This is an optimization exercise on Yosys and OpenROAD, whose aim is small area, not a production implementation. In this exercise RTL edits were held to simulation tests only and were not proved equivalent to the original. The series may have gaps, and a smaller design here may also do less where the tests do not look. No activity file was given, so power comes from the tool's default toggle rates.

==> design/flow/design.v <==
module ahb_ic (
  input  wire          hclk,
  input  wire          hresetn,
  input  wire [127:0]  hmaster_m,
  input  wire [7:0]    htrans_m,
  input  wire [127:0]  haddr_m,
  input  wire [11:0]   hsize_m,
  input  wire [127:0]  hwdata_m,
  input  wire [3:0]    hwrite_m,
  output reg  [127:0]  hrdata_m,
  output reg  [3:0]    hready_m,
  output reg  [3:0]    hresp_m,
  output reg  [2:0]    hsel_s,
  output reg  [50:0]   haddr_lo_s,     
  output reg  [95:0]   hmaster_s,
  output reg  [8:0]    hsize_s,
  output reg  [2:0]    hwrite_s,
  output reg  [95:0]   hwdata_s,
  input  wire [95:0]   hrdata_s,
  input  wire [2:0]    hready_s,
  input  wire [2:0]    hresp_s
);
  function automatic in_win(input integer s, input [31:0] a);
    case (s)
      0:       in_win = (a[31:16] == 16'h0000);
      1:       in_win = (a[31:17] == 15'h1000);
      default: in_win = (a[31:16] == 16'h4002);
    endcase
  endfunction
  reg  [11:0] lat;        
  reg  [11:0] dsel;       
  reg  [11:0] sel;        
  reg  [11:0] req;
  reg  [67:0] h_addr;     
  reg  [15:0] h_mid;      
  reg  [11:0] h_size;     
  reg  [3:0]  h_write;
  reg  [3:0]  any_lat;
  reg  [67:0]  e_addr;
  reg  [127:0] e_mid;
  reg  [11:0]  e_size;
  reg  [3:0]   e_write;
  integer s, m;
  reg hpm;
  always @* begin
    for (m = 0; m < 4; m = m + 1) begin
      any_lat[m] = 1'b0;
      if (m != 0)
        any_lat[m] = lat[m] | lat[4+m] | lat[8+m];
      hready_m[m] = ~any_lat[m];
      for (s = 0; s < 3; s = s + 1)
        if (dsel[s*4+m] & ~hready_s[s]) hready_m[m] = 1'b0;
      if (m != 0 && any_lat[m]) begin
        e_addr[m*17 +: 17] = h_addr[m*17 +: 17];
        e_mid[m*32 +: 32]  = {28'b0, h_mid[m*4 +: 4]};
        e_size[m*3 +: 3]   = h_size[m*3 +: 3];
        e_write[m]         = h_write[m];
      end
      else begin
        e_addr[m*17 +: 17] = haddr_m[m*32 +: 17];
        e_mid[m*32 +: 32]  = hmaster_m[m*32 +: 32];
        e_size[m*3 +: 3]   = hsize_m[m*3 +: 3];
        e_write[m]         = hwrite_m[m];
      end
    end
    for (s = 0; s < 3; s = s + 1) begin
      hpm = 1'b0;
      for (m = 0; m < 4; m = m + 1) begin
        if (m == 0)
          req[s*4+m] = in_win(s, haddr_m[m*32 +: 32]) & htrans_m[m*2+1];
        else
          req[s*4+m] = lat[s*4+m] | (in_win(s, haddr_m[m*32 +: 32]) & htrans_m[m*2+1] & hready_m[m]);
        sel[s*4+m] = req[s*4+m] & ~hpm & hready_s[s];
        hpm = hpm | sel[s*4+m];
      end
    end
    for (s = 0; s < 3; s = s + 1) begin
      hsel_s[s]               = 1'b0;
      haddr_lo_s[s*17 +: 17]  = 17'b0;
      hmaster_s[s*32 +: 32]   = 32'b0;
      hsize_s[s*3 +: 3]       = 3'b0;
      hwrite_s[s]             = 1'b0;
      hwdata_s[s*32 +: 32]    = 32'b0;
      for (m = 0; m < 4; m = m + 1) begin
        hsel_s[s]              = hsel_s[s]              | sel[s*4+m];
        haddr_lo_s[s*17 +: 17] = haddr_lo_s[s*17 +: 17] | ({17{sel[s*4+m]}} & e_addr[m*17 +: 17]);
        hmaster_s[s*32 +: 32]  = hmaster_s[s*32 +: 32]  | ({32{sel[s*4+m]}} & e_mid[m*32 +: 32]);
        hsize_s[s*3 +: 3]      = hsize_s[s*3 +: 3]      | ({3{sel[s*4+m]}}  & e_size[m*3 +: 3]);
        hwrite_s[s]            = hwrite_s[s]            | (sel[s*4+m] & e_write[m]);
        hwdata_s[s*32 +: 32]   = hwdata_s[s*32 +: 32]   | ({32{dsel[s*4+m]}} & hwdata_m[m*32 +: 32]);
      end
      if (s != 1) haddr_lo_s[s*17+16] = 1'b0;
    end
    for (m = 0; m < 4; m = m + 1) begin
      hrdata_m[m*32 +: 32] = 32'b0;
      hresp_m[m]           = 1'b0;
      for (s = 0; s < 3; s = s + 1) begin
        hrdata_m[m*32 +: 32] = hrdata_m[m*32 +: 32] | ({32{dsel[s*4+m]}} & hrdata_s[s*32 +: 32]);
        hresp_m[m]           = hresp_m[m] | (dsel[s*4+m] & hresp_s[s]);
      end
    end
  end
  integer rs, rm;
  always @(posedge hclk or negedge hresetn) begin
    if (hresetn == 1'b0) begin
      lat  <= 12'b0;
      dsel <= 12'b0;
    end
    else begin
      for (rs = 0; rs < 3; rs = rs + 1)
        for (rm = 0; rm < 4; rm = rm + 1) begin
          lat[rs*4+rm] <= (rm != 0) & req[rs*4+rm] & ~sel[rs*4+rm];
          dsel[rs*4+rm] <= sel[rs*4+rm] | (dsel[rs*4+rm] & ~hready_s[rs]);
        end
    end
  end
  always @(posedge hclk) begin
    for (rm = 1; rm < 4; rm = rm + 1)
      if (hready_m[rm]) begin
        h_addr[rm*17 +: 17] <= haddr_m[rm*32 +: 17];
        h_mid[rm*4 +: 4]    <= hmaster_m[rm*32 +: 4];
        h_size[rm*3 +: 3]   <= hsize_m[rm*3 +: 3];
        h_write[rm]         <= hwrite_m[rm];
      end
  end
endmodule
module transmonitor #(
  parameter [31:0] BASE  = 32'h2000_0000,
  parameter        ABITS = 17)
 (
  input   wire        hclk,
  input   wire        hresetn,
  input   wire [31:0] hmaster_m,
  input   wire        hsel_m,
  input   wire [16:0] haddr_lo_m,
  input   wire [2:0]  hsize_m,
  input   wire [31:0] hwdata_m,
  input   wire        hwrite_m,
  output  wire        hready_m,
  output  wire        hresp_m,
  output wire        hsel_s,
  output wire [31:0] haddr_s,
  output wire [31:0] hmaster_s,
  output wire [ 2:0] hsize_s,
  output wire [31:0] hwdata_s,
  output wire        hwrite_s,
  input  wire        hready_s,
  input  wire        hresp_s,
  input   wire [63:0] apumid,
  input   wire [63:0] apuaddr,
  input   wire [63:0] apumask,
  input   wire [63:0] apuperm,
  input   wire [63:0] dpumid,
  input   wire [63:0] dpuaddr,
  input   wire [63:0] dpudata,
  input   wire [63:0] dpumask,
  input   wire [63:0] dpuamask
);
  reg              hready_loc;
  reg              hresp_loc;
  reg [31:0]       hmaster_m_d;
  reg [ABITS-1:0]  haddr_m_d;
  reg [2:0]        hsize_m_d;
  wire dpu_check_d = ~hready_loc & ~hresp_loc;
  wire [31:0] haddr_full   = BASE | haddr_lo_m[ABITS-1:0];
  wire [31:0] haddr_full_d = BASE | haddr_m_d;
  assign hready_m = hready_s & hready_loc;
  assign hresp_m  = hresp_s  | hresp_loc;
  function automatic le32(input [31:0] x, input [31:0] b);
    integer k;
    reg e;
    begin
      e = 1'b1;
      for (k = 0; k < 32; k = k + 1)
        e = (~x[k] & b[k]) | (~x[k] & e) | (b[k] & e);
      le32 = e;
    end
  endfunction
  wire priv = ~|hmaster_m[31:1];
  reg  apu_hit;
  reg  dpu_hit;
  integer i;
  always @* begin
    apu_hit = 1'b0;
    for (i = 0; i < 2; i = i + 1)
      if ((apumid[i*32 +: 32] == hmaster_m) &&
          le32(haddr_full, apuaddr[i*32 +: 32] | apumask[i*32 +: 32]) &&
          le32(apuaddr[i*32 +: 32] & ~apumask[i*32 +: 32], haddr_full) &&
          (hwrite_m ? apuperm[i*32+1] : apuperm[i*32]))
        apu_hit = 1'b1;
    dpu_hit = 1'b0;
    for (i = 0; i < 2; i = i + 1)
      if ((dpumid[i*32 +: 32] == hmaster_m_d) &&
          ((hwdata_m & ~dpumask[i*32 +: 32]) == dpudata[i*32 +: 32]) &&
          le32(haddr_full_d, dpuaddr[i*32 +: 32] | dpuamask[i*32 +: 32]) &&
          le32(dpuaddr[i*32 +: 32] & ~dpuamask[i*32 +: 32], haddr_full_d))
        dpu_hit = 1'b1;
  end
  wire apu_err   = hsel_m & ~priv & ~apu_hit;
  wire dpu_check = hsel_m & ~priv & apu_hit & hwrite_m;
  wire pass      = hsel_m & (priv | (apu_hit & ~hwrite_m));
  wire dpu_err   = dpu_check_d & dpu_hit;
  wire dpu_pass  = dpu_check_d & ~dpu_hit;
  assign hsel_s    = pass | dpu_pass;
  assign haddr_s   = ({32{pass}} & haddr_full) | ({32{dpu_pass}} & haddr_full_d);
  assign hmaster_s = ({32{pass}} & hmaster_m)  | ({32{dpu_pass}} & hmaster_m_d);
  assign hsize_s   = ({3{pass}}  & hsize_m)    | ({3{dpu_pass}}  & hsize_m_d);
  assign hwrite_s  = (pass & hwrite_m) | dpu_pass;
  assign hwdata_s  = hwdata_m & {32{~apu_err & ~dpu_check & hready_m & ~hresp_m}};
  always @(posedge hclk or negedge hresetn) begin
    if (hresetn == 1'b0) begin
      hready_loc <= 1'b1;
      hresp_loc  <= 1'b0;
    end
    else if (apu_err | dpu_err) begin
      hready_loc <= 1'b0;
      hresp_loc  <= 1'b1;
    end
    else if (dpu_check) begin
      hready_loc <= 1'b0;
      hresp_loc  <= 1'b0;
    end
    else begin
      hready_loc <= 1'b1;
      hresp_loc  <= hresp_loc & ~hready_loc;
    end
  end
  always @(posedge hclk) begin
    hmaster_m_d <= hmaster_m;
    haddr_m_d   <= haddr_lo_m[ABITS-1:0];
    hsize_m_d   <= hsize_m;
  end
endmodule
module ahb_ic_wrap (
  input  wire           hclk,
  input  wire [127:0]   hmaster_m,
  input  wire [7:0]     htrans_m,
  input  wire [15:0]    hprot_m,
  input  wire [127:0]   haddr_m,
  input  wire [11:0]    hsize_m,
  input  wire [127:0]   hwdata_m,
  input  wire [3:0]     hwrite_m,
  output wire [127:0]   hrdata_m,
  output wire [3:0]     hready_m,
  output wire [3:0]     hresp_m,
  output wire [2:0]     hsel_s,
  output wire [95:0]    haddr_s,
  output wire [95:0]    hmaster_s,
  output wire [8:0]     hsize_s,
  output wire [2:0]     hwrite_s,
  output wire [95:0]    hwdata_s,
  input  wire [95:0]    hrdata_s,
  input  wire [2:0]     hready_s,
  input  wire [2:0]     hresp_s,
  input  wire [127:0]   apumid,
  input  wire [127:0]   apuaddr,
  input  wire [127:0]   apumask,
  input  wire [127:0]   apuperm,
  input  wire [127:0]   dpumid,
  input  wire [127:0]   dpuaddr,
  input  wire [127:0]   dpudata,
  input  wire [127:0]   dpumask,
  input  wire [127:0]   dpuamask,
  input  wire           hresetn
);
wire [2:0]   hsel_x;
wire [50:0]  haddr_lo_x;
wire [95:0]  hmaster_x;
wire [8:0]   hsize_x;
wire [2:0]   hwrite_x;
wire [95:0]  hwdata_x;
wire [2:0]   hready_x;
wire [2:0]   hresp_x;
ahb_ic u_ahb_ic_inst (
  .hclk       (hclk),
  .hresetn    (hresetn),
  .hmaster_m  (hmaster_m),
  .htrans_m   (htrans_m),
  .haddr_m    (haddr_m),
  .hsize_m    (hsize_m),
  .hwdata_m   (hwdata_m),
  .hwrite_m   (hwrite_m),
  .hrdata_m   (hrdata_m),
  .hready_m   (hready_m),
  .hresp_m    (hresp_m),
  .hsel_s     (hsel_x),
  .haddr_lo_s (haddr_lo_x),
  .hmaster_s  (hmaster_x),
  .hsize_s    (hsize_x),
  .hwrite_s   (hwrite_x),
  .hwdata_s   (hwdata_x),
  .hrdata_s   (hrdata_s),
  .hready_s   (hready_x),
  .hresp_s    (hresp_x)
);
assign hsel_s[0]          = hsel_x[0];
assign haddr_s[0 +: 32]   = {16'b0, haddr_lo_x[0 +: 16]};
assign hmaster_s[0 +: 32] = hmaster_x[0 +: 32];
assign hsize_s[0 +: 3]    = hsize_x[0 +: 3];
assign hwrite_s[0]        = hwrite_x[0];
assign hwdata_s[0 +: 32]  = hwdata_x[0 +: 32];
assign hready_x[0]        = hready_s[0];
assign hresp_x[0]         = hresp_s[0];
genvar s;
generate
  for (s = 1; s < 3; s = s + 1) begin : g_mon
    transmonitor #(
      .BASE  (s == 1 ? 32'h2000_0000 : 32'h4002_0000),
      .ABITS (s == 1 ? 17 : 16)
    ) u_transmonitor_inst (
      .hclk       (hclk),
      .hresetn    (hresetn),
      .hmaster_m  (hmaster_x[s*32 +: 32]),
      .hsel_m     (hsel_x[s]),
      .haddr_lo_m (haddr_lo_x[s*17 +: 17]),
      .hsize_m    (hsize_x[s*3 +: 3]),
      .hwdata_m   (hwdata_x[s*32 +: 32]),
      .hwrite_m   (hwrite_x[s]),
      .hready_m   (hready_x[s]),
      .hresp_m    (hresp_x[s]),
      .hsel_s     (hsel_s[s]),
      .haddr_s    (haddr_s[s*32 +: 32]),
      .hmaster_s  (hmaster_s[s*32 +: 32]),
      .hsize_s    (hsize_s[s*3 +: 3]),
      .hwdata_s   (hwdata_s[s*32 +: 32]),
      .hwrite_s   (hwrite_s[s]),
      .hready_s   (hready_s[s]),
      .hresp_s    (hresp_s[s]),
      .apumid     (apumid  [(s-1)*64 +: 64]),
      .apuaddr    (apuaddr [(s-1)*64 +: 64]),
      .apumask    (apumask [(s-1)*64 +: 64]),
      .apuperm    (apuperm [(s-1)*64 +: 64]),
      .dpumid     (dpumid  [(s-1)*64 +: 64]),
      .dpuaddr    (dpuaddr [(s-1)*64 +: 64]),
      .dpudata    (dpudata [(s-1)*64 +: 64]),
      .dpumask    (dpumask [(s-1)*64 +: 64]),
      .dpuamask   (dpuamask[(s-1)*64 +: 64])
    );
  end
endgenerate
endmodule
==> design/flow/run.sh <==
#!/bin/bash
# synth_recipe.tcl (not shown) runs the flow's synth.tcl, then flattens the netlist and writes it again
# the make line also repeats each setting of config.mk as NAME=value (left out here)
make -C /OpenROAD-flow-scripts/flow DESIGN_CONFIG=/design/flow/config.mk WORK_HOME=/design/flow/orfs CLKGATE_MAP_FILE= SYNTH_SCRIPT=/design/flow/synth_recipe.tcl finish
==> design/flow/config.mk <==
export PLATFORM = sky130hd
export DESIGN_NAME = ahb_ic_wrap
export DESIGN_NICKNAME = ahb_ic_wrap
export VERILOG_FILES = /design/flow/design.v
export SDC_FILE = /design/flow/constraint.sdc
export NUM_CORES = 8
export LEC_CHECK = 0
export CAP_MARGIN = 20
export CORE_AREA = 10 10 690 690
export DIE_AREA = 0 0 700 700
export SLEW_MARGIN = 20
==> design/flow/constraint.sdc <==
create_clock -name core_clock -period 20.0 [get_ports {hclk}]
set_input_delay 4.0000 -clock core_clock [delete_from_list [all_inputs] [get_ports {hclk}]]
set_output_delay 4.0000 -clock core_clock [all_outputs]
set_load 0.01 [all_outputs]
Fig. 1: run 1, PDN straps and rails
Pins as bars on the die edge.
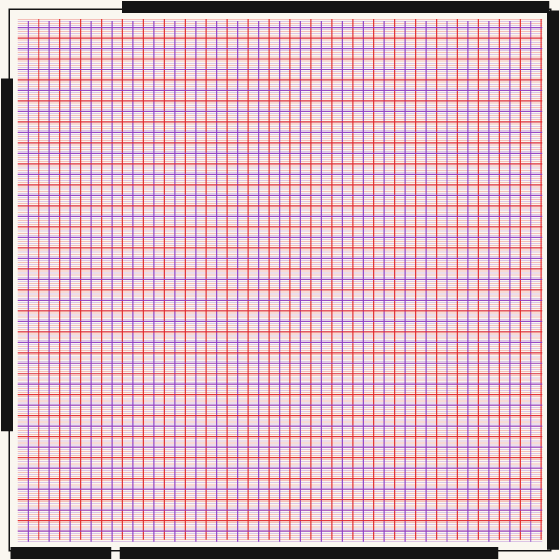
Red marks VDD. Purple marks VSS.
50 straps on met4. 2119 signal pins sit on the boundary. The core has 249 rows. 49 straps on met5. 250 met1 rails follow the rows.
Die H: 700 µm
width of the die: 700 µm
total core area: 0.4605 mm²
Max IR drop VDD: 0.00005866 V

Fig. 2: run 1, cells coloured by class
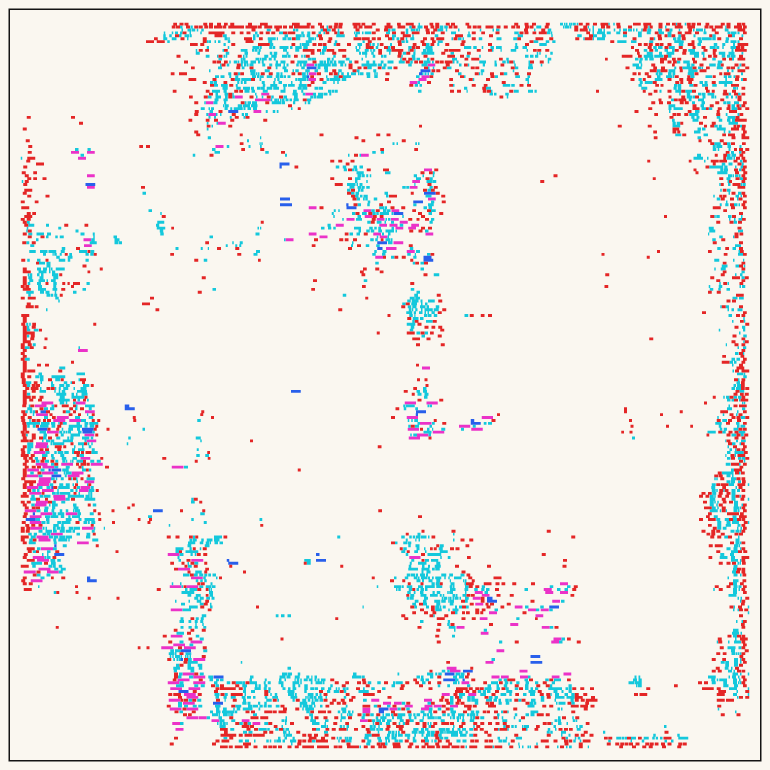
Cyan marks combinational and other logic, cells 3483. Blue marks clock drivers and dummy loads, cells 61. Red marks remaining buffers and delay cells, cells 2203. Magenta marks sequential cells, cells 203.
Layout Utilization: 12.94%
Site Rows: 249
final cell area excluding filler cells: 0.05959 mm²
Seq area share: 8.369%

Fig. 3: run 1, clock wires, drivers and flops
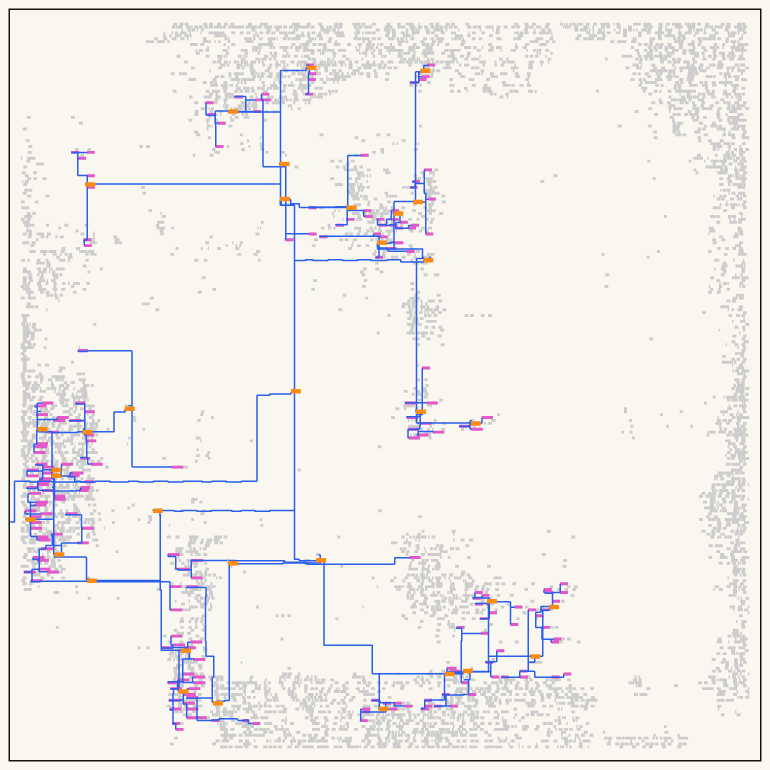
Blue marks clock wires, length 6830 µm. Orange marks clock drivers, count 34. Magenta marks flip-flops, count 203.
There are 35 routed clock nets.
clock network fraction of total power: 40.6%
Clock Latency Late Sink: 0.68 ns
Final Skew: 0.08178 ns

Fig. 4: run 1, routed metal, one colour a layer
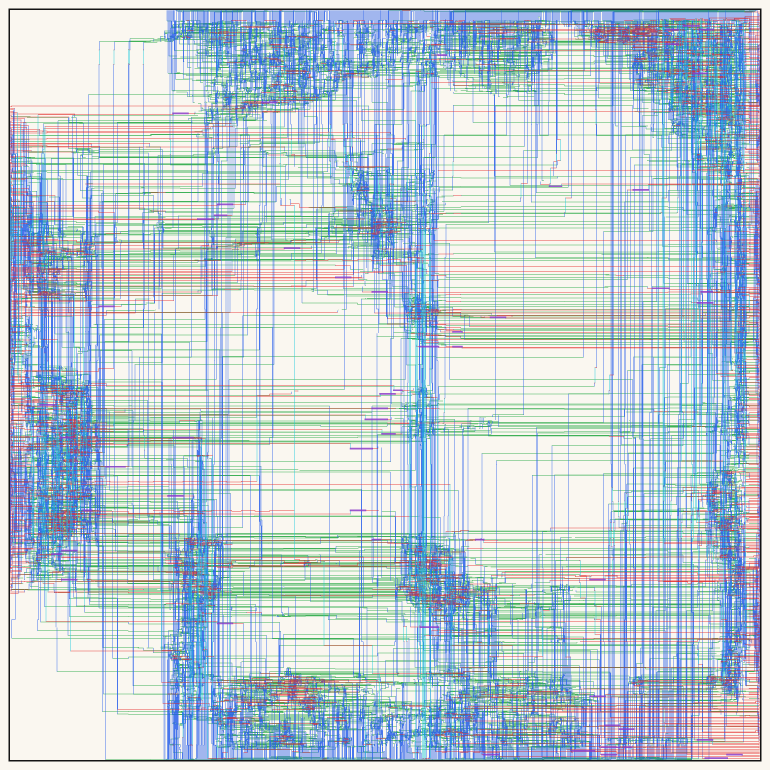
Purple marks metal 5, wire length 740 µm. Green marks metal 1, wire length 200 mm. Cyan marks metal 4, wire length 24.5 mm. Blue marks metal 2, wire length 229 mm. Red marks metal 3, wire length 54.1 mm.

==> reports/metrics.yaml, run 1 <==
timing:
  slew_violations: 0
  relSlewSlack_pct: 11.36
  fin_crit_ns: 17.36
  setup_viol: 0
  maxClockFrequency_mhz: 57.60
  finalCritPeriodShare_pct: 86.80
placed_design:
  dp_worst_setup_slack_ns: 2.508
  io_buffers: 1934
  place.gp.congestion: 0.9623
layout:
  num-nets-final: 7605
  final_cell_mix: "clkdlybuf4s50_1, nor2_1, inv_1, nand2_1, buf_4"
worst_setup_path:
  crit_buf_inv: 8
  r2r_slack_ns: 11.92
  slowest_stage: "clkdlybuf4s50_1"
  cp_data_required_time_ns: 16.00
  worst_r2r_endpoint: "g_mon[1].u_transmonitor_inst.hready_loc$_DFF_PN1_"
  r2r_cells: 19
  cp_common_cell: "buf_4"
  cp_cell_sequence: "clkdlybuf4s50_1, a21bo_2, nand4_1, clkinv_1, a41oi_2, buf_4, and4_2, buf_4, nand3_1, nand2_1, xor2_1, buf_4, or4_1, nor4_2, buf_4, nand4b_1, o32a_1, a21oi_4, buf_4, or2_2, clkdlybuf4s50_1"
  crit_path_start_kind: "primary input"
  slowest_delay_ns: 1.08
  crit_path_end_kind: "output pin"
logic_synthesis:
  synth_compound_area_share_pct: 34.19
  seq_area_frac_synth_pct: 17.02
  synth_flop_cell: "dfxtp_1"
  yosys_warnings: 3
  yosys.area_share.simple_pct: 24.35
  syn_area_mm2: 0.02904
  synthArstFlopShare_pct: 12.32
global_routing:
  grtUsageMet3_pct: 7.532
  grt_pass1_vias: 44459
  busiest_layer: "met2"
  grtUsageTotal_pct: 19.55
  grt_max_degree: 48
  use_met1_pct: 23.17
clock_tree:
  cts_resized: 0
  htree_levels: 2
  hold_buffers: 0
worst_hold_path:
  holdPathEnd: "g_mon[1].u_transmonitor_inst.hresp_loc$_DFF_PN0_"
  hold_class: "register to register"
floorplan:
  pin_count: 2119
drt:
  vias: 46652
  wl_met3_um: 54070
  wl_um: 508000
  wl_per_cell_um: 41.15
  wl_met2_um: 228600
pwr:
  p_per_area_mw_per_mm2: 28.94
outcome:
  status: "no timing/DRC/antenna violations"
==> run 1: worst max-delay path by stage <==
stage	from	to	slack (ns)	cells past startpoint
6_report	hready_s[1]	haddr_s[94]	2.64	21
5_1_grt	hready_s[1]	haddr_s[94]	2.39	21
4_1_cts	hready_s[1]	haddr_s[94]	2.48	21
3_5_place_dp	hready_s[1]	haddr_s[94]	2.51	21
3_3_place_gp	hready_s[2]	haddr_s[94]	2.56	21
2_1_floorplan	hready_s[1]	hwdata_s[64]	7.31	16
==> run 1: final cells by class <==
type                            count  area (µm²)  area share (%)
Tap cell                         6149        7694           12.91
Clock inverter                     16       241.5          0.4052
Antenna cell                      247       618.1           1.037
Multi-Input combinational cell   3139       22420           37.63
Inverter                          344        1291           2.167
Clock buffer                       45       953.4           1.600
Timing Repair Buffer             2203       21380           35.88
Sequential cell                   203        4987           8.369
==> run 1: state kept, by name, indices dropped and copies added, names as in the netlist, 6 cells and up, named ones only <==
signal and flops:
u_ahb_ic_inst.h_size 9, u_ahb_ic_inst.h_mid 12, u_ahb_ic_inst.lat 9, u_ahb_ic_inst.h_addr 51
g_mon.u_transmonitor_inst.hmaster_m_d 64, g_mon.u_transmonitor_inst.haddr_m_d 33, u_ahb_ic_inst.dsel 11, g_mon.u_transmonitor_inst.hsize_m_d 6
==> run 1: through the flow <==
step / cell area, µm² / hold slack (ns)
floorplan: 29200 / 0.4832
global placement: 57710 / 0.5905
CTS: 58960 / 0.6198
finish: 59590 / 0.6043
detailed placement: 57770 / 0.6061
global route: 59390 / 0.6568
==> run 1: synth_stat cells, types with 75 or more instances <==
master | n | area, µm²
a221oi_1 | 111 | 972.2
a22o_1 | 134 | 1174
nand2b_1 | 100 | 625.6
dfxtp_1 | 103 | 2062
nor2_1 | 356 | 1336
clkbuf_1 | 174 | 653.1
nor3_1 | 107 | 535.5
nand2_1 | 276 | 1036
a22oi_1 | 129 | 968.4
edfxtp_1 | 75 | 2252
nor4_1 | 161 | 1007
xnor2_1 | 226 | 1979
xor2_1 | 147 | 1287
a222oi_1 | 176 | 1762
inv_1 | 341 | 1280
o21ai_0 | 118 | 590.6
nand4_1 | 82 | 513.0
==> run 1: where the power goes <==
part	total (W)	internal [W]	switching [W]
clock	0.000700	0.000393	0.000307
sequential	0.000439	0.000437	0.00000224
combinational	0.000585	0.000333	0.000252
## Run 2: what changed since run 1
==> design/flow/flow/run.sh (new file) <==
#!/bin/bash
# Own layout flow:
#  1. the standard synthesis (bash standard.sh synth);
#  2. its combinational logic re-mapped for area with Yosys/ABC (reabc.tcl, area.abc); every
#     register keeps its instance name and cell type;
#  3. the standard layout from there on, with 1x buffers (buf_1) on the ports.
# Each tool's output goes to a log of its own in the work folder.
set -euo pipefail
W=$(pwd)
R=$W/orfs/results/$FLOW_PLATFORM/ahb_ic_wrap/base
YOSYS=yosys
[[ -x $FLOW_HOME/../tools/install/yosys/bin/yosys ]] && YOSYS=$FLOW_HOME/../tools/install/yosys/bin/yosys

bash standard.sh synth > $W/1_synth_standard.log 2>&1

cp $R/1_2_yosys.v $W/1_2_yosys_standard.v
export REABC_LIB=$FLOW_HOME/platforms/$FLOW_PLATFORM/lib/sky130_fd_sc_hd__tt_025C_1v80.lib
export REABC_IN=$W/1_2_yosys_standard.v
export REABC_OUT=$W/1_2_yosys_reabc.v
export REABC_SCRIPT=$W/flow/area.abc
export REABC_STAT=$W/1_2_reabc_stat.txt
DONT_USE_CELLS="sky130_fd_sc_hd__probe_p_8 sky130_fd_sc_hd__probec_p_8 sky130_fd_sc_hd__lpflow_*" \
  $YOSYS -c $W/flow/reabc.tcl > $W/1_2_reabc.log 2>&1
cp $REABC_OUT $R/1_2_yosys.v

bash standard.sh "BUFFER_PORTS_ARGS=-buffer_cell sky130_fd_sc_hd__buf_1" finish > $W/2_finish.log 2>&1
==> design/flow/flow/area.abc (new file) <==
&get -n
&st
&syn2
&dch
&nf -R 1000
&st
&syn2
&dch
&nf -R 1000
&put
==> design/flow/flow/reabc.tcl (new file) <==
# Re-map the combinational logic of the standard synthesis for area. Registers (their instance
# names and cell types) are kept exactly as the standard synthesis made them.
yosys -import
set lib $::env(REABC_LIB)
read_liberty -ignore_miss_func $lib
read_verilog $::env(REABC_IN)
hierarchy -top $::env(FLOW_TOP)
setattr -mod -set keep_hierarchy 1 sky130_fd_sc_hd__df* sky130_fd_sc_hd__edf* sky130_fd_sc_hd__sdf* sky130_fd_sc_hd__dl*
flatten
opt_clean
set dont_use {}
foreach c $::env(DONT_USE_CELLS) { lappend dont_use -dont_use $c }
abc -script $::env(REABC_SCRIPT) -liberty $lib {*}$dont_use
setundef -zero
splitnets
opt_clean -purge
hilomap -singleton -hicell sky130_fd_sc_hd__conb_1 HI -locell sky130_fd_sc_hd__conb_1 LO
insbuf -buf sky130_fd_sc_hd__buf_4 A X
# left out here: clean up, hide names made inside functions
tee -o $::env(REABC_STAT) stat -liberty $lib
select -module $::env(FLOW_TOP)
write_verilog -noattr -nohex -nodec -selected $::env(REABC_OUT)
==> design/flow/standard.sh (new file) <==
#!/bin/bash
# synth_recipe.tcl (not shown) runs the flow's synth.tcl, then flattens the netlist and writes it again
# the make line also repeats each setting of config.mk as NAME=value (left out here)
make -C /OpenROAD-flow-scripts/flow DESIGN_CONFIG=/design/flow/config.mk WORK_HOME=/design/flow/orfs CLKGATE_MAP_FILE= SYNTH_SCRIPT=/design/flow/synth_recipe.tcl "${@:-finish}"
removed: design/flow/run.sh
Fig. 5: run 2, the routed nets
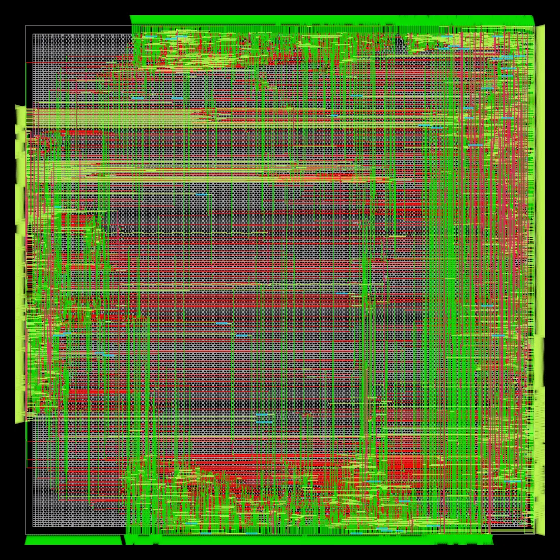
WL/cell: 40.41 µm
GRT Total Usage: 19.09%
final wirelength: 497200 µm
wire length on met1: 189500 µm

==> run 2 against run 1 <==
Effect of this change:
- cell count decreased by 0.36%
- via count increased by 0.28%
- highest routed layer unchanged
- largest power group unchanged
- flip-flop and latch count unchanged
- critical path depth increased by 9
- worst setup slack got worse by 0.054 ns
- area after synthesis decreased by 9.5%
- clock skew decreased by 0.036 ns
- worst hold slack got worse by 0.017 ns
==> reports/metrics.yaml, run 2 <==
floorplan:
  die_w_um: 700  # unchanged
  core_area_mm2: 0.4605  # unchanged
  rows: 249  # unchanged
  pin_count: 2119  # unchanged
clock_tree:
  htree_levels: 2  # unchanged
  cts_resized: 0  # unchanged
  hold_buffers: 0  # unchanged
logic_synthesis:
  syn_area_mm2: 0.02629  # was 0.02904 mm²
  synth_area_per_cell_um2: 7.137  # was 7.350 µm²
  yosys_warnings: 3  # unchanged
layout:
  final_cell_mix: "buf_1, nand2_1, nor2_1, clkinv_1, buf_4"  # was clkdlybuf4s50_1, nor2_1, inv_1, nand2_1, buf_4
  regMostFlops: "g_mon.u_transmonitor_inst.hmaster_m_d"  # unchanged
  largest_reg_flops: 64  # unchanged
  largestRegisters: "g_mon.u_transmonitor_inst.hmaster_m_d: 64 flops, u_ahb_ic_inst.h_addr: 51 flops, g_mon.u_transmonitor_inst.haddr_m_d: 33 flops"  # unchanged
  num-nets-final: 7604  # was 7605
worst_setup_path:
  crit_path_start_kind: "primary input"  # unchanged
  r2r_slack_ns: 11.25  # was 11.92 ns
  slowest_delay_ns: 0.77  # was 1.08 ns
  cp_data_required_time_ns: 16.00  # about the same
  cp_common_cell: "buf_4"  # unchanged
  crit_path_end_kind: "output pin"  # unchanged
timing:
  maxClockFrequency_mhz: 57.42  # was 57.60 MHz
  relSlewSlack_pct: 15.16  # was 11.36%
  skew_ns: 0.04576  # was 0.08178 ns
  fin_crit_ns: 17.42  # was 17.36 ns
  finalCritPeriodShare_pct: 87.08  # was 86.80%
global_routing:
  grt_pass1_vias: 43854  # was 44459
  grt_max_degree: 58  # was 48
  busiest_layer: "met2"  # unchanged
  use_met1_pct: 21.91  # was 23.17%
drt:
  wl_met2_um: 228400  # was 228600 µm
outcome:
  status: "no timing/DRC/antenna violations"  # unchanged
pwr:
  p_per_area_mw_per_mm2: 33.82  # was 28.94 mW/mm²
Fig. 6: run 2, PDN straps and rails
Pins as bars on the die edge.
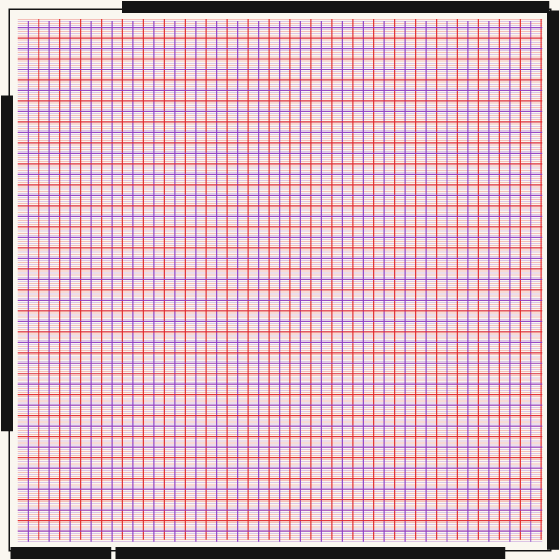
Purple marks VSS. Red marks VDD.
2119 signal pins sit on the boundary. 50 straps on met4.

-- run 2: changes by cell type in the layout (fill, tap and decap cells not counted), sizes merged, moves of 53 or more --
cell	change
nand2	+177
clkinv	+336
a22oi	-53
a222oi	+113
inv	-341
a21boi	+63
xnor2	-134
o21ai	+166
buf	+1928
clkdlybuf4s50	-1931
a22o	-86
-- run 2: layout make-up --
class | count | area, µm² | share of cell area (%)
antenna | 198 | 495.5 | 1.053
clock buffer | 47 | 1057 | 2.247
clock inverter | 25 | 320.3 | 0.6809
inverter | 336 | 1261 | 2.681
multi-input combinational | 3141 | 20960 | 44.55
sequential | 203 | 4987 | 10.60
tap | 6149 | 7694 | 16.35
timing repair buffer | 2203 | 10270 | 21.83
-- run 2: path summary, 6_finish.rpt --
| check | startpoint | endpoint | cells past startpoint |
|---|---|---|---|
| setup / recovery | hready_s[1] | hwdata_s[43] | 30 |
| hold / removal | g_mon[2].u_transmonitor_inst.hready_loc$_DFF_PN1_ | g_mon[2].u_transmonitor_inst.hresp_loc$_DFF_PN0_ | 1 |
| setup reg to reg | g_mon[1].u_transmonitor_inst.hready_loc$_DFF_PN1_ | g_mon[1].u_transmonitor_inst.hready_loc$_DFF_PN1_ | 26 |
| hold reg to reg | g_mon[2].u_transmonitor_inst.hready_loc$_DFF_PN1_ | g_mon[2].u_transmonitor_inst.hresp_loc$_DFF_PN0_ | 1 |
| max in group asynchronous | hresetn | u_ahb_ic_inst.dsel[6]$_DFF_PN0_ | 2 |
| min in group asynchronous | hresetn | g_mon[1].u_transmonitor_inst.hresp_loc$_DFF_PN0_ | 2 |
-- run 2: power by group --
group	total, W	switching, W	internal [W]	leakage [nW]
registers	0.000439	0.00000200	0.000437	1.94
logic	0.000360	0.000235	0.000125	11.7
clock network	0.000792	0.000337	0.000456	0.661
-- run 2: stage by stage --
step                power [W]  worst slack [ns]  util (%)  cell area (µm²)
global placement    0.0007954             1.907     9.802            45140
detailed placement  0.0007976             2.338     9.809            45170
global route         0.001665             1.963     10.18            46860
finish               0.001591             2.585     10.22            47050
floorplan           0.0005499             4.469         -            26450
CTS                  0.001627             2.305     10.11            46550
-- run 2: critical path: cells and delay by family --
kind | cells | cell delay [ns]
and+or+nand+nor | 15 | 4.60
AOI/OAI and AO/OA | 5 | 1.76
buffers and inverters | 10 | 2.55
## Run 3: what changed since run 2
--- a/design/flow/flow/run.sh
+++ b/design/flow/flow/run.sh
@@ -3,7 +3,8 @@
 #  1. the standard synthesis (bash standard.sh synth);
 #  2. its combinational logic re-mapped for area with Yosys/ABC (reabc.tcl, area.abc); every
 #     register keeps its instance name and cell type;
-#  3. the standard layout from there on, with 1x buffers (buf_1) on the ports.
+#  3. the standard layout from there on, with 1x buffers (buf_1) on the ports and pins one
+#     routing track apart (so the die can be small).
 # Each tool's output goes to a log of its own in the work folder.
 set -euo pipefail
 W=$(pwd)
@@ -23,4 +24,5 @@
   $YOSYS -c $W/flow/reabc.tcl > $W/1_2_reabc.log 2>&1
 cp $REABC_OUT $R/1_2_yosys.v
 
-bash standard.sh "BUFFER_PORTS_ARGS=-buffer_cell sky130_fd_sc_hd__buf_1" finish > $W/2_finish.log 2>&1
+bash standard.sh "BUFFER_PORTS_ARGS=-buffer_cell sky130_fd_sc_hd__buf_1" \
+  "PLACE_PINS_ARGS=-min_distance 1 -min_distance_in_tracks" finish > $W/2_finish.log 2>&1
--- a/design/flow/config.mk
+++ b/design/flow/config.mk
@@ -6,6 +6,6 @@
 export NUM_CORES = 8
 export LEC_CHECK = 0
 export CAP_MARGIN = 20
-export CORE_AREA = 10 10 690 690
-export DIE_AREA = 0 0 700 700
+export CORE_AREA = 10 10 390 390
+export DIE_AREA = 0 0 400 400
 export SLEW_MARGIN = 20
==> run 3 against run 2 <==
Effect of this change:
- the flow now stops in global routing (5_1_grt)
- area after synthesis did not move
- synthesized cell count did not move
==> reports/metrics.yaml, run 3 <==
outcome:
  error: "[ERROR GRT-0116] Global routing finished with congestion. Check the congestion regions in the DRC Viewer."
  status: "stopped before the end"  # was no timing/DRC/antenna violations
  stop_stage: "global routing (5_1_grt)"
clock_tree:
  root_buffer: "clkbuf_16"  # unchanged
  clk_path_buf_depth: 3  # unchanged
  hold_buffers: 0  # unchanged
  cts_buffers: 34  # was 39
  cts_resized: 0  # unchanged
  htree_levels: 2  # unchanged
  postCtsSetupBuffers: 0  # unchanged
logic_synthesis:
  yosys_warnings: 3  # unchanged
  syn_inst: 3684  # unchanged
  synth_area_per_cell_um2: 7.137  # unchanged
  syn_area_mm2: 0.02629  # unchanged
placed_design:
  dp_hpwl_um: 263100  # was 446300 µm
  dp.cells: 7692  # was 12032
  io_buffers: 1934  # unchanged
  dpl-instance-area_mm2: 0.03743  # was 0.04517 mm²
  place.gp.congestion: 1.140  # was 1.015
floorplan:
  die_h_um: 400  # was 700 µm
  die_w_um: 400  # was 700 µm
  initial_core_util_pct: 18.32  # was 5.710%
  rows: 139  # was 249
  pin_count: 2119  # unchanged
global_routing:
  grt_pass1_wl_um: 428100
  grtUsageTotal_pct: 39.44
  grt_max_degree: 65
  grt_overflow_total: 12
  grt_pass1_vias: 46206
## run 3: routing by layer
| layer | GRT overflow | track usage (%) |
|---|---|---|
| met4 | 7 | 35.17 |
| met5 | 0 | 6.354 |
| met2 | 5 | 56.49 |
| met3 | 0 | 20.12 |
| met1 | 0 | 41.70 |
## run 3: worst max path at each step
stage	to	slack, ns	cells after the start
after floorplan	haddr_s[94]	4.47	20
after global placement	hwdata_s[37]	3.35	28
after detailed placement	hwdata_s[37]	3.28	28
after CTS	hwdata_s[37]	3.24	28
## run 3: power groups by stage
stage	Combinational (W)	Sequential (W)	Clock [W]
after CTS	0.000306	0.000439	0.000651
after detailed placement	0.000304	0.000447	0
after global placement	0.000300	0.000447	0
after floorplan	0.000103	0.000447	0
## run 3: metrics by stage
| stage | power (W) | setup WS, ns |
|---|---|---|
| after global placement | 0.0007467 | 3.352 |
| after detailed placement | 0.0007514 | 3.280 |
| after floorplan | 0.0005499 | 4.469 |
| after CTS | 0.001397 | 3.236 |
## Run 4: what changed since run 3
--- a/design/flow/config.mk
+++ b/design/flow/config.mk
@@ -7,5 +7,6 @@
 export LEC_CHECK = 0
 export CAP_MARGIN = 20
 export CORE_AREA = 10 10 390 390
+export CTS_BUF_LIST = sky130_fd_sc_hd__clkbuf_4
 export DIE_AREA = 0 0 400 400
 export SLEW_MARGIN = 20
==> run 4 against run 3 <==
Effect of this change:
- the run again fails in global routing (5_1_grt)
- area after synthesis unchanged
- synthesized cell count unchanged
==> reports/metrics.yaml, run 4 <==
floorplan:
  pin_count: 2119  # unchanged
  initial_core_util_pct: 18.32  # unchanged
  rows: 139  # unchanged
  die_w_um: 400  # unchanged
  die_h_um: 400  # unchanged
clock_tree:
  hold_buffers: 0  # unchanged
  root_buffer: "clkbuf_4"  # was clkbuf_16
  clk_path_buf_depth: 3  # unchanged
  cts_resized: 0  # unchanged
  cts_buffers: 73  # was 34
  htree_levels: 3  # was 2
  postCtsSetupBuffers: 0  # unchanged
global_routing:
  grt_pass1_wl_um: 427500
  grt_pass1_vias: 46439
  grt_overflow_total: 11
  grtUsageTotal_pct: 39.47
  grt_max_degree: 65
outcome:
  stop_stage: "global routing (5_1_grt)"  # unchanged
  status: "stopped before the end"  # unchanged
  error: "[ERROR GRT-0116] Global routing finished with congestion. Check the congestion regions in the DRC Viewer."  # unchanged
logic_synthesis:
  syn_area_mm2: 0.02629  # unchanged
  syn_inst: 3684  # unchanged
  synth_area_per_cell_um2: 7.137  # unchanged
  yosys_warnings: 3  # unchanged
placed_design:
  dp_worst_setup_slack_ns: 3.280  # unchanged
  dpl-instance-area_mm2: 0.03743  # unchanged
  dp.cells: 7692  # unchanged
  io_buffers: 1934  # unchanged
  place.gp.congestion: 1.140  # unchanged
  dp_hpwl_um: 263100  # unchanged
[run 4: how the worst max path moves through the flow]
stage,depth (start not counted),from,end,slack [ns]
after floorplan,20,haddr_m[26],haddr_s[94],4.47
after global placement,28,hready_s[0],hwdata_s[37],3.35
after detailed placement,28,hready_s[0],hwdata_s[37],3.28
after CTS,28,hready_s[0],hwdata_s[37],3.25
[run 4: metrics by stage]
stage / utilization (%) / hold slack, ns / power, W
after floorplan: - / 0.4922 / 0.0005499
after detailed placement: 26.08 / 0.5347 / 0.0007514
after global placement: 26.08 / 0.5191 / 0.0007467
after CTS: 26.73 / 0.5433 / 0.001267
[run 4: per-layer routing]
metal	track usage [%]	GRT overflow
met2	55.81	10
met4	37.33	1
met3	20.48	0
met5	6.082	0
met1	41.35	0
[run 4: power groups by stage]
stage,clock network (W),registers [W],logic (W)
global placement,0,0.000447,0.000300
CTS,0.000522,0.000439,0.000306
floorplan,0,0.000447,0.000103
detailed placement,0,0.000447,0.000304
## Run 5: what changed since run 4
--- a/design/flow/flow/run.sh
+++ b/design/flow/flow/run.sh
@@ -4,7 +4,8 @@
 #  2. its combinational logic re-mapped for area with Yosys/ABC (reabc.tcl, area.abc); every
 #     register keeps its instance name and cell type;
 #  3. the standard layout from there on, with 1x buffers (buf_1) on the ports and pins one
-#     routing track apart (so the die can be small).
+#     routing track apart (so the die can be small), and no wider-spaced routing rule on the
+#     clock net, whose pin has other pins one track away.
 # Each tool's output goes to a log of its own in the work folder.
 set -euo pipefail
 W=$(pwd)
@@ -25,4 +26,5 @@
 cp $REABC_OUT $R/1_2_yosys.v
 
 bash standard.sh "BUFFER_PORTS_ARGS=-buffer_cell sky130_fd_sc_hd__buf_1" \
-  "PLACE_PINS_ARGS=-min_distance 1 -min_distance_in_tracks" finish > $W/2_finish.log 2>&1
+  "PLACE_PINS_ARGS=-min_distance 1 -min_distance_in_tracks" \
+  "CTS_ARGS=-sink_clustering_enable -repair_clock_nets -buf_list sky130_fd_sc_hd__clkbuf_4 -apply_ndr none" finish > $W/2_finish.log 2>&1
==> design/flow/flow/area.abc (replaced) <==
&get -n
&st
&syn2
&dch
&nf -R 1000
&put
mfs2 -W 4
&get -n
&st
&syn2
&dch
&nf -R 1000
&st
&syn2
&dch
&nf -R 1000
&put
--- a/design/flow/config.mk
+++ b/design/flow/config.mk
@@ -6,7 +6,7 @@
 export NUM_CORES = 8
 export LEC_CHECK = 0
 export CAP_MARGIN = 20
-export CORE_AREA = 10 10 390 390
+export CORE_AREA = 10 10 470 470
 export CTS_BUF_LIST = sky130_fd_sc_hd__clkbuf_4
-export DIE_AREA = 0 0 400 400
+export DIE_AREA = 0 0 480 480
 export SLEW_MARGIN = 20
Fig. 7: run 5, full-chip view from the flow's report step
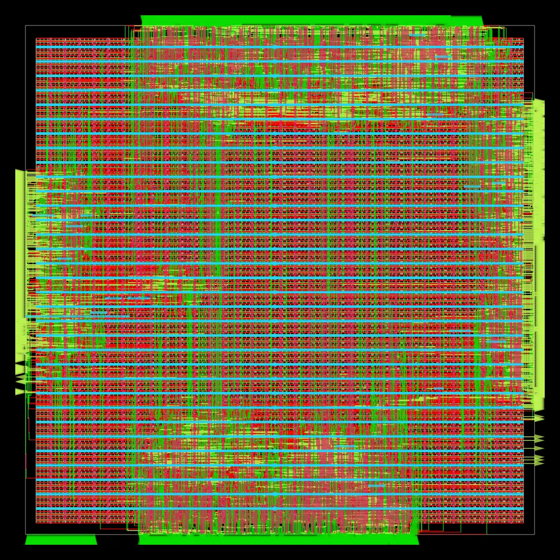
final cell area excluding filler cells: 0.03959 mm²
Final Non-Filler Cells: 8836

==> run 5 against run 4 <==
Effect of this change:
- now clean on timing, DRC and antenna
- synthesized cell count shrank 3.1%
- area after synthesis shrank 2.4%
==> reports/metrics.yaml, run 5 <==
outcome:
  status: "no timing/DRC/antenna violations"  # was stopped before the end
drt:
  drt-vias-per-instance: 5.149
  drt-initial-drc-count: 7723
  wl_per_cell_um: 35.46
  drt-met1-wl_um: 106000
  wl_um: 313300
  wl_met2_um: 138400
timing:
  skew_ns: 0.1114
  finalCritPeriodShare_pct: 82.44
  whs_ns: 0.5653
  relSlewSlack_pct: 13.05
  maxClockFrequency_mhz: 60.65
  fin_crit_ns: 16.49
  slew_violations: 0
  setup_viol: 0
clock_tree:
  htree_levels: 3  # unchanged
  cts_buffers: 69  # was 73
  clkSlewWorstSetupHoldPaths_ns: 0.06
  clock_latency_ns: 1.03
  postCtsSetupBuffers: 0  # unchanged
  clk_path_buf_depth: 3  # unchanged
  hold_buffers: 0  # unchanged
  root_buffer: "clkbuf_4"  # unchanged
  cts_resized: 0  # unchanged
floorplan:
  initial_core_util_pct: 12.22  # was 18.32%
  rows: 168  # was 139
  die_w_um: 480  # was 400 µm
  dieArea_mm2: 0.2304
  die_h_um: 480  # was 400 µm
  core_area_mm2: 0.2100
  pin_count: 2119  # unchanged
layout:
  final_cell_mix: "buf_1, nand2_1, clkinv_1, nor2_1, o21ai_0"
  num-nets-final: 7450
  final_common_cell: "buf_1"
  regMostFlops: "g_mon.u_transmonitor_inst.hmaster_m_d"
  largestRegisters: "g_mon.u_transmonitor_inst.hmaster_m_d: 64 flops, u_ahb_ic_inst.h_addr: 51 flops, g_mon.u_transmonitor_inst.haddr_m_d: 33 flops"
  largest_reg_flops: 64
pwr:
  ir_drop_v: 0.00003917
  p_per_area_mw_per_mm2: 31.56
worst_hold_path:
  hold_class: "register to register"
worst_setup_path:
  slowest_stage: "o221a_1"
  cp_data_required_time_ns: 16.00
  crit_path_end_kind: "output pin"
  slowest_delay_ns: 0.65
  crit_path_start_kind: "primary input"
  r2r_slack_ns: 11.71
  cp_common_cell: "buf_4"
logic_synthesis:
  syn_area_mm2: 0.02566  # was 0.02629 mm²
  yosys_warnings: 3  # unchanged
  syn_inst: 3571  # was 3684
  synth_area_per_cell_um2: 7.185  # was 7.137 µm²
global_routing:
  grt_pass1_wl_um: 397400
  grt_pass1_vias: 42898
  grt_max_degree: 55
  grt_overflow_total: 0
  grtUsageTotal_pct: 24.99
placed_design:
  io_buffers: 1934  # unchanged
  dp_hpwl_um: 267500  # was 263100 µm
  place.gp.congestion: 1.108  # was 1.140
Fig. 8: run 5, the routed nets
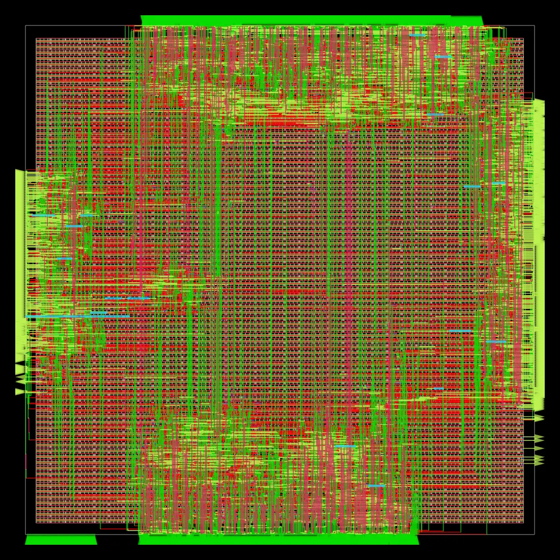
Top Layer Used: met5
met3 wire len: 34440 µm
DR vias: 45494

==> run 5: critical path, delay by kind of cell <==
family                     cells  cell delay [ns]
AOI/OAI and AO/OA              8             1.91
adders and majority gates      1             0.37
buffers and inverters          6             1.80
and+or+nand+nor               15             4.31
==> run 5: cell type report <==
type	count	area [µm²]	area share [%]
Tap cell	2805	3510	8.866
Inverter	363	1363	3.442
Sequential cell	203	4987	12.60
Timing Repair Buffer	2132	8752	22.11
Clock inverter	21	123.9	0.3129
Clock buffer	98	735.7	1.858
Multi-Input combinational cell	3001	19580	49.47
Antenna cell	213	533.0	1.346
==> run 5: report_power, final <==
group	internal, W	switching [W]	leakage, nW	total, W
logic	0.000122	0.000197	10.3	0.000318
clock network	0.000238	0.000254	0.514	0.000492
registers	0.000436	0.00000199	1.94	0.000438
total	0.000796	0.000453	12.7	0.00125
==> run 5: per-stage QoR <==
step	cell area [µm²]	instances	utilization (%)	power, W	setup WS (ns)
4_1_cts	39030	8620	18.59	0.001255	3.457
3_5_place_dp	38170	8501	18.18	0.0007548	3.505
5_1_grt	39390	8756	18.76	0.001306	3.033
6_report	39590	8836	18.85	0.001249	3.512
2_1_floorplan	25820	3614	-	0.0005488	3.788
3_3_place_gp	38170	8501	18.18	0.0007531	3.598
==> run 5: metal layers <==
layer,global-route usage [%],up-vias
met5,1.387,-
met1,26.76,21124
met2,39.32,4266
met3,8.183,1286
li1,-,18782
met4,21.89,36
==> run 5: worst paths after layout <==
| kind | startpoint | end | cells after the start |
|---|---|---|---|
| max in group asynchronous | hresetn | u_ahb_ic_inst.dsel[7]$_DFF_PN0_ | 1 |
| worst min register to register | g_mon[1].u_transmonitor_inst.hready_loc$_DFF_PN1_ | g_mon[1].u_transmonitor_inst.hresp_loc$_DFF_PN0_ | 1 |
| worst min-delay path | g_mon[1].u_transmonitor_inst.hready_loc$_DFF_PN1_ | g_mon[1].u_transmonitor_inst.hresp_loc$_DFF_PN0_ | 1 |
| worst max register to register | g_mon[2].u_transmonitor_inst.hready_loc$_DFF_PN1_ | g_mon[1].u_transmonitor_inst.hready_loc$_DFF_PN1_ | 26 |
| min in group asynchronous | hresetn | g_mon[2].u_transmonitor_inst.hresp_loc$_DFF_PN0_ | 1 |
| worst max-delay path | hready_s[2] | hwdata_s[34] | 30 |
## Run 6: what changed since run 5
==> design/flow/flow/run.sh (replaced) <==
#!/bin/bash
# Own layout flow:
#  1. the standard synthesis (bash standard.sh synth);
#  2. its combinational logic re-mapped for area with Yosys/ABC (reabc.tcl), once per script in
#     abc/, keeping the smallest result; every register keeps its instance name and cell type;
#  3. the standard layout from there on, with 1x buffers (buf_1) on the ports and pins one
#     routing track apart (so the die can be small), and no wider-spaced routing rule on the
#     clock net, whose pin has other pins one track away; clock tree sinks clustered by 10 and
#     no dummy loads.
# Each tool's output goes to a log of its own in the work folder.
set -euo pipefail
W=$(pwd)
R=$W/orfs/results/$FLOW_PLATFORM/ahb_ic_wrap/base
YOSYS=yosys
[[ -x $FLOW_HOME/../tools/install/yosys/bin/yosys ]] && YOSYS=$FLOW_HOME/../tools/install/yosys/bin/yosys

bash standard.sh synth > $W/1_synth_standard.log 2>&1

cp $R/1_2_yosys.v $W/1_2_yosys_standard.v
export REABC_LIB=$FLOW_HOME/platforms/$FLOW_PLATFORM/lib/sky130_fd_sc_hd__tt_025C_1v80.lib
export REABC_IN=$W/1_2_yosys_standard.v
# one re-mapping per ABC script in flow/abc, in parallel; the smallest is kept
for s in $W/flow/abc/*.abc; do
  n=$(basename $s .abc)
  REABC_SCRIPT=$s REABC_OUT=$W/1_2_reabc_$n.v REABC_STAT=$W/1_2_reabc_$n.stat \
  DONT_USE_CELLS="sky130_fd_sc_hd__probe_p_8 sky130_fd_sc_hd__probec_p_8 sky130_fd_sc_hd__lpflow_*" \
    $YOSYS -c $W/flow/reabc.tcl > $W/1_2_reabc_$n.log 2>&1 &
done
wait
best=""; best_area=""
for s in $W/flow/abc/*.abc; do
  n=$(basename $s .abc)
  a=$(awk '/Chip area for top module/ {print $NF}' $W/1_2_reabc_$n.stat 2>/dev/null || true)
  [[ -n "$a" && -s $W/1_2_reabc_$n.v ]] || continue
  echo "$n $a" >> $W/1_2_reabc_areas.txt
  if [[ -z "$best" ]] || awk -v a=$a -v b=$best_area 'BEGIN {exit !(a < b)}'; then best=$n; best_area=$a; fi
done
[[ -n "$best" ]]
echo "kept $best $best_area" >> $W/1_2_reabc_areas.txt
cp $W/1_2_reabc_$best.v $R/1_2_yosys.v

bash standard.sh "BUFFER_PORTS_ARGS=-buffer_cell sky130_fd_sc_hd__buf_1" \
  "PLACE_PINS_ARGS=-min_distance 1 -min_distance_in_tracks" \
  "CTS_ARGS=-sink_clustering_enable -repair_clock_nets -buf_list sky130_fd_sc_hd__clkbuf_4 -apply_ndr none -sink_clustering_size 10 -sink_clustering_max_diameter 60 -dont_use_dummy_load" finish > $W/2_finish.log 2>&1
==> design/flow/flow/abc/s1.abc (new file) <==
&get -n
&st
&syn2
&dch
&nf -R 1000
&st
&syn2
&dch
&nf -R 1000
&put
==> design/flow/flow/abc/s2.abc (new file) <==
&get -n
&st
&syn2
&dch
&nf -R 1000
&st
&syn2
&dch
&nf -R 1000
&st
&syn2
&dch
&nf -R 1000
&st
&syn2
&dch
&nf -R 1000
&put
==> design/flow/flow/abc/s3.abc (new file) <==
&get -n
&st
&syn2
&dch
&nf -R 1000
&put
mfs2 -W 4
&get -n
&st
&syn2
&dch
&nf -R 1000
&st
&syn2
&dch
&nf -R 1000
&put
==> design/flow/flow/abc/s4.abc (new file) <==
&get -n
&st
&syn2
&dch
&nf -R 1000
&put
mfs2 -W 6 -M 5000
&get -n
&st
&syn2
&dch
&nf -R 1000
&st
&syn2
&dch
&nf -R 1000
&put
==> design/flow/flow/abc/s5.abc (new file) <==
&get -n
&st
&syn2
&dch
&nf -R 1000
&put
mfs2 -W 10 -M 10000
&get -n
&st
&syn2
&dch
&nf -R 1000
&st
&syn2
&dch
&nf -R 1000
&put
==> design/flow/flow/abc/s6.abc (new file) <==
&get -n
&st
&syn2
&synch2
&dch
&nf -R 1000
&st
&syn2
&synch2
&dch
&nf -R 1000
&st
&syn2
&synch2
&dch
&nf -R 1000
&put
--- a/design/flow/config.mk
+++ b/design/flow/config.mk
@@ -7,6 +7,5 @@
 export LEC_CHECK = 0
 export CAP_MARGIN = 20
 export CORE_AREA = 10 10 470 470
-export CTS_BUF_LIST = sky130_fd_sc_hd__clkbuf_4
 export DIE_AREA = 0 0 480 480
 export SLEW_MARGIN = 20
removed: design/flow/flow/area.abc
Fig. 9: run 6, the routed nets
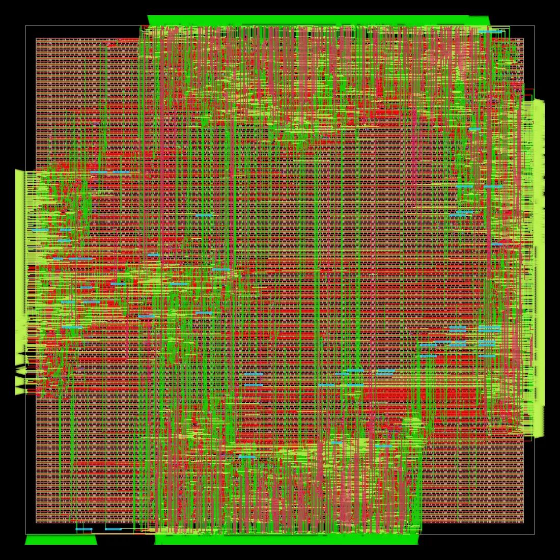
final wirelength: 313700 µm
DR vias: 44531
met3 wire len: 35010 µm
GRT Total Usage: 24.97%
wire length on met1: 106900 µm

==> run 6 against run 5 <==
Effect of this change:
- still clean on timing, DRC and antenna
- power decreased by 17%
- worst setup slack lost 0.44 ns
- combinational power fell by 2%
- non-clock buffer count is 24 lower
- fmax decreased by 2.6%
- global-route usage hardly changed
- sequential power about the same
- sequential share of layout area rose by 0.26 points
==> reports/metrics.yaml, run 6 <==
floorplan:
  rows: 168  # unchanged
  dieArea_mm2: 0.2304  # unchanged
  core_area_mm2: 0.2100  # unchanged
  initial_core_util_pct: 12.09  # was 12.22%
timing:
  whs_ns: 0.5617  # was 0.5653 ns
  maxClockFrequency_mhz: 59.08  # was 60.65 MHz
  fin_crit_ns: 16.92  # was 16.49 ns
  slew_violations: 0  # unchanged
  finalCritPeriodShare_pct: 84.62  # was 82.44%
  setup_viol: 0  # unchanged
clock_tree:
  root_buffer: "clkbuf_4"  # unchanged
  cts_buffers: 40  # was 69
  clkSlewWorstSetupHoldPaths_ns: 0.07  # was 0.06 ns
  postCtsSetupBuffers: 0  # unchanged
drt:
  drt-initial-drc-count: 7299  # was 7723
  wl_met2_um: 136400  # was 138400 µm
  drt-vias-per-instance: 5.104  # was 5.149
  routed.top_layer: "met5"  # unchanged
pwr:
  power.total_w: 0.001036  # was 0.001249 W
  ir_drop_v: 0.00004410  # was 0.00003917 V
worst_setup_path:
  cp_data_required_time_ns: 16.00  # about the same
  cp_cell_sequence: "buf_1, nand2_1, nand2_1, and4_2, buf_4, nand4_1, nor2_1, o21ai_4, nor2_4, buf_4, a221oi_4, buf_4, a222oi_1, nand4_1, nor4_1, nand2_1, nor4_1, a32oi_1, nand2b_1, and2_2, or3_2, nor2_1, buf_1"
  slowest_delay_ns: 0.89  # was 0.65 ns
placed_design:
  dp_worst_setup_slack_ns: 2.769  # was 3.505 ns
  dpl-instance-area_mm2: 0.03777  # was 0.03817 mm²
  place.gp.congestion: 1.087  # was 1.108
global_routing:
  grt_overflow_total: 0  # unchanged
  grt_max_degree: 60  # was 55
layout:
  num-nets-final: 7358  # was 7450
  final_cell_mix: "buf_1, nor2_1, clkinv_1, nand2_1, a222oi_1"  # was buf_1, nand2_1, clkinv_1, nor2_1, o21ai_0
  final_area_mm2: 0.03871  # was 0.03959 mm²
logic_synthesis:
  syn_inst: 3532  # was 3571
  yosys_warnings: 3  # unchanged
outcome:
  status: "no timing/DRC/antenna violations"  # unchanged
Fig. 10: run 6, clock wires, drivers and flops
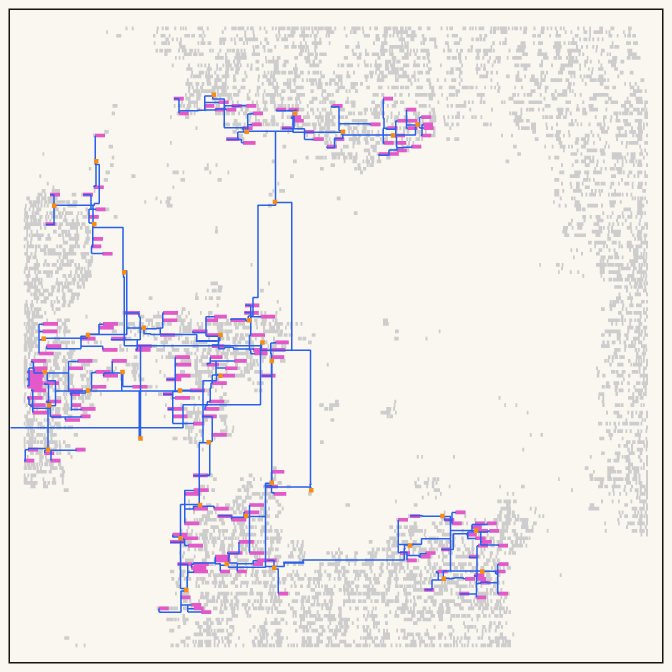
Blue marks clock wires, length 4670 µm. Orange marks clock drivers, count 40. Magenta marks flip-flops, count 203.
Position of the flops: all over the die. There are 41 routed clock nets.
clock network fraction of total power: 27.6%
Clock Latency Late Sink: 0.94 ns
Final Skew: 0.1405 ns
reported clock group power: 0.000286 W

run 6: report_power, final:
group	switching (W)	internal, W	total [W]
clock network	0.000195	0.0000904	0.000286
registers	0.00000204	0.000436	0.000438
logic	0.000192	0.000120	0.000312
run 6: worst max-delay path, delay by kind of cell:
kind,cells,cell delay [ns]
AND/OR/NAND/NOR,14,6.00
AO/OA/AOI/OAI,4,1.25
buffers and inverters,5,1.52
run 6: cell type report:
| type | instances | area, µm² | area share, % |
|---|---|---|---|
| diodes | 243 | 608.1 | 1.571 |
| clock buffers | 40 | 300.3 | 0.7756 |
| inverters | 371 | 1393 | 3.597 |
| multi-input cells | 2954 | 19350 | 49.98 |
| flip-flops and latches | 203 | 4977 | 12.86 |
| well taps | 2805 | 3510 | 9.065 |
| repair buffers | 2108 | 8577 | 22.15 |
run 6: worst paths after layout:
check | startpoint | endpoint | slack, ns | cells past startpoint
setup / recovery | hready_s[1] | hwdata_s[54] | 3.08 | 23
hold / removal | g_mon[1].u_transmonitor_inst.hready_loc$_DFF_PN1_ | g_mon[1].u_transmonitor_inst.hready_loc$_DFF_PN1_ | 0.56 | 2
setup reg to reg | g_mon[2].u_transmonitor_inst.hready_loc$_DFF_PN1_ | g_mon[1].u_transmonitor_inst.hready_loc$_DFF_PN1_ | 11.62 | 20
hold reg to reg | g_mon[1].u_transmonitor_inst.hready_loc$_DFF_PN1_ | g_mon[1].u_transmonitor_inst.hready_loc$_DFF_PN1_ | 0.56 | 2
max in group asynchronous | hresetn | u_ahb_ic_inst.dsel[11]$_DFF_PN0_ | 16.15 | 1
min in group asynchronous | hresetn | u_ahb_ic_inst.lat[7]$_DFF_PN0_ | 3.17 | 1
run 6: stage by stage:
stage,cells,utilization [%]
after floorplan,3575,-
after global placement,8439,17.98
after detailed placement,8440,17.99
after global routing,8668,18.37
after CTS,8480,18.13
final,8724,18.44
run 6: layer usage:
layer  vias to the layer above  GRT usage [%]
met5                         -          1.719
met4                       100          23.22
met3                      1235          9.096
met2                      3823          38.30
met1                     20783          26.45
li1                      18590              -
## Run 7: what changed since run 6
--- a/design/flow/flow/run.sh
+++ b/design/flow/flow/run.sh
@@ -5,7 +5,7 @@
 #     abc/, keeping the smallest result; every register keeps its instance name and cell type;
 #  3. the standard layout from there on, with 1x buffers (buf_1) on the ports and pins one
 #     routing track apart (so the die can be small), and no wider-spaced routing rule on the
-#     clock net, whose pin has other pins one track away; clock tree sinks clustered by 10 and
+#     clock net, whose pin has other pins one track away; clock tree sinks clustered by 8 and
 #     no dummy loads.
 # Each tool's output goes to a log of its own in the work folder.
 set -euo pipefail
@@ -41,4 +41,4 @@
 
 bash standard.sh "BUFFER_PORTS_ARGS=-buffer_cell sky130_fd_sc_hd__buf_1" \
   "PLACE_PINS_ARGS=-min_distance 1 -min_distance_in_tracks" \
-  "CTS_ARGS=-sink_clustering_enable -repair_clock_nets -buf_list sky130_fd_sc_hd__clkbuf_4 -apply_ndr none -sink_clustering_size 10 -sink_clustering_max_diameter 60 -dont_use_dummy_load" finish > $W/2_finish.log 2>&1
+  "CTS_ARGS=-sink_clustering_enable -repair_clock_nets -buf_list sky130_fd_sc_hd__clkbuf_4 -apply_ndr none -sink_clustering_size 8 -sink_clustering_max_diameter 50 -dont_use_dummy_load" finish > $W/2_finish.log 2>&1
Fig. 11: run 7, cells coloured by class
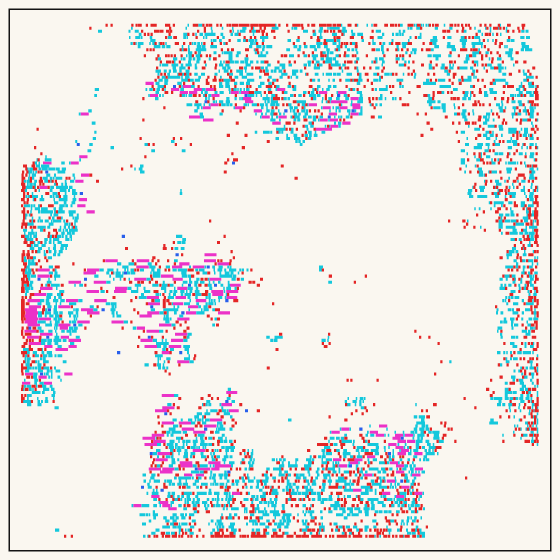
Red marks remaining buffers and delay cells, cells 2108. Blue marks clock drivers, cells 45. Magenta marks sequential cells, cells 203. Cyan marks combinational and other logic, cells 3325.
Layout Utilization: 18.45%
final cell area excluding filler cells: 0.03875 mm²
total core area: 0.2100 mm²

==> run 7 against run 6 <==
Effect of this change:
- clock power increased by 3%
- die area unchanged
- critical path depth unchanged
==> reports/metrics.yaml, run 7 <==
outcome:
  status: "no timing/DRC/antenna violations"  # unchanged
floorplan:
  die_w_um: 480  # unchanged
  rows: 168  # unchanged
  initial_core_util_pct: 12.09  # unchanged
  pin_count: 2119  # unchanged
clock_tree:
  root_buffer: "clkbuf_4"  # unchanged
  cts_resized: 0  # unchanged
  clkSlewWorstSetupHoldPaths_ns: 0.08  # was 0.07 ns
  hold_buffers: 0  # unchanged
  postCtsSetupBuffers: 0  # unchanged
pwr:
  p_switching_w: 0.0003865  # was 0.0003890 W
  sw_frac_of_total_pct: 37.01  # was 37.55%
  p_per_area_mw_per_mm2: 26.95  # was 26.76 mW/mm²
  seq_power_share_pct: 42.0  # was 42.3%
layout:
  final-seq-area_mm2: 0.004977  # unchanged
  largest_reg_flops: 64  # unchanged
  largestRegisters: "g_mon.u_transmonitor_inst.hmaster_m_d: 64 flops, u_ahb_ic_inst.h_addr: 51 flops, g_mon.u_transmonitor_inst.haddr_m_d: 33 flops"  # unchanged
  num-nets-final: 7363  # was 7358
placed_design:
  io_buffers: 1934  # unchanged
  dp_worst_setup_slack_ns: 2.769  # unchanged
worst_hold_path:
  hold_class: "register to register"  # unchanged
  hold_depth: 2  # unchanged
logic_synthesis:
  syn_area_mm2: 0.02538  # unchanged
worst_setup_path:
  r2r_cells: 20  # unchanged
  crit_path_start_kind: "primary input"  # unchanged
  cp_data_required_time_ns: 16.00  # about the same
drt:
  drt-initial-drc-count: 7270  # was 7299
  drt-vias-per-instance: 5.125  # was 5.104
timing:
  finalCritPeriodShare_pct: 85.20  # was 84.62%
  setup_viol: 0  # unchanged
  skew_ns: 0.2022  # was 0.1405 ns
  maxClockFrequency_mhz: 58.68  # was 59.08 MHz
  slew_violations: 0  # unchanged
  setup_ws_ns: 2.959  # was 3.075 ns
Fig. 12: run 7, routed metal, one colour a layer
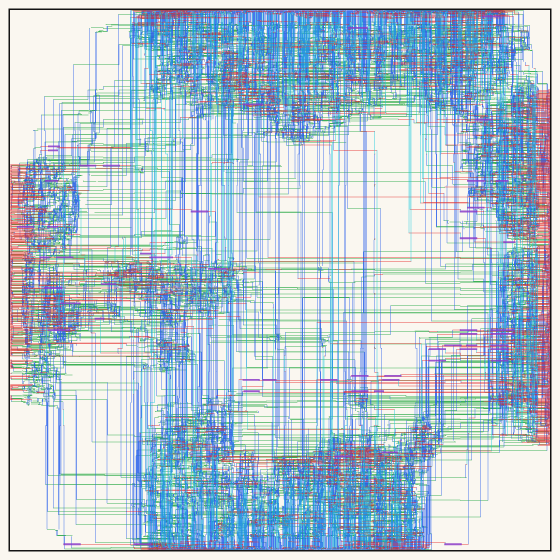
Cyan marks metal 4, wire length 35.6 mm. Red marks metal 3, wire length 35.3 mm. Purple marks metal 5, wire length 708 µm. Green marks metal 1, wire length 107 mm. Blue marks metal 2, wire length 135 mm.
WL/cell: 35.90 µm
DR vias: 44728
final wirelength: 313300 µm

## run 7: per-layer routing
metal	GRT usage [%]	vias to the layer above	part of all wire, %
li1	-	18612	-
met5	1.739	-	0.23
met2	37.97	3907	43
met3	8.929	1269	11
met1	26.41	20832	34
met4	23.90	108	11
## run 7: final cells by class
class / instances / area share (%)
diodes: 241 / 1.556
multi-input cells: 2954 / 49.92
clock buffers: 45 / 0.8718
repair buffers: 2108 / 22.15
inverters: 371 / 3.594
well taps: 2805 / 9.057
flip-flops and latches: 203 / 12.84
## run 7: final timing paths
path                                                              startpoint                                           endpoint  slack [ns]
max                                                              hready_s[1]                                       hwdata_s[37]        2.96
min                        g_mon[1].u_transmonitor_inst.hready_loc$_DFF_PN1_  g_mon[1].u_transmonitor_inst.hready_loc$_DFF_PN1_        0.56
max reg2reg                g_mon[2].u_transmonitor_inst.hready_loc$_DFF_PN1_  g_mon[1].u_transmonitor_inst.hready_loc$_DFF_PN1_       11.48
min reg2reg                g_mon[1].u_transmonitor_inst.hready_loc$_DFF_PN1_  g_mon[1].u_transmonitor_inst.hready_loc$_DFF_PN1_        0.56
max in group asynchronous                                            hresetn                   u_ahb_ic_inst.dsel[11]$_DFF_PN0_       16.15
min in group asynchronous                                            hresetn                    u_ahb_ic_inst.dsel[2]$_DFF_PN0_        3.15
## run 7: power by group through the flow
stage	sequential, W	combinational (W)	clock, W
3_5_place_dp	0.000447	0.000302	0
6_report	0.000438	0.000312	0.000295
5_1_grt	0.000439	0.000337	0.000320
2_1_floorplan	0.000447	0.000101	0
3_3_place_gp	0.000447	0.000302	0
4_1_cts	0.000438	0.000304	0.000307
## run 7: stage by stage
stage          util [%]  hold WS (ns)
5_1_grt           18.38        0.6169
3_5_place_dp      17.99        0.5579
3_3_place_gp      17.98        0.5474
4_1_cts           18.15        0.5653
6_report          18.45        0.5625
2_1_floorplan         -        0.5132
## run 7: worst max-delay path: cells and delay by family
| kind | cells | cell delay (ns) |
|---|---|---|
| simple gates | 14 | 6.03 |
| buf+inv | 5 | 1.57 |
| compound gates | 4 | 1.22 |
## Run 8: what changed since run 7
==> design/flow/flow/abc/s7.abc (new file) <==
&get -n
&st
&syn2
&dch
&nf -R 1000
&put
mfs2 -W 6 -M 5000
&get -n
&st
&syn2
&dch
&nf -R 1000
&put
mfs2 -W 6 -M 5000
&get -n
&st
&syn2
&dch
&nf -R 1000
&st
&syn2
&dch
&nf -R 1000
&put
Fig. 13: run 8, cells coloured by class
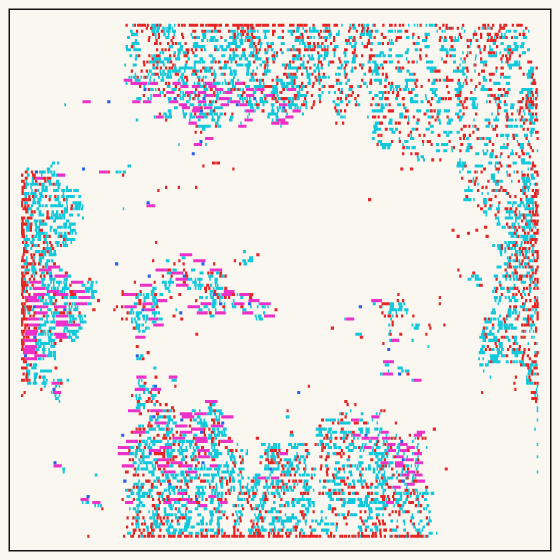
Cyan marks combinational and other logic, cells 3354. Blue marks clock drivers, cells 51. Magenta marks sequential cells, cells 203. Red marks remaining buffers and delay cells, cells 2114.

==> run 8 against run 7 <==
Effect of this change:
- still clean on timing, DRC and antenna
- cell area down 0.20%
- wire length grew 1.4%
- synthesized cell count is 0.82% higher
- area after synthesis shrank 0.35%
- global-route usage increased by 0.35 points
- critical path depth is 3 lower
- cell count up 0.17%
- die area did not move
- utilization about the same
- combinational power barely moved
- critical endpoint is now hmaster_s[45]
- largest cell class unchanged
==> reports/metrics.yaml, run 8 <==
outcome:
  status: "no timing/DRC/antenna violations"  # unchanged
floorplan:
  die_h_um: 480  # unchanged
  core_area_mm2: 0.2100  # unchanged
  rows: 168  # unchanged
  die_w_um: 480  # unchanged
  initial_core_util_pct: 12.04  # was 12.09%
worst_setup_path:
  worst_r2r_endpoint: "g_mon[1].u_transmonitor_inst.hready_loc$_DFF_PN1_"  # unchanged
  crit_path_start_kind: "primary input"  # unchanged
  slowest_delay_ns: 1.02  # was 0.87 ns
  cp_cell_sequence: "buf_1, nor4_1, nand4bb_1, nor3_1, a21oi_1, and2_0, and3_1, buf_4, a222oi_1, a21boi_2, xnor2_1, nor4_2, o2111ai_1, a21oi_1, a32o_1, nor2b_2, nor2_4, buf_4, o21ai_0, buf_1"  # was buf_1, nand2_1, nand2_1, and4_2, buf_4, nand4_1, nor2_1, o21ai_4, nor2_4, buf_4, a221oi_4, buf_4, a222oi_1, nand4_1, nor4_1, nand2_1, nor4_1, a32oi_1, nand2b_1, and2_2, or3_2, nor2_1, buf_1
  cp_data_required_time_ns: 16.00  # about the same
  r2r_slack_ns: 11.69  # was 11.48 ns
  cpLargestDelayFamily: "simple AND/OR/NAND/NOR gates"  # unchanged
  path_depth: 20  # was 23
  critPathLaunch: "haddr_m[31]"  # was hready_s[1]
  r2r_cells: 20  # unchanged
  crit_path_end_kind: "output pin"  # unchanged
pwr:
  p_per_area_mw_per_mm2: 27.56  # was 26.95 mW/mm²
  power.total_w: 0.001066  # was 0.001045 W
worst_hold_path:
  hold_start: "u_ahb_ic_inst.dsel[9]$_DFF_PN0_"  # was g_mon[1].u_transmonitor_inst.hready_loc$_DFF_PN1_
  holdPathEnd: "u_ahb_ic_inst.dsel[9]$_DFF_PN0_"  # was g_mon[1].u_transmonitor_inst.hready_loc$_DFF_PN1_
global_routing:
  busiest_layer: "met2"  # unchanged
  use_met1_pct: 27.98  # was 26.41%
  grt_overflow_total: 0  # unchanged
  grtUsageTotal_pct: 25.27  # was 24.92%
  grtUsageMet3_pct: 7.833  # was 8.929%
clock_tree:
  postCtsSetupBuffers: 0  # unchanged
  root_buffer: "clkbuf_4"  # unchanged
  cts_buffers: 51  # was 45
  clk_path_buf_depth: 3  # unchanged
  clkSlewWorstSetupHoldPaths_ns: 0.05  # was 0.08 ns
  htree_levels: 2  # unchanged
layout:
  largest_reg_flops: 64  # unchanged
  final_common_cell: "buf_1"  # unchanged
  num-nets-final: 7404  # was 7363
placed_design:
  io_buffers: 1934  # unchanged
  place.gp.congestion: 1.087  # about the same
  dp_hpwl_um: 269700  # was 269000 µm
timing:
  skew_ns: 0.2215  # was 0.2022 ns
  relSlewSlack_pct: 4.216  # was 15.17%
  maxClockFrequency_mhz: 59.97  # was 58.68 MHz
  fin_crit_ns: 16.67  # was 17.04 ns
logic_synthesis:
  synth_area_per_cell_um2: 7.103  # was 7.187 µm²
  yosys_warnings: 3  # unchanged
  syn_area_mm2: 0.02529  # was 0.02538 mm²
  syn_inst: 3561  # was 3532
drt:
  vias: 44954  # was 44728
  drt-vias-per-instance: 5.142  # was 5.125
  wl_um: 317700  # was 313300 µm
Fig. 14: run 8, routed metal, one colour a layer
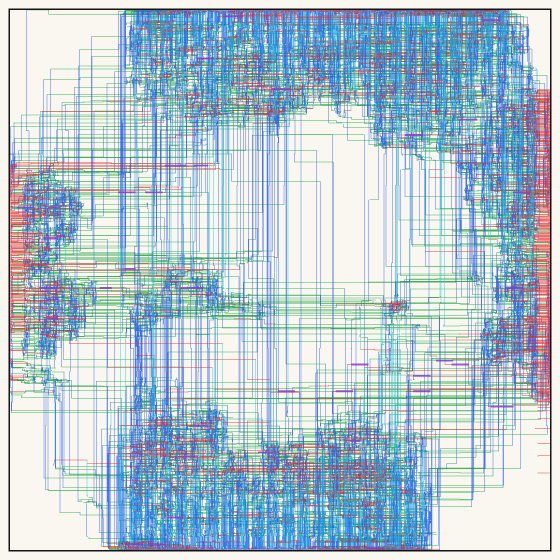
Blue marks metal 2, wire length 140 mm. Cyan marks metal 4, wire length 32.1 mm. Purple marks metal 5, wire length 477 µm. Red marks metal 3, wire length 32.6 mm. Green marks metal 1, wire length 112 mm.

## run 8: cell types whose count changed in the layout (fill, tap and decap cells not counted), sizes merged, moves of 8 or more
| cell | previous run | this run |
|---|---|---|
| xor2 | 86 | 103 |
| nor2 | 447 | 455 |
| nor3 | 113 | 91 |
| a21oi | 79 | 106 |
| diode | 241 | 215 |
| a22o | 54 | 32 |
| o21ai | 275 | 318 |
| maj3 | 27 | 19 |
| o221ai | 38 | 50 |
| nand2 | 307 | 347 |
| xnor2 | 87 | 76 |
| a221oi | 85 | 72 |
| o22ai | 147 | 117 |
| nand3 | 39 | 28 |
## run 8: power breakdown
group / internal [W] / switching [W]
combinational: 0.000120 / 0.000191
clock: 0.000114 / 0.000203
sequential: 0.000436 / 0.00000195
total: 0.000670 / 0.000396
## run 8: through the flow
| step | util, % | instance area (µm²) | cells | hold WS, ns | setup slack (ns) |
|---|---|---|---|---|---|
| 2_1_floorplan | - | 25450 | 3604 | 0.4922 | 1.763 |
| 3_5_place_dp | 17.95 | 37690 | 8473 | 0.5002 | 3.354 |
| 6_report | 18.42 | 38670 | 8742 | 0.5334 | 3.326 |
| 4_1_cts | 18.13 | 38080 | 8524 | 0.5146 | 3.316 |
| 3_3_place_gp | 17.94 | 37680 | 8472 | 0.4871 | 3.430 |
| 5_1_grt | 18.34 | 38510 | 8677 | 0.5549 | 3.020 |
## run 8: worst reg2reg max path: stages (launching register included)
cell,delay (ns)
dfstp_2,0.62
nand2_1,0.41
nand2_1,0.24
and4_2,0.22
buf_4,0.45
nor3b_1,0.40
a31oi_1,0.21
and2_0,0.33
and3_1,0.25
buf_4,0.27
a222oi_1,0.59
a21boi_2,0.84
xnor2_1,0.19
nor4_2,1.00
o2111ai_1,0.24
a21oi_1,0.21
a32o_1,0.42
nor2b_2,0.72
nor2_4,0.09
buf_4,0.28
a21oi_1,0.16
## run 8: cell type report
cell class	count	area (µm²)	area share (%)
Antenna cell	215	538.0	1.391
Tap cell	2805	3510	9.075
Inverter	378	1419	3.669
Clock buffer	51	382.9	0.9900
Sequential cell	203	4957	12.82
Timing Repair Buffer	2114	8656	22.38
Multi-Input combinational cell	2976	19210	49.67
## run 8: routing by layer
layer / vias to the layer above / wire length, µm
li1: 18628 / -
met1: 21173 / 112400
met2: 3827 / 140200
met3: 1252 / 32580
met4: 74 / 32070
met5: - / 477
## Run 9: what changed since run 8
--- a/design/flow/flow/run.sh
+++ b/design/flow/flow/run.sh
@@ -6,7 +6,7 @@
 #  3. the standard layout from there on, with 1x buffers (buf_1) on the ports and pins one
 #     routing track apart (so the die can be small), and no wider-spaced routing rule on the
 #     clock net, whose pin has other pins one track away; clock tree sinks clustered by 8 and
-#     no dummy loads.
+#     no dummy loads; cells on paths with slack downsized after global routing (RECOVER_POWER).
 # Each tool's output goes to a log of its own in the work folder.
 set -euo pipefail
 W=$(pwd)
@@ -41,4 +41,5 @@
 
 bash standard.sh "BUFFER_PORTS_ARGS=-buffer_cell sky130_fd_sc_hd__buf_1" \
   "PLACE_PINS_ARGS=-min_distance 1 -min_distance_in_tracks" \
-  "CTS_ARGS=-sink_clustering_enable -repair_clock_nets -buf_list sky130_fd_sc_hd__clkbuf_4 -apply_ndr none -sink_clustering_size 8 -sink_clustering_max_diameter 50 -dont_use_dummy_load" finish > $W/2_finish.log 2>&1
+  "CTS_ARGS=-sink_clustering_enable -repair_clock_nets -buf_list sky130_fd_sc_hd__clkbuf_4 -apply_ndr none -sink_clustering_size 8 -sink_clustering_max_diameter 50 -dont_use_dummy_load" \
+  RECOVER_POWER=100 finish > $W/2_finish.log 2>&1
Fig. 15: run 9, PDN straps and rails
Pins as bars on the die edge.
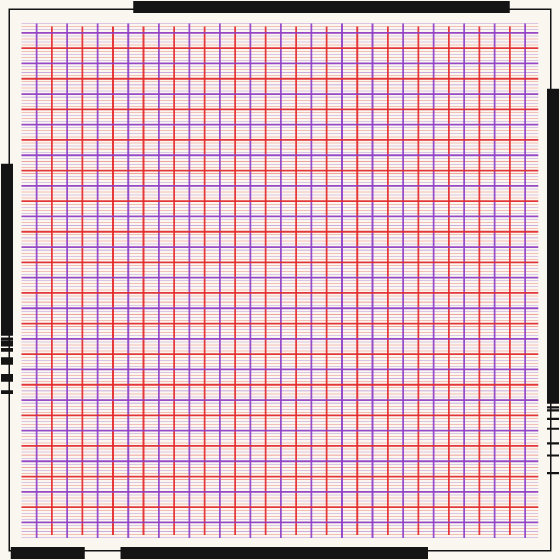
Red marks VDD. Purple marks VSS.
33 straps on met4. 169 met1 rails follow the rows. The core has 168 rows. 33 straps on met5.

==> run 9 against run 8 <==
Effect of this change:
- sequential power barely moved
- now fails the layout checks on capacitance limit, slew limit
- cell area fell by 0.86%
- worst hold slack got worse by 0.0035 ns
- cell count barely moved
- power barely moved
- die area did not move
- register-to-register slack got worse by 1.8 ns
- largest power group unchanged
- global-route usage did not move
- largest cell class unchanged
==> reports/metrics.yaml, run 9 <==
global_routing:
  grtUsageMet3_pct: 7.833  # unchanged
  grt_max_degree: 68  # unchanged
  use_met1_pct: 27.98  # unchanged
  grtUsageTotal_pct: 25.27  # unchanged
  grt_overflow_total: 0  # unchanged
  grt_use_met2_pct: 39.20  # unchanged
floorplan:
  pin_count: 2119  # unchanged
  die_h_um: 480  # unchanged
  die_w_um: 480  # unchanged
clock_tree:
  postCtsSetupBuffers: 0  # unchanged
  clkSlewWorstSetupHoldPaths_ns: 0.05  # about the same
pwr:
  ir_drop_v: 0.00003474  # was 0.00003493 V
  power.total_w: 0.001065  # was 0.001066 W
layout:
  regMostFlops: "g_mon.u_transmonitor_inst.hmaster_m_d"  # unchanged
  largest_reg_flops: 64  # unchanged
drt:
  drt-met1-wl_um: 112100  # was 112400 µm
  wl_met3_um: 33240  # was 32580 µm
logic_synthesis:
  syn_area_mm2: 0.02529  # unchanged
  syn_inst: 3561  # unchanged
outcome:
  status: "finished with violations"  # was no timing/DRC/antenna violations
  so_faults: "capacitance limit, slew limit"
timing:
  setup_ws_ns: 1.706  # was 3.326 ns
  finalCritPeriodShare_pct: 91.47  # was 83.37%
  slew_violations: 253  # was 0
  relSlewSlack_pct: -107.3  # was 4.216%
worst_setup_path:
  crit_path_start_kind: "primary input"  # unchanged
  crit_path_end_kind: "output pin"  # unchanged
flow_run:
  cap_violations: 15  # was 0
placed_design:
  place.gp.congestion: 1.087  # unchanged
Fig. 16: run 9, the routed nets
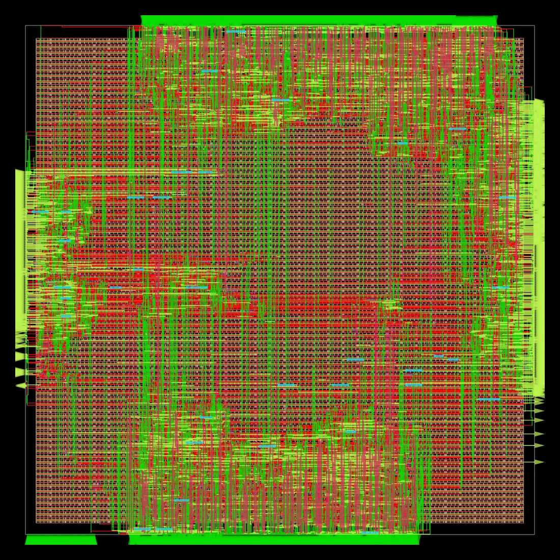
DR WL met2: 140200 µm
WL/cell: 36.37 µm

run 9: through the flow:
| stage | cells | util, % | area (µm²) | hold slack, ns |
|---|---|---|---|---|
| finish | 8746 | 18.26 | 38340 | 0.5299 |
| global route | 8677 | 18.18 | 38170 | 0.5549 |
| CTS | 8524 | 18.13 | 38080 | 0.5146 |
| detailed placement | 8473 | 17.95 | 37690 | 0.5002 |
| global placement | 8472 | 17.94 | 37680 | 0.4871 |
| floorplan | 3604 | - | 25450 | 0.4922 |
run 9: cell type report:
cell class              instances  area, µm²  share of cell area [%]
well taps                    2805       3510                   9.154
flip-flops and latches        203       4957                   12.93
repair buffers               2114       8403                   21.92
clock buffers                  51      382.9                  0.9986
inverters                     378       1419                   3.701
multi-input cells            2976      19120                   49.87
diodes                        219      548.0                   1.429
run 9: power breakdown:
part | leakage (nW) | internal (W) | switching, W
clock network | 0.236 | 0.000114 | 0.000202
logic | 9.91 | 0.000120 | 0.000191
registers | 1.95 | 0.000436 | 0.00000194
run 9: worst paths after layout:
check	end	slack (ns)	cells after the start	startpoint
min in group asynchronous	u_ahb_ic_inst.lat[2]$_DFF_PN0_	3.61	1	hresetn
worst max register to register	g_mon[1].u_transmonitor_inst.hready_loc$_DFF_PN1_	9.85	25	g_mon[2].u_transmonitor_inst.hready_loc$_DFF_PN1_
worst max-delay path	haddr_s[77]	1.71	26	hready_s[2]
worst min register to register	u_ahb_ic_inst.dsel[9]$_DFF_PN0_	0.53	2	u_ahb_ic_inst.dsel[9]$_DFF_PN0_
max in group asynchronous	asynchronous set/reset pin	14.97	1	hresetn
worst min-delay path	u_ahb_ic_inst.dsel[9]$_DFF_PN0_	0.53	2	u_ahb_ic_inst.dsel[9]$_DFF_PN0_
run 9: critical path, stage by stage:
cell and delay (ns):
buf_1 0.09, nand2_1 0.48, nand2_1 0.15, and4_2 0.25
clkbuf_1 0.88, a41oi_1 0.77, and2_0 0.61, nand2_1 0.21
nor2_4 0.73, clkbuf_1 0.80, a221oi_1 0.22, clkbuf_1 0.41
nand2_1 0.18, o211ai_1 0.10, a2111oi_0 0.57, nand4_1 0.16
nor4_1 0.71, o2111ai_1 0.31, nor3_1 0.22, a41oi_1 0.18
nor2_1 0.30, or2_0 0.40, o21ai_4 0.09, buf_4 0.32
o21ai_0 0.71, buf_1 0.29
## Run 10: what changed since run 9
--- a/design/flow/flow/run.sh
+++ b/design/flow/flow/run.sh
@@ -5,8 +5,8 @@
 #     abc/, keeping the smallest result; every register keeps its instance name and cell type;
 #  3. the standard layout from there on, with 1x buffers (buf_1) on the ports and pins one
 #     routing track apart (so the die can be small), and no wider-spaced routing rule on the
-#     clock net, whose pin has other pins one track away; clock tree sinks clustered by 8 and
-#     no dummy loads; cells on paths with slack downsized after global routing (RECOVER_POWER).
+#     clock net, whose pin has other pins one track away; clock tree sinks clustered by 6 and
+#     no dummy loads.
 # Each tool's output goes to a log of its own in the work folder.
 set -euo pipefail
 W=$(pwd)
@@ -39,7 +39,33 @@
 echo "kept $best $best_area" >> $W/1_2_reabc_areas.txt
 cp $W/1_2_reabc_$best.v $R/1_2_yosys.v
 
-bash standard.sh "BUFFER_PORTS_ARGS=-buffer_cell sky130_fd_sc_hd__buf_1" \
+# the platform's don't-use cells, and buffers above 2x drive (other than the clock tree's
+# clkbuf_4) and delay buffers, so repairs use small buffers
+DONT_USE="sky130_fd_sc_hd__probe_p_8 sky130_fd_sc_hd__probec_p_8\
+  sky130_fd_sc_hd__lpflow_bleeder_1 sky130_fd_sc_hd__lpflow_clkbufkapwr_1\
+  sky130_fd_sc_hd__lpflow_clkbufkapwr_16 sky130_fd_sc_hd__lpflow_clkbufkapwr_2\
+  sky130_fd_sc_hd__lpflow_clkbufkapwr_4 sky130_fd_sc_hd__lpflow_clkbufkapwr_8\
+  sky130_fd_sc_hd__lpflow_clkinvkapwr_1 sky130_fd_sc_hd__lpflow_clkinvkapwr_16\
+  sky130_fd_sc_hd__lpflow_clkinvkapwr_2 sky130_fd_sc_hd__lpflow_clkinvkapwr_4\
+  sky130_fd_sc_hd__lpflow_clkinvkapwr_8 sky130_fd_sc_hd__lpflow_decapkapwr_12\
+  sky130_fd_sc_hd__lpflow_decapkapwr_3 sky130_fd_sc_hd__lpflow_decapkapwr_4\
+  sky130_fd_sc_hd__lpflow_decapkapwr_6 sky130_fd_sc_hd__lpflow_decapkapwr_8\
+  sky130_fd_sc_hd__lpflow_inputiso0n_1 sky130_fd_sc_hd__lpflow_inputiso0p_1\
+  sky130_fd_sc_hd__lpflow_inputiso1n_1 sky130_fd_sc_hd__lpflow_inputiso1p_1\
+  sky130_fd_sc_hd__lpflow_inputisolatch_1 sky130_fd_sc_hd__lpflow_isobufsrc_1\
+  sky130_fd_sc_hd__lpflow_isobufsrc_16 sky130_fd_sc_hd__lpflow_isobufsrc_2\
+  sky130_fd_sc_hd__lpflow_isobufsrc_4 sky130_fd_sc_hd__lpflow_isobufsrc_8\
+  sky130_fd_sc_hd__lpflow_isobufsrckapwr_16 sky130_fd_sc_hd__lpflow_lsbuf_lh_hl_isowell_tap_1\
+  sky130_fd_sc_hd__lpflow_lsbuf_lh_hl_isowell_tap_2\
+  sky130_fd_sc_hd__lpflow_lsbuf_lh_hl_isowell_tap_4 sky130_fd_sc_hd__lpflow_lsbuf_lh_isowell_4\
+  sky130_fd_sc_hd__lpflow_lsbuf_lh_isowell_tap_1 sky130_fd_sc_hd__lpflow_lsbuf_lh_isowell_tap_2\
+  sky130_fd_sc_hd__lpflow_lsbuf_lh_isowell_tap_4 sky130_fd_sc_hd__buf_4 sky130_fd_sc_hd__buf_6\
+  sky130_fd_sc_hd__buf_8 sky130_fd_sc_hd__buf_12 sky130_fd_sc_hd__buf_16\
+  sky130_fd_sc_hd__bufbuf_8 sky130_fd_sc_hd__bufbuf_16 sky130_fd_sc_hd__clkbuf_8\
+  sky130_fd_sc_hd__clkbuf_16 sky130_fd_sc_hd__clkdlybuf4s15_1 sky130_fd_sc_hd__clkdlybuf4s15_2\
+  sky130_fd_sc_hd__clkdlybuf4s18_1 sky130_fd_sc_hd__clkdlybuf4s18_2\
+  sky130_fd_sc_hd__clkdlybuf4s25_1 sky130_fd_sc_hd__clkdlybuf4s25_2\
+  sky130_fd_sc_hd__clkdlybuf4s50_1 sky130_fd_sc_hd__clkdlybuf4s50_2"
+bash standard.sh "BUFFER_PORTS_ARGS=-buffer_cell sky130_fd_sc_hd__buf_1" "DONT_USE_CELLS=$DONT_USE" \
   "PLACE_PINS_ARGS=-min_distance 1 -min_distance_in_tracks" \
-  "CTS_ARGS=-sink_clustering_enable -repair_clock_nets -buf_list sky130_fd_sc_hd__clkbuf_4 -apply_ndr none -sink_clustering_size 8 -sink_clustering_max_diameter 50 -dont_use_dummy_load" \
-  RECOVER_POWER=100 finish > $W/2_finish.log 2>&1
+  "CTS_ARGS=-sink_clustering_enable -repair_clock_nets -buf_list sky130_fd_sc_hd__clkbuf_4 -apply_ndr none -sink_clustering_size 6 -sink_clustering_max_diameter 40 -dont_use_dummy_load" finish > $W/2_finish.log 2>&1
--- a/design/flow/config.mk
+++ b/design/flow/config.mk
@@ -6,6 +6,6 @@
 export NUM_CORES = 8
 export LEC_CHECK = 0
 export CAP_MARGIN = 20
-export CORE_AREA = 10 10 470 470
-export DIE_AREA = 0 0 480 480
+export CORE_AREA = 10 10 390 390
+export DIE_AREA = 0 0 400 400
 export SLEW_MARGIN = 20
==> run 10 against run 9 <==
Effect of this change:
- the flow now stops in global routing (5_1_grt)
- synthesized cell count unchanged
- area after synthesis unchanged
==> reports/metrics.yaml, run 10 <==
placed_design:
  io_buffers: 1934  # unchanged
  place.gp.congestion: 1.205  # was 1.087
  dp_hpwl_um: 264400  # was 269700 µm
  dp_worst_setup_slack_ns: 2.545  # was 3.354 ns
clock_tree:
  clk_path_buf_depth: 3  # unchanged
  cts_resized: 0  # unchanged
  hold_buffers: 0  # unchanged
  htree_levels: 2  # unchanged
  cts_buffers: 52  # was 51
  root_buffer: "clkbuf_4"  # unchanged
  postCtsSetupBuffers: 0  # unchanged
global_routing:
  grt_pass1_wl_um: 412500
  grt_max_degree: 27
  grt_overflow_total: 12
  grt_pass1_vias: 45384
  grtUsageTotal_pct: 37.60
logic_synthesis:
  syn_inst: 3561  # unchanged
  yosys_warnings: 3  # unchanged
  synth_area_per_cell_um2: 7.103  # unchanged
  syn_area_mm2: 0.02529  # unchanged
floorplan:
  die_w_um: 400  # was 480 µm
  die_h_um: 400  # was 480 µm
  initial_core_util_pct: 17.63  # was 12.04%
  pin_count: 2119  # unchanged
  rows: 139  # was 168
outcome:
  error: "[ERROR GRT-0116] Global routing finished with congestion. Check the congestion regions in the DRC Viewer."
  stop_stage: "global routing (5_1_grt)"
  status: "stopped before the end"  # was finished with violations
run 10: worst min-delay path by stage:
stage | cells after the start | slack [ns] | start | to
after floorplan | 1 | 0.49 | g_mon[1].u_transmonitor_inst.hready_loc$_DFF_PN1_ | g_mon[1].u_transmonitor_inst.hresp_loc$_DFF_PN0_
after global placement | 2 | 0.49 | u_ahb_ic_inst.dsel[4]$_DFF_PN0_ | u_ahb_ic_inst.dsel[4]$_DFF_PN0_
after detailed placement | 2 | 0.50 | u_ahb_ic_inst.dsel[4]$_DFF_PN0_ | u_ahb_ic_inst.dsel[4]$_DFF_PN0_
after CTS | 2 | 0.51 | u_ahb_ic_inst.dsel[4]$_DFF_PN0_ | u_ahb_ic_inst.dsel[4]$_DFF_PN0_
run 10: power groups by stage:
stage | clock (W) | combinational (W) | sequential [W]
after floorplan | 0 | 0.000100 | 0.000447
after global placement | 0 | 0.000288 | 0.000447
after detailed placement | 0 | 0.000293 | 0.000447
after CTS | 0.000325 | 0.000295 | 0.000438
run 10: layer usage:
| layer | GRT overflow | track usage [%] |
|---|---|---|
| met5 | 0 | 6.112 |
| met3 | 0 | 18.53 |
| met1 | 0 | 40.43 |
| met4 | 2 | 33.51 |
| met2 | 10 | 53.53 |
run 10: through the flow:
step                      hold slack, ns   power, W  std cells  instance area [µm²]
after floorplan                   0.4922  0.0005471       3604                25450
after global placement            0.4914  0.0007351       7617                36000
after detailed placement          0.5015  0.0007402       7617                36000
after CTS                         0.5109   0.001058       7669                36390
## Run 11: what changed since run 10
--- a/design/flow/config.mk
+++ b/design/flow/config.mk
@@ -6,6 +6,6 @@
 export NUM_CORES = 8
 export LEC_CHECK = 0
 export CAP_MARGIN = 20
-export CORE_AREA = 10 10 390 390
-export DIE_AREA = 0 0 400 400
+export CORE_AREA = 10 10 470 470
+export DIE_AREA = 0 0 480 480
 export SLEW_MARGIN = 20
Fig. 17: run 11, routed metal, one colour a layer
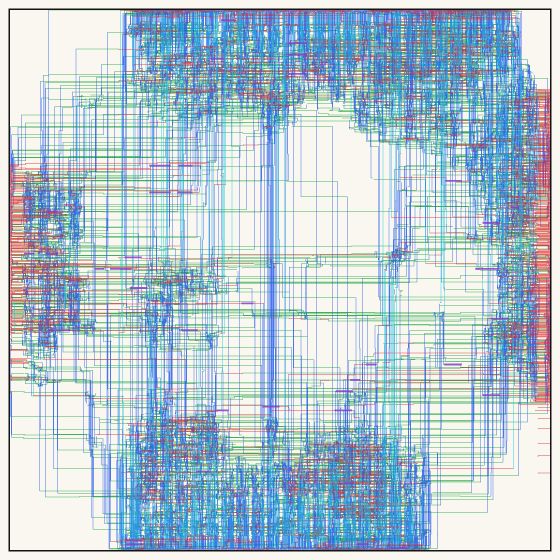
Red marks metal 3, wire length 34.4 mm. Blue marks metal 2, wire length 136 mm. Cyan marks metal 4, wire length 34.4 mm. Green marks metal 1, wire length 113 mm. Purple marks metal 5, wire length 472 µm.
WL/cell: 36.02 µm
GRT Total Usage: 25.42%
DR vias: 45502
final wirelength: 318300 µm

==> run 11 against run 10 <==
Effect of this change:
- now clean on timing, DRC and antenna
- area after synthesis is the same
- synthesized cell count unchanged
==> reports/metrics.yaml, run 11 <==
timing:
  setup_viol: 0
  fin_crit_ns: 17.77
  relSlewSlack_pct: 11.50
  maxClockFrequency_mhz: 56.26
  finalCritPeriodShare_pct: 88.87
  slew_violations: 0
  whs_ns: 0.5519
clock_tree:
  cts_resized: 0  # unchanged
  hold_buffers: 0  # unchanged
  clock_latency_ns: 0.94
  cts_buffers: 58  # was 52
  postCtsSetupBuffers: 0  # unchanged
  clk_path_buf_depth: 3  # unchanged
  cts_tree: "yes"
  clkSlewWorstSetupHoldPaths_ns: 0.08
  htree_levels: 2  # unchanged
  root_buffer: "clkbuf_4"  # unchanged
layout:
  num-nets-final: 7504
  regMostFlops: "g_mon.u_transmonitor_inst.hmaster_m_d"
  final_common_cell: "buf_1"
  largest_reg_flops: 64
  largestRegisters: "g_mon.u_transmonitor_inst.hmaster_m_d: 64 flops, u_ahb_ic_inst.h_addr: 51 flops, g_mon.u_transmonitor_inst.haddr_m_d: 33 flops"
  final_cell_mix: "buf_1, nor2_1, clkinv_1, nand2_1, o21ai_0"
floorplan:
  die_h_um: 480  # was 400 µm
  core_area_mm2: 0.2100
  dieArea_mm2: 0.2304
  rows: 168  # was 139
  pin_count: 2119  # unchanged
  initial_core_util_pct: 12.04  # was 17.63%
worst_setup_path:
  cp_data_required_time_ns: 16.00
  crit_path_end_kind: "output pin"
  crit_path_start_kind: "primary input"
  critPathKind: "primary input to output pin"
global_routing:
  grtUsageMet3_pct: 8.570
  busiest_layer: "met2"
  grt_overflow_total: 0
  grt_pass1_vias: 42864
  grt_max_degree: 27
  use_met1_pct: 28.06
  grt_pass1_wl_um: 404100
  grt_use_met2_pct: 38.76
pwr:
  p_per_area_mw_per_mm2: 28.34
  power.total_w: 0.001089
  leakagePower_nw: 12.04
  ir_drop_v: 0.00003088
flow_run:
  cap_violations: 0
drt:
  drt-initial-drc-count: 7598
  drt-vias-per-instance: 5.149
  firstDrtPassIters: 15
logic_synthesis:
  syn_inst: 3561  # unchanged
  yosys_warnings: 3  # unchanged
  syn_area_mm2: 0.02529  # unchanged
  synth_area_per_cell_um2: 7.103  # unchanged
placed_design:
  place.gp.congestion: 1.122  # was 1.205
  io_buffers: 1934  # unchanged
  dp_hpwl_um: 277900  # was 264400 µm
worst_hold_path:
  hold_class: "register to register"
outcome:
  status: "no timing/DRC/antenna violations"  # was stopped before the end
Fig. 18: run 11, clock wires, drivers and flops
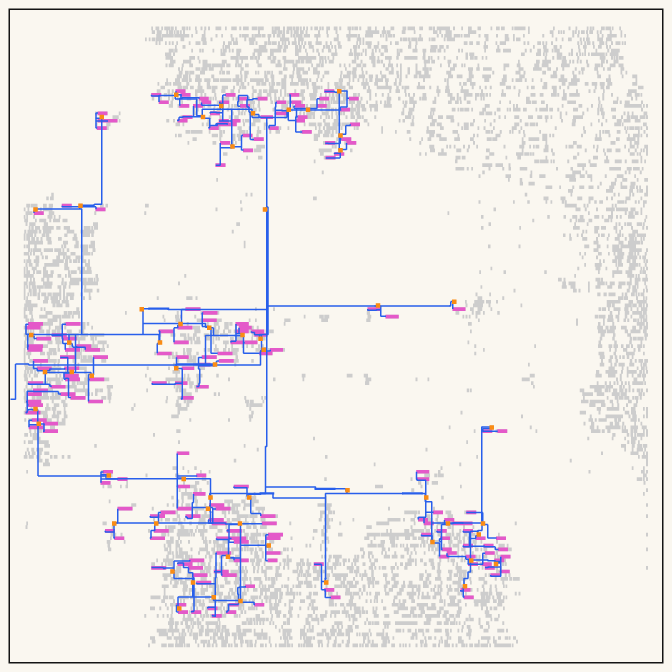
Blue marks clock wires, length 4770 µm. Magenta marks flip-flops, count 203. Orange marks clock drivers, count 58.
There are 59 routed clock nets.
reported clock group power: 0.000336 W
clock network fraction of total power: 30.8%
Final Skew: 0.1190 ns

-- run 11: path summary, 6_finish.rpt --
kind	cells after the start	endpoint	slack (ns)	startpoint
worst max-delay path	26	hwdata_s[42]	2.23	hready_s[1]
worst min register to register	2	g_mon[1].u_transmonitor_inst.hready_loc$_DFF_PN1_	0.55	g_mon[1].u_transmonitor_inst.hready_loc$_DFF_PN1_
worst max register to register	23	g_mon[1].u_transmonitor_inst.hready_loc$_DFF_PN1_	11.01	g_mon[1].u_transmonitor_inst.hready_loc$_DFF_PN1_
min in group asynchronous	1	u_ahb_ic_inst.lat[6]$_DFF_PN0_	2.94	hresetn
worst min-delay path	2	g_mon[1].u_transmonitor_inst.hready_loc$_DFF_PN1_	0.55	g_mon[1].u_transmonitor_inst.hready_loc$_DFF_PN1_
max in group asynchronous	3	asynchronous set/reset pin	15.88	hresetn
-- run 11: layer usage --
layer	vias to the layer above	wire length, µm
met2	4043	136500
li1	18836	-
met1	21298	112600
met4	76	34400
met5	-	471
met3	1249	34400
-- run 11: layout make-up --
class / count / area (µm²)
Sequential cell: 203 / 4957
Fill cell: 24716 / 171600
Clock buffer: 58 / 435.4
Multi-Input combinational cell: 2976 / 19210
Inverter: 378 / 1419
Antenna cell: 210 / 525.5
Timing Repair Buffer: 2207 / 8363
Tap cell: 2805 / 3510
-- run 11: critical path: stages --
cell and delay [ns]:
buf_1 0.07, nand2_1 0.30, buf_1 0.39, nand2_1 0.14
and4_2 0.34, nand4_1 0.14, nor3_1 0.14, a21oi_1 0.52
nand3b_1 0.63, nor2_2 0.93, buf_1 0.56, a21boi_2 0.31
xnor2_1 0.20, a2111oi_1 0.82, o211ai_1 0.19, nor3_1 0.26
buf_1 0.33, o2111ai_1 0.17, a21oi_1 0.22, a32o_1 0.41
nor2b_2 0.83, nor2_4 0.13, or3_1 0.67, buf_1 0.50
nor2_1 0.27, buf_1 0.21
-- run 11: power breakdown --
group          internal, W  switching (W)
logic             0.000120       0.000195
clock network     0.000129       0.000206
registers         0.000436     0.00000195
-- run 11: stage by stage --
step	worst slack (ns)	area (µm²)	std cells	utilization, %
2_1_floorplan	1.763	25450	3604	-
3_3_place_gp	2.155	37430	8565	17.82
3_5_place_dp	2.024	37440	8566	17.83
4_1_cts	1.973	37870	8624	18.03
5_1_grt	1.584	38250	8769	18.22
6_report	2.226	38420	8837	18.30
## Run 12: what changed since run 11
--- a/design/flow/config.mk
+++ b/design/flow/config.mk
@@ -6,6 +6,6 @@
 export NUM_CORES = 8
 export LEC_CHECK = 0
 export CAP_MARGIN = 20
-export CORE_AREA = 10 10 470 470
-export DIE_AREA = 0 0 480 480
+export CORE_AREA = 10 10 430 430
+export DIE_AREA = 0 0 440 440
 export SLEW_MARGIN = 20
Fig. 19: run 12, cells coloured by class
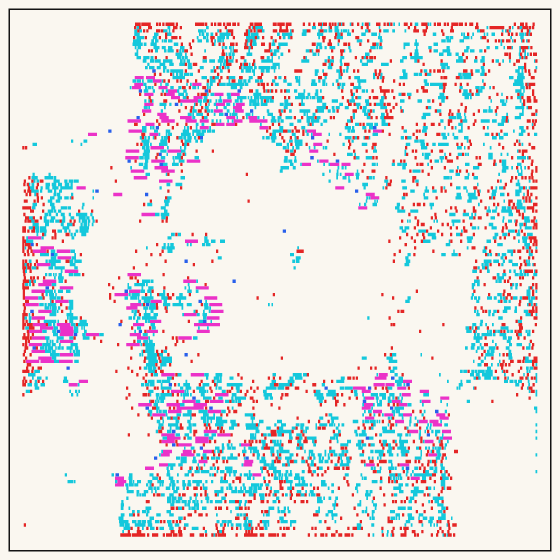
Blue marks clock drivers, cells 59. Cyan marks combinational and other logic, cells 3354. Magenta marks sequential cells, cells 203. Red marks remaining buffers and delay cells, cells 2166.

==> run 12 against run 11 <==
Effect of this change:
- critical endpoint is now hwdata_s[39]
- worst setup slack better by 0.66 ns
- power is essentially flat
- fmax rose by 3.8%
- still clean
- first-iteration DRC count is 1.2% higher
- utilization up 3.3 points
- register-to-register slack better by 0.36 ns
- cell area decreased by 1.3%
- clock power about the same
==> reports/metrics.yaml, run 12 <==
flow_run:
  cap_violations: 0  # unchanged
placed_design:
  place.gp.congestion: 1.138  # was 1.122
  io_buffers: 1934  # unchanged
outcome:
  status: "no timing/DRC/antenna violations"  # unchanged
global_routing:
  grt_pass1_wl_um: 416000  # was 404100 µm
  grtUsageTotal_pct: 31.38  # was 25.42%
  grt_max_degree: 28  # was 27
  grt_overflow_total: 0  # unchanged
  grt_pass1_vias: 43105  # was 42864
layout:
  n_all_buffers: 2166  # was 2207
  final_cell_mix: "buf_1, nor2_1, clkinv_1, nand2_1, o21ai_0"  # unchanged
  seq_share_pct: 13.16  # was 12.90%
  flops_and_latches: 203  # unchanged
  num-nets-final: 7464  # was 7504
  final_area_mm2: 0.03790  # was 0.03842 mm²
  buf_share_pct: 21.66  # was 21.77%
drt:
  drt-initial-drc-count: 7690  # was 7598
timing:
  setup_viol: 0  # unchanged
  whs_ns: 0.5372  # was 0.5519 ns
worst_setup_path:
  crit_path_end_kind: "output pin"  # unchanged
  critPathKind: "primary input to output pin"  # unchanged
clock_tree:
  clock_latency_ns: 0.99  # was 0.94 ns
pwr:
  p_per_area_mw_per_mm2: 28.74  # was 28.34 mW/mm²
  ir_drop_v: 0.00002793  # was 0.00003088 V
worst_hold_path:
  hold_class: "register to register"  # unchanged
logic_synthesis:
  synth_area_per_cell_um2: 7.103  # unchanged
Fig. 20: run 12, clock wires, drivers and flops
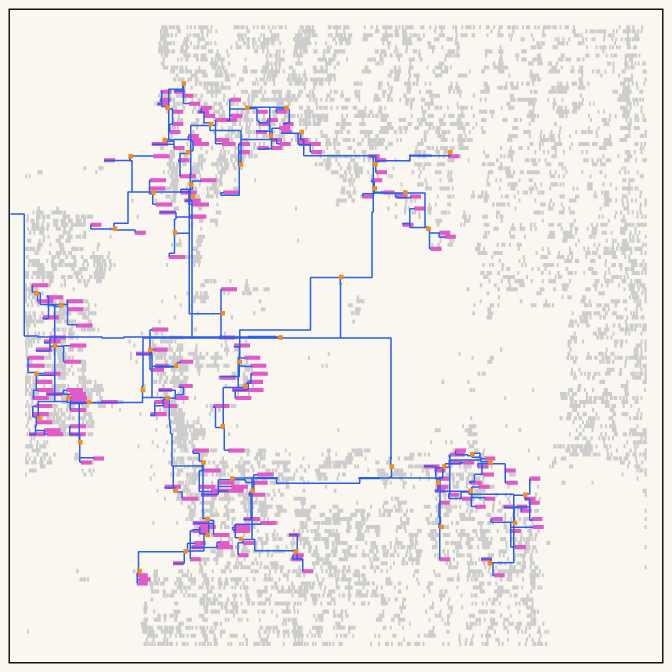
Magenta marks flip-flops, count 203. Orange marks clock drivers, count 59. Blue marks clock wires, length 4650 µm.
Position of the flops: all over the die. There are 60 routed clock nets.
clock network fraction of total power: 30.9%
Final Skew: 0.1353 ns

-- run 12: changes by cell type in the layout (fill, tap and decap cells not counted), sizes merged --
cell    change
buf        -41
diode      +65
clkbuf      +1
-- run 12: worst max-delay path, cell delays in order --
cell and delay (ns):
buf_1 0.37, nand2b_1 0.20, and4_2 0.52, nand4_1 0.39, nor3_1 0.62, a21oi_1 0.30, nand3b_1 0.79, buf_2 0.69
nor2_1 0.13, a211oi_2 0.72, xor2_1 0.20, o221ai_1 0.13, a2111oi_0 0.40, nand3_1 0.21, nor4_1 0.34, o2111ai_1 0.16
a21oi_1 0.29, a32o_1 0.24, nor2b_2 0.57, nor2_4 0.29, or3_1 0.66, buf_2 0.41, nor2_1 0.21, buf_1 0.20
-- run 12: path summary, 6_finish.rpt --
kind	from	end	slack (ns)	cells past startpoint
min in group asynchronous	hresetn	g_mon[1].u_transmonitor_inst.hresp_loc$_DFF_PN0_	2.86	1
min reg2reg	g_mon[1].u_transmonitor_inst.hready_loc$_DFF_PN1_	g_mon[1].u_transmonitor_inst.hresp_loc$_DFF_PN0_	0.54	1
max in group asynchronous	hresetn	u_ahb_ic_inst.dsel[4]$_DFF_PN0_	16.02	2
min	g_mon[1].u_transmonitor_inst.hready_loc$_DFF_PN1_	g_mon[1].u_transmonitor_inst.hresp_loc$_DFF_PN0_	0.54	1
max	hready_s[0]	hwdata_s[39]	2.88	24
max reg2reg	u_ahb_ic_inst.lat[2]$_DFF_PN0_	g_mon[1].u_transmonitor_inst.hready_loc$_DFF_PN1_	11.37	20
-- run 12: metrics by stage --
| step | power [W] | worst slack, ns | cells |
|---|---|---|---|
| final | 0.001089 | 2.882 | 8397 |
| after CTS | 0.001090 | 2.605 | 8119 |
| after global routing | 0.001140 | 2.377 | 8310 |
| after global placement | 0.0007446 | 2.755 | 8058 |
| after floorplan | 0.0005471 | 1.763 | 3604 |
| after detailed placement | 0.0007480 | 2.635 | 8060 |
-- run 12: power breakdown --
part | switching, W | internal [W]
Clock | 0.000205 | 0.000131
Sequential | 0.00000196 | 0.000436
Combinational | 0.000195 | 0.000119
-- run 12: metal layers --
| layer | share of wire [%] | track usage (%) | up-vias |
|---|---|---|---|
| met5 | 0.15 | 0.4713 | - |
| met4 | 11 | 29.20 | 74 |
| met1 | 33 | 32.98 | 21746 |
| li1 | - | - | 18814 |
| met3 | 12 | 12.29 | 1387 |
| met2 | 43 | 47.95 | 4151 |
## Run 13: what changed since run 12
--- a/design/flow/flow/run.sh
+++ b/design/flow/flow/run.sh
@@ -5,7 +5,7 @@
 #     abc/, keeping the smallest result; every register keeps its instance name and cell type;
 #  3. the standard layout from there on, with 1x buffers (buf_1) on the ports and pins one
 #     routing track apart (so the die can be small), and no wider-spaced routing rule on the
-#     clock net, whose pin has other pins one track away; clock tree sinks clustered by 6 and
+#     clock net, whose pin has other pins one track away; clock tree sinks clustered by 8 and
 #     no dummy loads.
 # Each tool's output goes to a log of its own in the work folder.
 set -euo pipefail
@@ -68,4 +68,4 @@
   sky130_fd_sc_hd__clkdlybuf4s50_1 sky130_fd_sc_hd__clkdlybuf4s50_2"
 bash standard.sh "BUFFER_PORTS_ARGS=-buffer_cell sky130_fd_sc_hd__buf_1" "DONT_USE_CELLS=$DONT_USE" \
   "PLACE_PINS_ARGS=-min_distance 1 -min_distance_in_tracks" \
-  "CTS_ARGS=-sink_clustering_enable -repair_clock_nets -buf_list sky130_fd_sc_hd__clkbuf_4 -apply_ndr none -sink_clustering_size 6 -sink_clustering_max_diameter 40 -dont_use_dummy_load" finish > $W/2_finish.log 2>&1
+  "CTS_ARGS=-sink_clustering_enable -repair_clock_nets -buf_list sky130_fd_sc_hd__clkbuf_4 -apply_ndr none -sink_clustering_size 8 -sink_clustering_max_diameter 40 -dont_use_dummy_load" finish > $W/2_finish.log 2>&1
Fig. 21: run 13, the routed nets
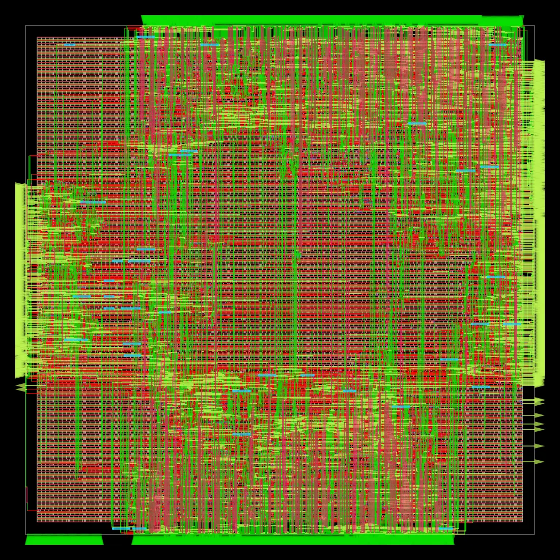
final wirelength: 327900 µm
GRT Total Usage: 31.40%
wire length on met1: 108900 µm
WL/cell: 39.03 µm
DR vias: 46205

==> run 13 against run 12 <==
Effect of this change:
- highest routed layer unchanged
- utilization hardly changed
- cell area is essentially flat
- largest cell class unchanged
- wire length hardly changed
- still clean
- sequential power is essentially flat
- register-to-register slack got worse by 0.02 ns
- fmax fell by 0.32%
- first-iteration DRC count grew 1.3%
- critical path depth stayed put
==> reports/metrics.yaml, run 13 <==
outcome:
  status: "no timing/DRC/antenna violations"  # unchanged
global_routing:
  grt_pass1_wl_um: 415700  # was 416000 µm
  grt_pass1_vias: 42971  # was 43105
  grt_overflow_total: 0  # unchanged
worst_setup_path:
  critPathLaunch: "hready_s[0]"  # unchanged
  cp_cell_sequence: "buf_1, nand2b_1, and4_2, nand4_1, nor3_1, a21oi_1, nand3b_1, buf_2, nor2_1, a211oi_2, xor2_1, o221ai_1, a2111oi_0, nand3_1, nor4_1, o2111ai_1, a21oi_1, a32o_1, nor2b_2, nor2_4, or3_1, buf_2, nor2_1, buf_1"  # unchanged
  crit_path_end_kind: "output pin"  # unchanged
  crit_path_start_kind: "primary input"  # unchanged
  cp_data_required_time_ns: 16.00  # about the same
  critPathKind: "primary input to output pin"  # unchanged
drt:
  firstDrtPassIters: 15  # was 17
  drt-initial-drc-count: 7789  # was 7690
  drt-vias-per-instance: 5.501  # was 5.499
timing:
  setup_ws_ns: 2.828  # was 2.882 ns
  maxClockFrequency_mhz: 58.23  # was 58.42 MHz
  fin_crit_ns: 17.17  # was 17.12 ns
  slew_violations: 0  # unchanged
  whs_ns: 0.5407  # was 0.5372 ns
  skew_ns: 0.1805  # was 0.1353 ns
  finalCritPeriodShare_pct: 85.86  # was 85.59%
layout:
  final-seq-area_mm2: 0.004987  # unchanged
  regMostFlops: "g_mon.u_transmonitor_inst.hmaster_m_d"  # unchanged
  fill_cells: 20634  # was 20631
  largestRegisters: "g_mon.u_transmonitor_inst.hmaster_m_d: 64 flops, u_ahb_ic_inst.h_addr: 51 flops, g_mon.u_transmonitor_inst.haddr_m_d: 33 flops"  # unchanged
  final_cell_mix: "buf_1, nor2_1, clkinv_1, nand2_1, o21ai_0"  # unchanged
  largest_reg_flops: 64  # unchanged
logic_synthesis:
  syn_area_mm2: 0.02529  # unchanged
  synth_area_per_cell_um2: 7.103  # unchanged
clock_tree:
  cts_tree: "yes"  # unchanged
  postCtsSetupBuffers: 0  # unchanged
  root_buffer: "clkbuf_4"  # unchanged
  cts_buffers: 57  # was 59
  clk_path_buf_depth: 3  # unchanged
  clkSlewWorstSetupHoldPaths_ns: 0.09  # was 0.07 ns
  cts_resized: 0  # unchanged
  clock_latency_ns: 1.01  # was 0.99 ns
floorplan:
  dieArea_mm2: 0.1936  # unchanged
  die_w_um: 440  # unchanged
  initial_core_util_pct: 14.39  # unchanged
  die_h_um: 440  # unchanged
placed_design:
  dpl-instance-area_mm2: 0.03674  # unchanged
  io_buffers: 1934  # unchanged
  dp_worst_setup_slack_ns: 2.635  # unchanged
worst_hold_path:
  hold_start: "g_mon[1].u_transmonitor_inst.hready_loc$_DFF_PN1_"  # unchanged
Fig. 22: run 13, cells coloured by class
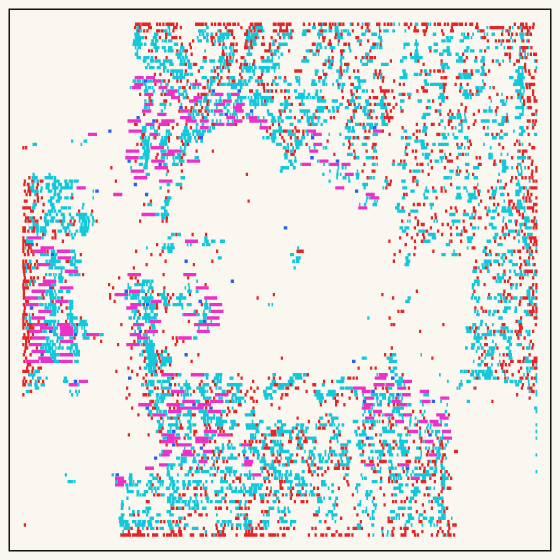
Red marks remaining buffers and delay cells, cells 2166. Magenta marks sequential cells, cells 203. Blue marks clock drivers, cells 57. Cyan marks combinational and other logic, cells 3354.
total core area: 0.1757 mm²
Site Rows: 154
Layout Utilization: 21.56%
final cell area excluding filler cells: 0.03789 mm²

[run 13: per-stage QoR]
step / total power [W] / utilization [%] / cells
2_1_floorplan: 0.0005471 / - / 3604
3_3_place_gp: 0.0007446 / 20.90 / 8058
3_5_place_dp: 0.0007480 / 20.91 / 8060
4_1_cts: 0.001082 / 21.15 / 8117
5_1_grt: 0.001135 / 21.44 / 8310
6_report: 0.001080 / 21.56 / 8400
[run 13: area by class of cell]
class	instances	area share, %
inverters	378	3.744
flip-flops and latches	203	13.16
repair buffers	2166	21.67
clock buffers	57	1.129
diodes	280	1.849
multi-input cells	2976	50.72
well taps	2340	7.726
[run 13: worst max-delay path: cells and delay by family]
kind / cells / cell delay [ns]
simple gates: 12 / 4.95
buf+inv: 4 / 1.70
compound gates: 7 / 2.24
xor+xnor: 1 / 0.20
[run 13: path summary, 6_finish.rpt]
kind,cells past startpoint,slack (ns),end
setup reg to reg,20,11.35,g_mon[1].u_transmonitor_inst.hready_loc$_DFF_PN1_
hold reg to reg,1,0.54,g_mon[1].u_transmonitor_inst.hresp_loc$_DFF_PN0_
max in group asynchronous,2,16.01,asynchronous set/reset pin
setup / recovery,24,2.83,hwdata_s[47]
min in group asynchronous,1,2.90,g_mon[1].u_transmonitor_inst.hresp_loc$_DFF_PN0_
hold / removal,1,0.54,g_mon[1].u_transmonitor_inst.hresp_loc$_DFF_PN0_
[run 13: metal layers]
metal	share of wire [%]	vias to the layer above	wire length [µm]	global-route usage, %
li1	-	18817	-	-
met1	33	21862	108900	33.00
met2	43	4096	142200	47.55
met3	12	1358	38800	12.47
met4	11	72	37480	29.71
met5	0.14	-	461	0.9675
[run 13: power breakdown]
part	switching, W	internal [W]	leakage, nW
clock	0.000201	0.000127	0.264
combinational	0.000195	0.000119	9.81
sequential	0.00000196	0.000436	1.94
total	0.000397	0.000683	12.0

==> layout pictures side by side <==
Full-chip view from the flow's report step.
(a)
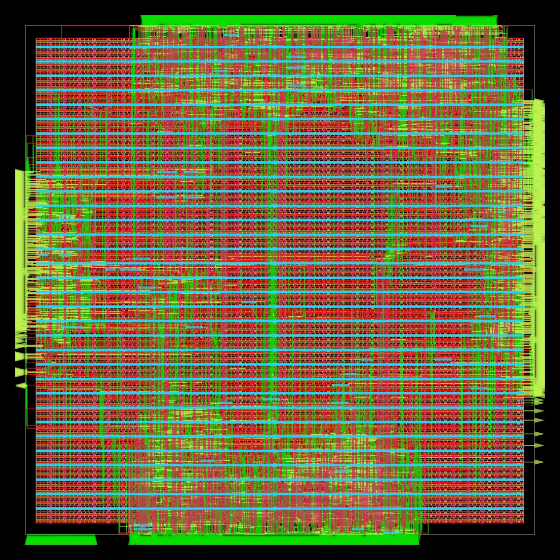
(b)
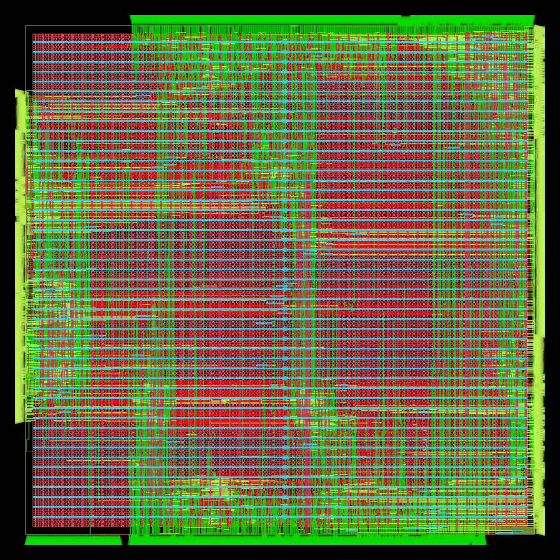
The one with the largest die is (b).
The one with the most cells is (b).
Run 11 is (a).
Run 1 is (b).


==> notes/layouts.md <==
Pictures saved along the way, in no particular order.

Routed metal, one colour a layer.
Plate I
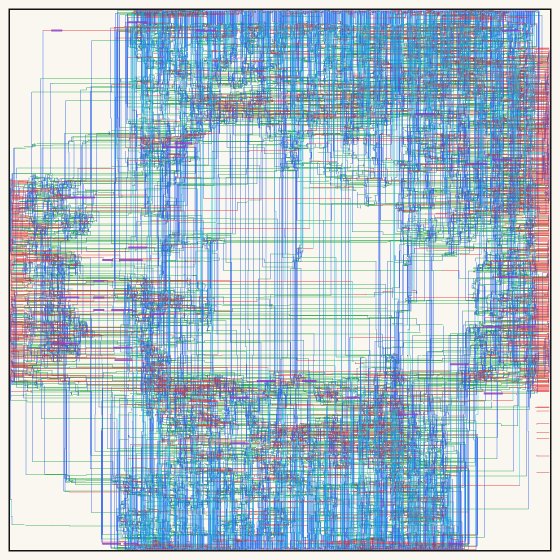
Plate II
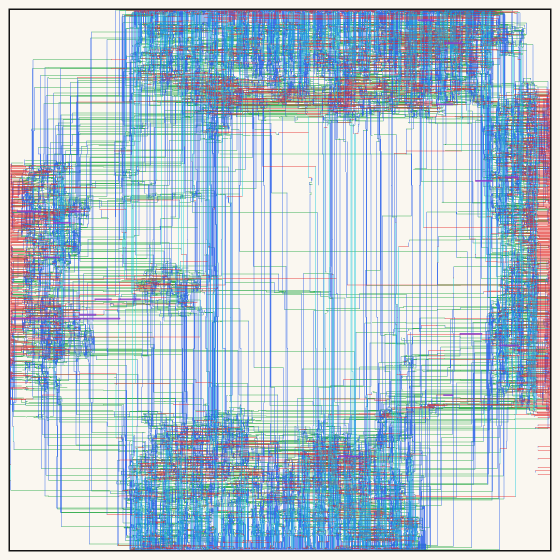
Plate III
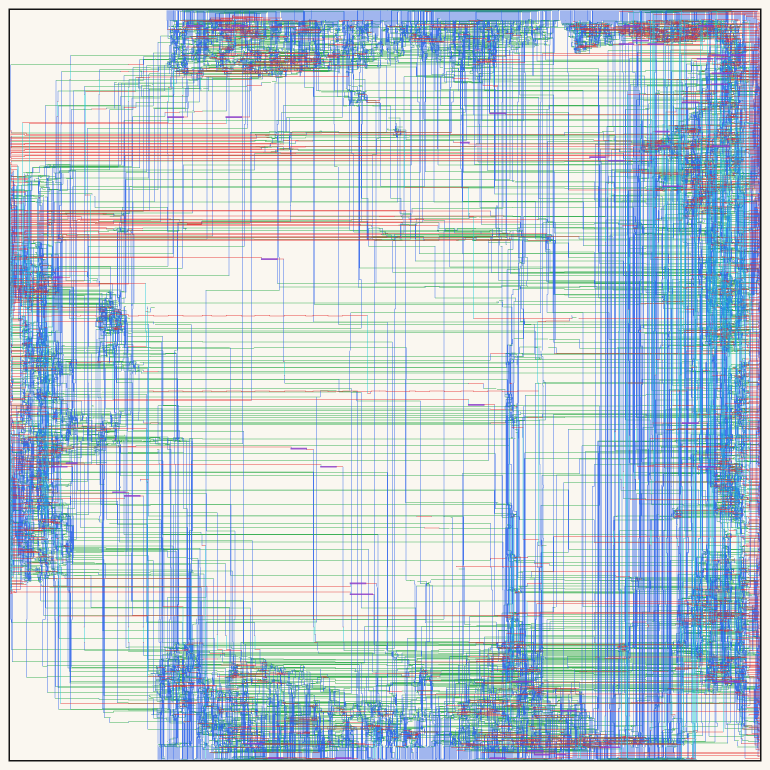
Plate III comes from run 2.
Plate I comes from run 13.
Plate II comes from run 5.
Of these, most wire: Plate III

[afterwards: timing with drivers on the ports]
In the flow no input, the clock included, has a driving cell. The finished layouts below were timed again as built, in two steps. Step 1: set_driving_cell puts a clkbuf_16 on hclk and a buf_2 on each other input, an assumption about the parent block. Step 2 also shifts input and output timing later by t, the mid clock arrival at the registers, as if the neighbouring blocks saw the same clock. Slacks: ideal / step 1 / step 2; pairs: ideal / step 1.
| run | t, ns | slack for setup (ns) | slew at the worst register clock pin (ns) |
|---|---|---|---|
| run 1 | 0.726 | 2.639 / 2.419 / 2.419 | 0.09 / 0.09 |
| run 2 | 0.760 | 2.585 / 2.423 / 2.423 | 0.08 / 0.08 |
| run 5 | 1.039 | 3.512 / 3.420 / 3.420 | 0.08 / 0.08 |
| run 6 | 0.946 | 3.075 / 2.910 / 2.910 | 0.12 / 0.12 |
| run 7 | 0.933 | 2.959 / 2.860 / 2.860 | 0.11 / 0.11 |
| run 8 | 0.927 | 3.325 / 3.261 / 3.261 | 0.11 / 0.11 |
| run 9 | 0.948 | 1.706 / 1.562 / 1.562 | 0.11 / 0.11 |
| run 11 | 0.946 | 2.226 / 2.171 / 2.171 | 0.09 / 0.09 |
| run 12 | 0.991 | 2.882 / 2.613 / 2.613 | 0.10 / 0.10 |
| run 13 | 0.994 | 2.828 / 2.554 / 2.554 | 0.10 / 0.10 |
The setup slack of run 13, which loses most, moves by -0.274 ns with the drivers and by -0.274 ns with both steps.
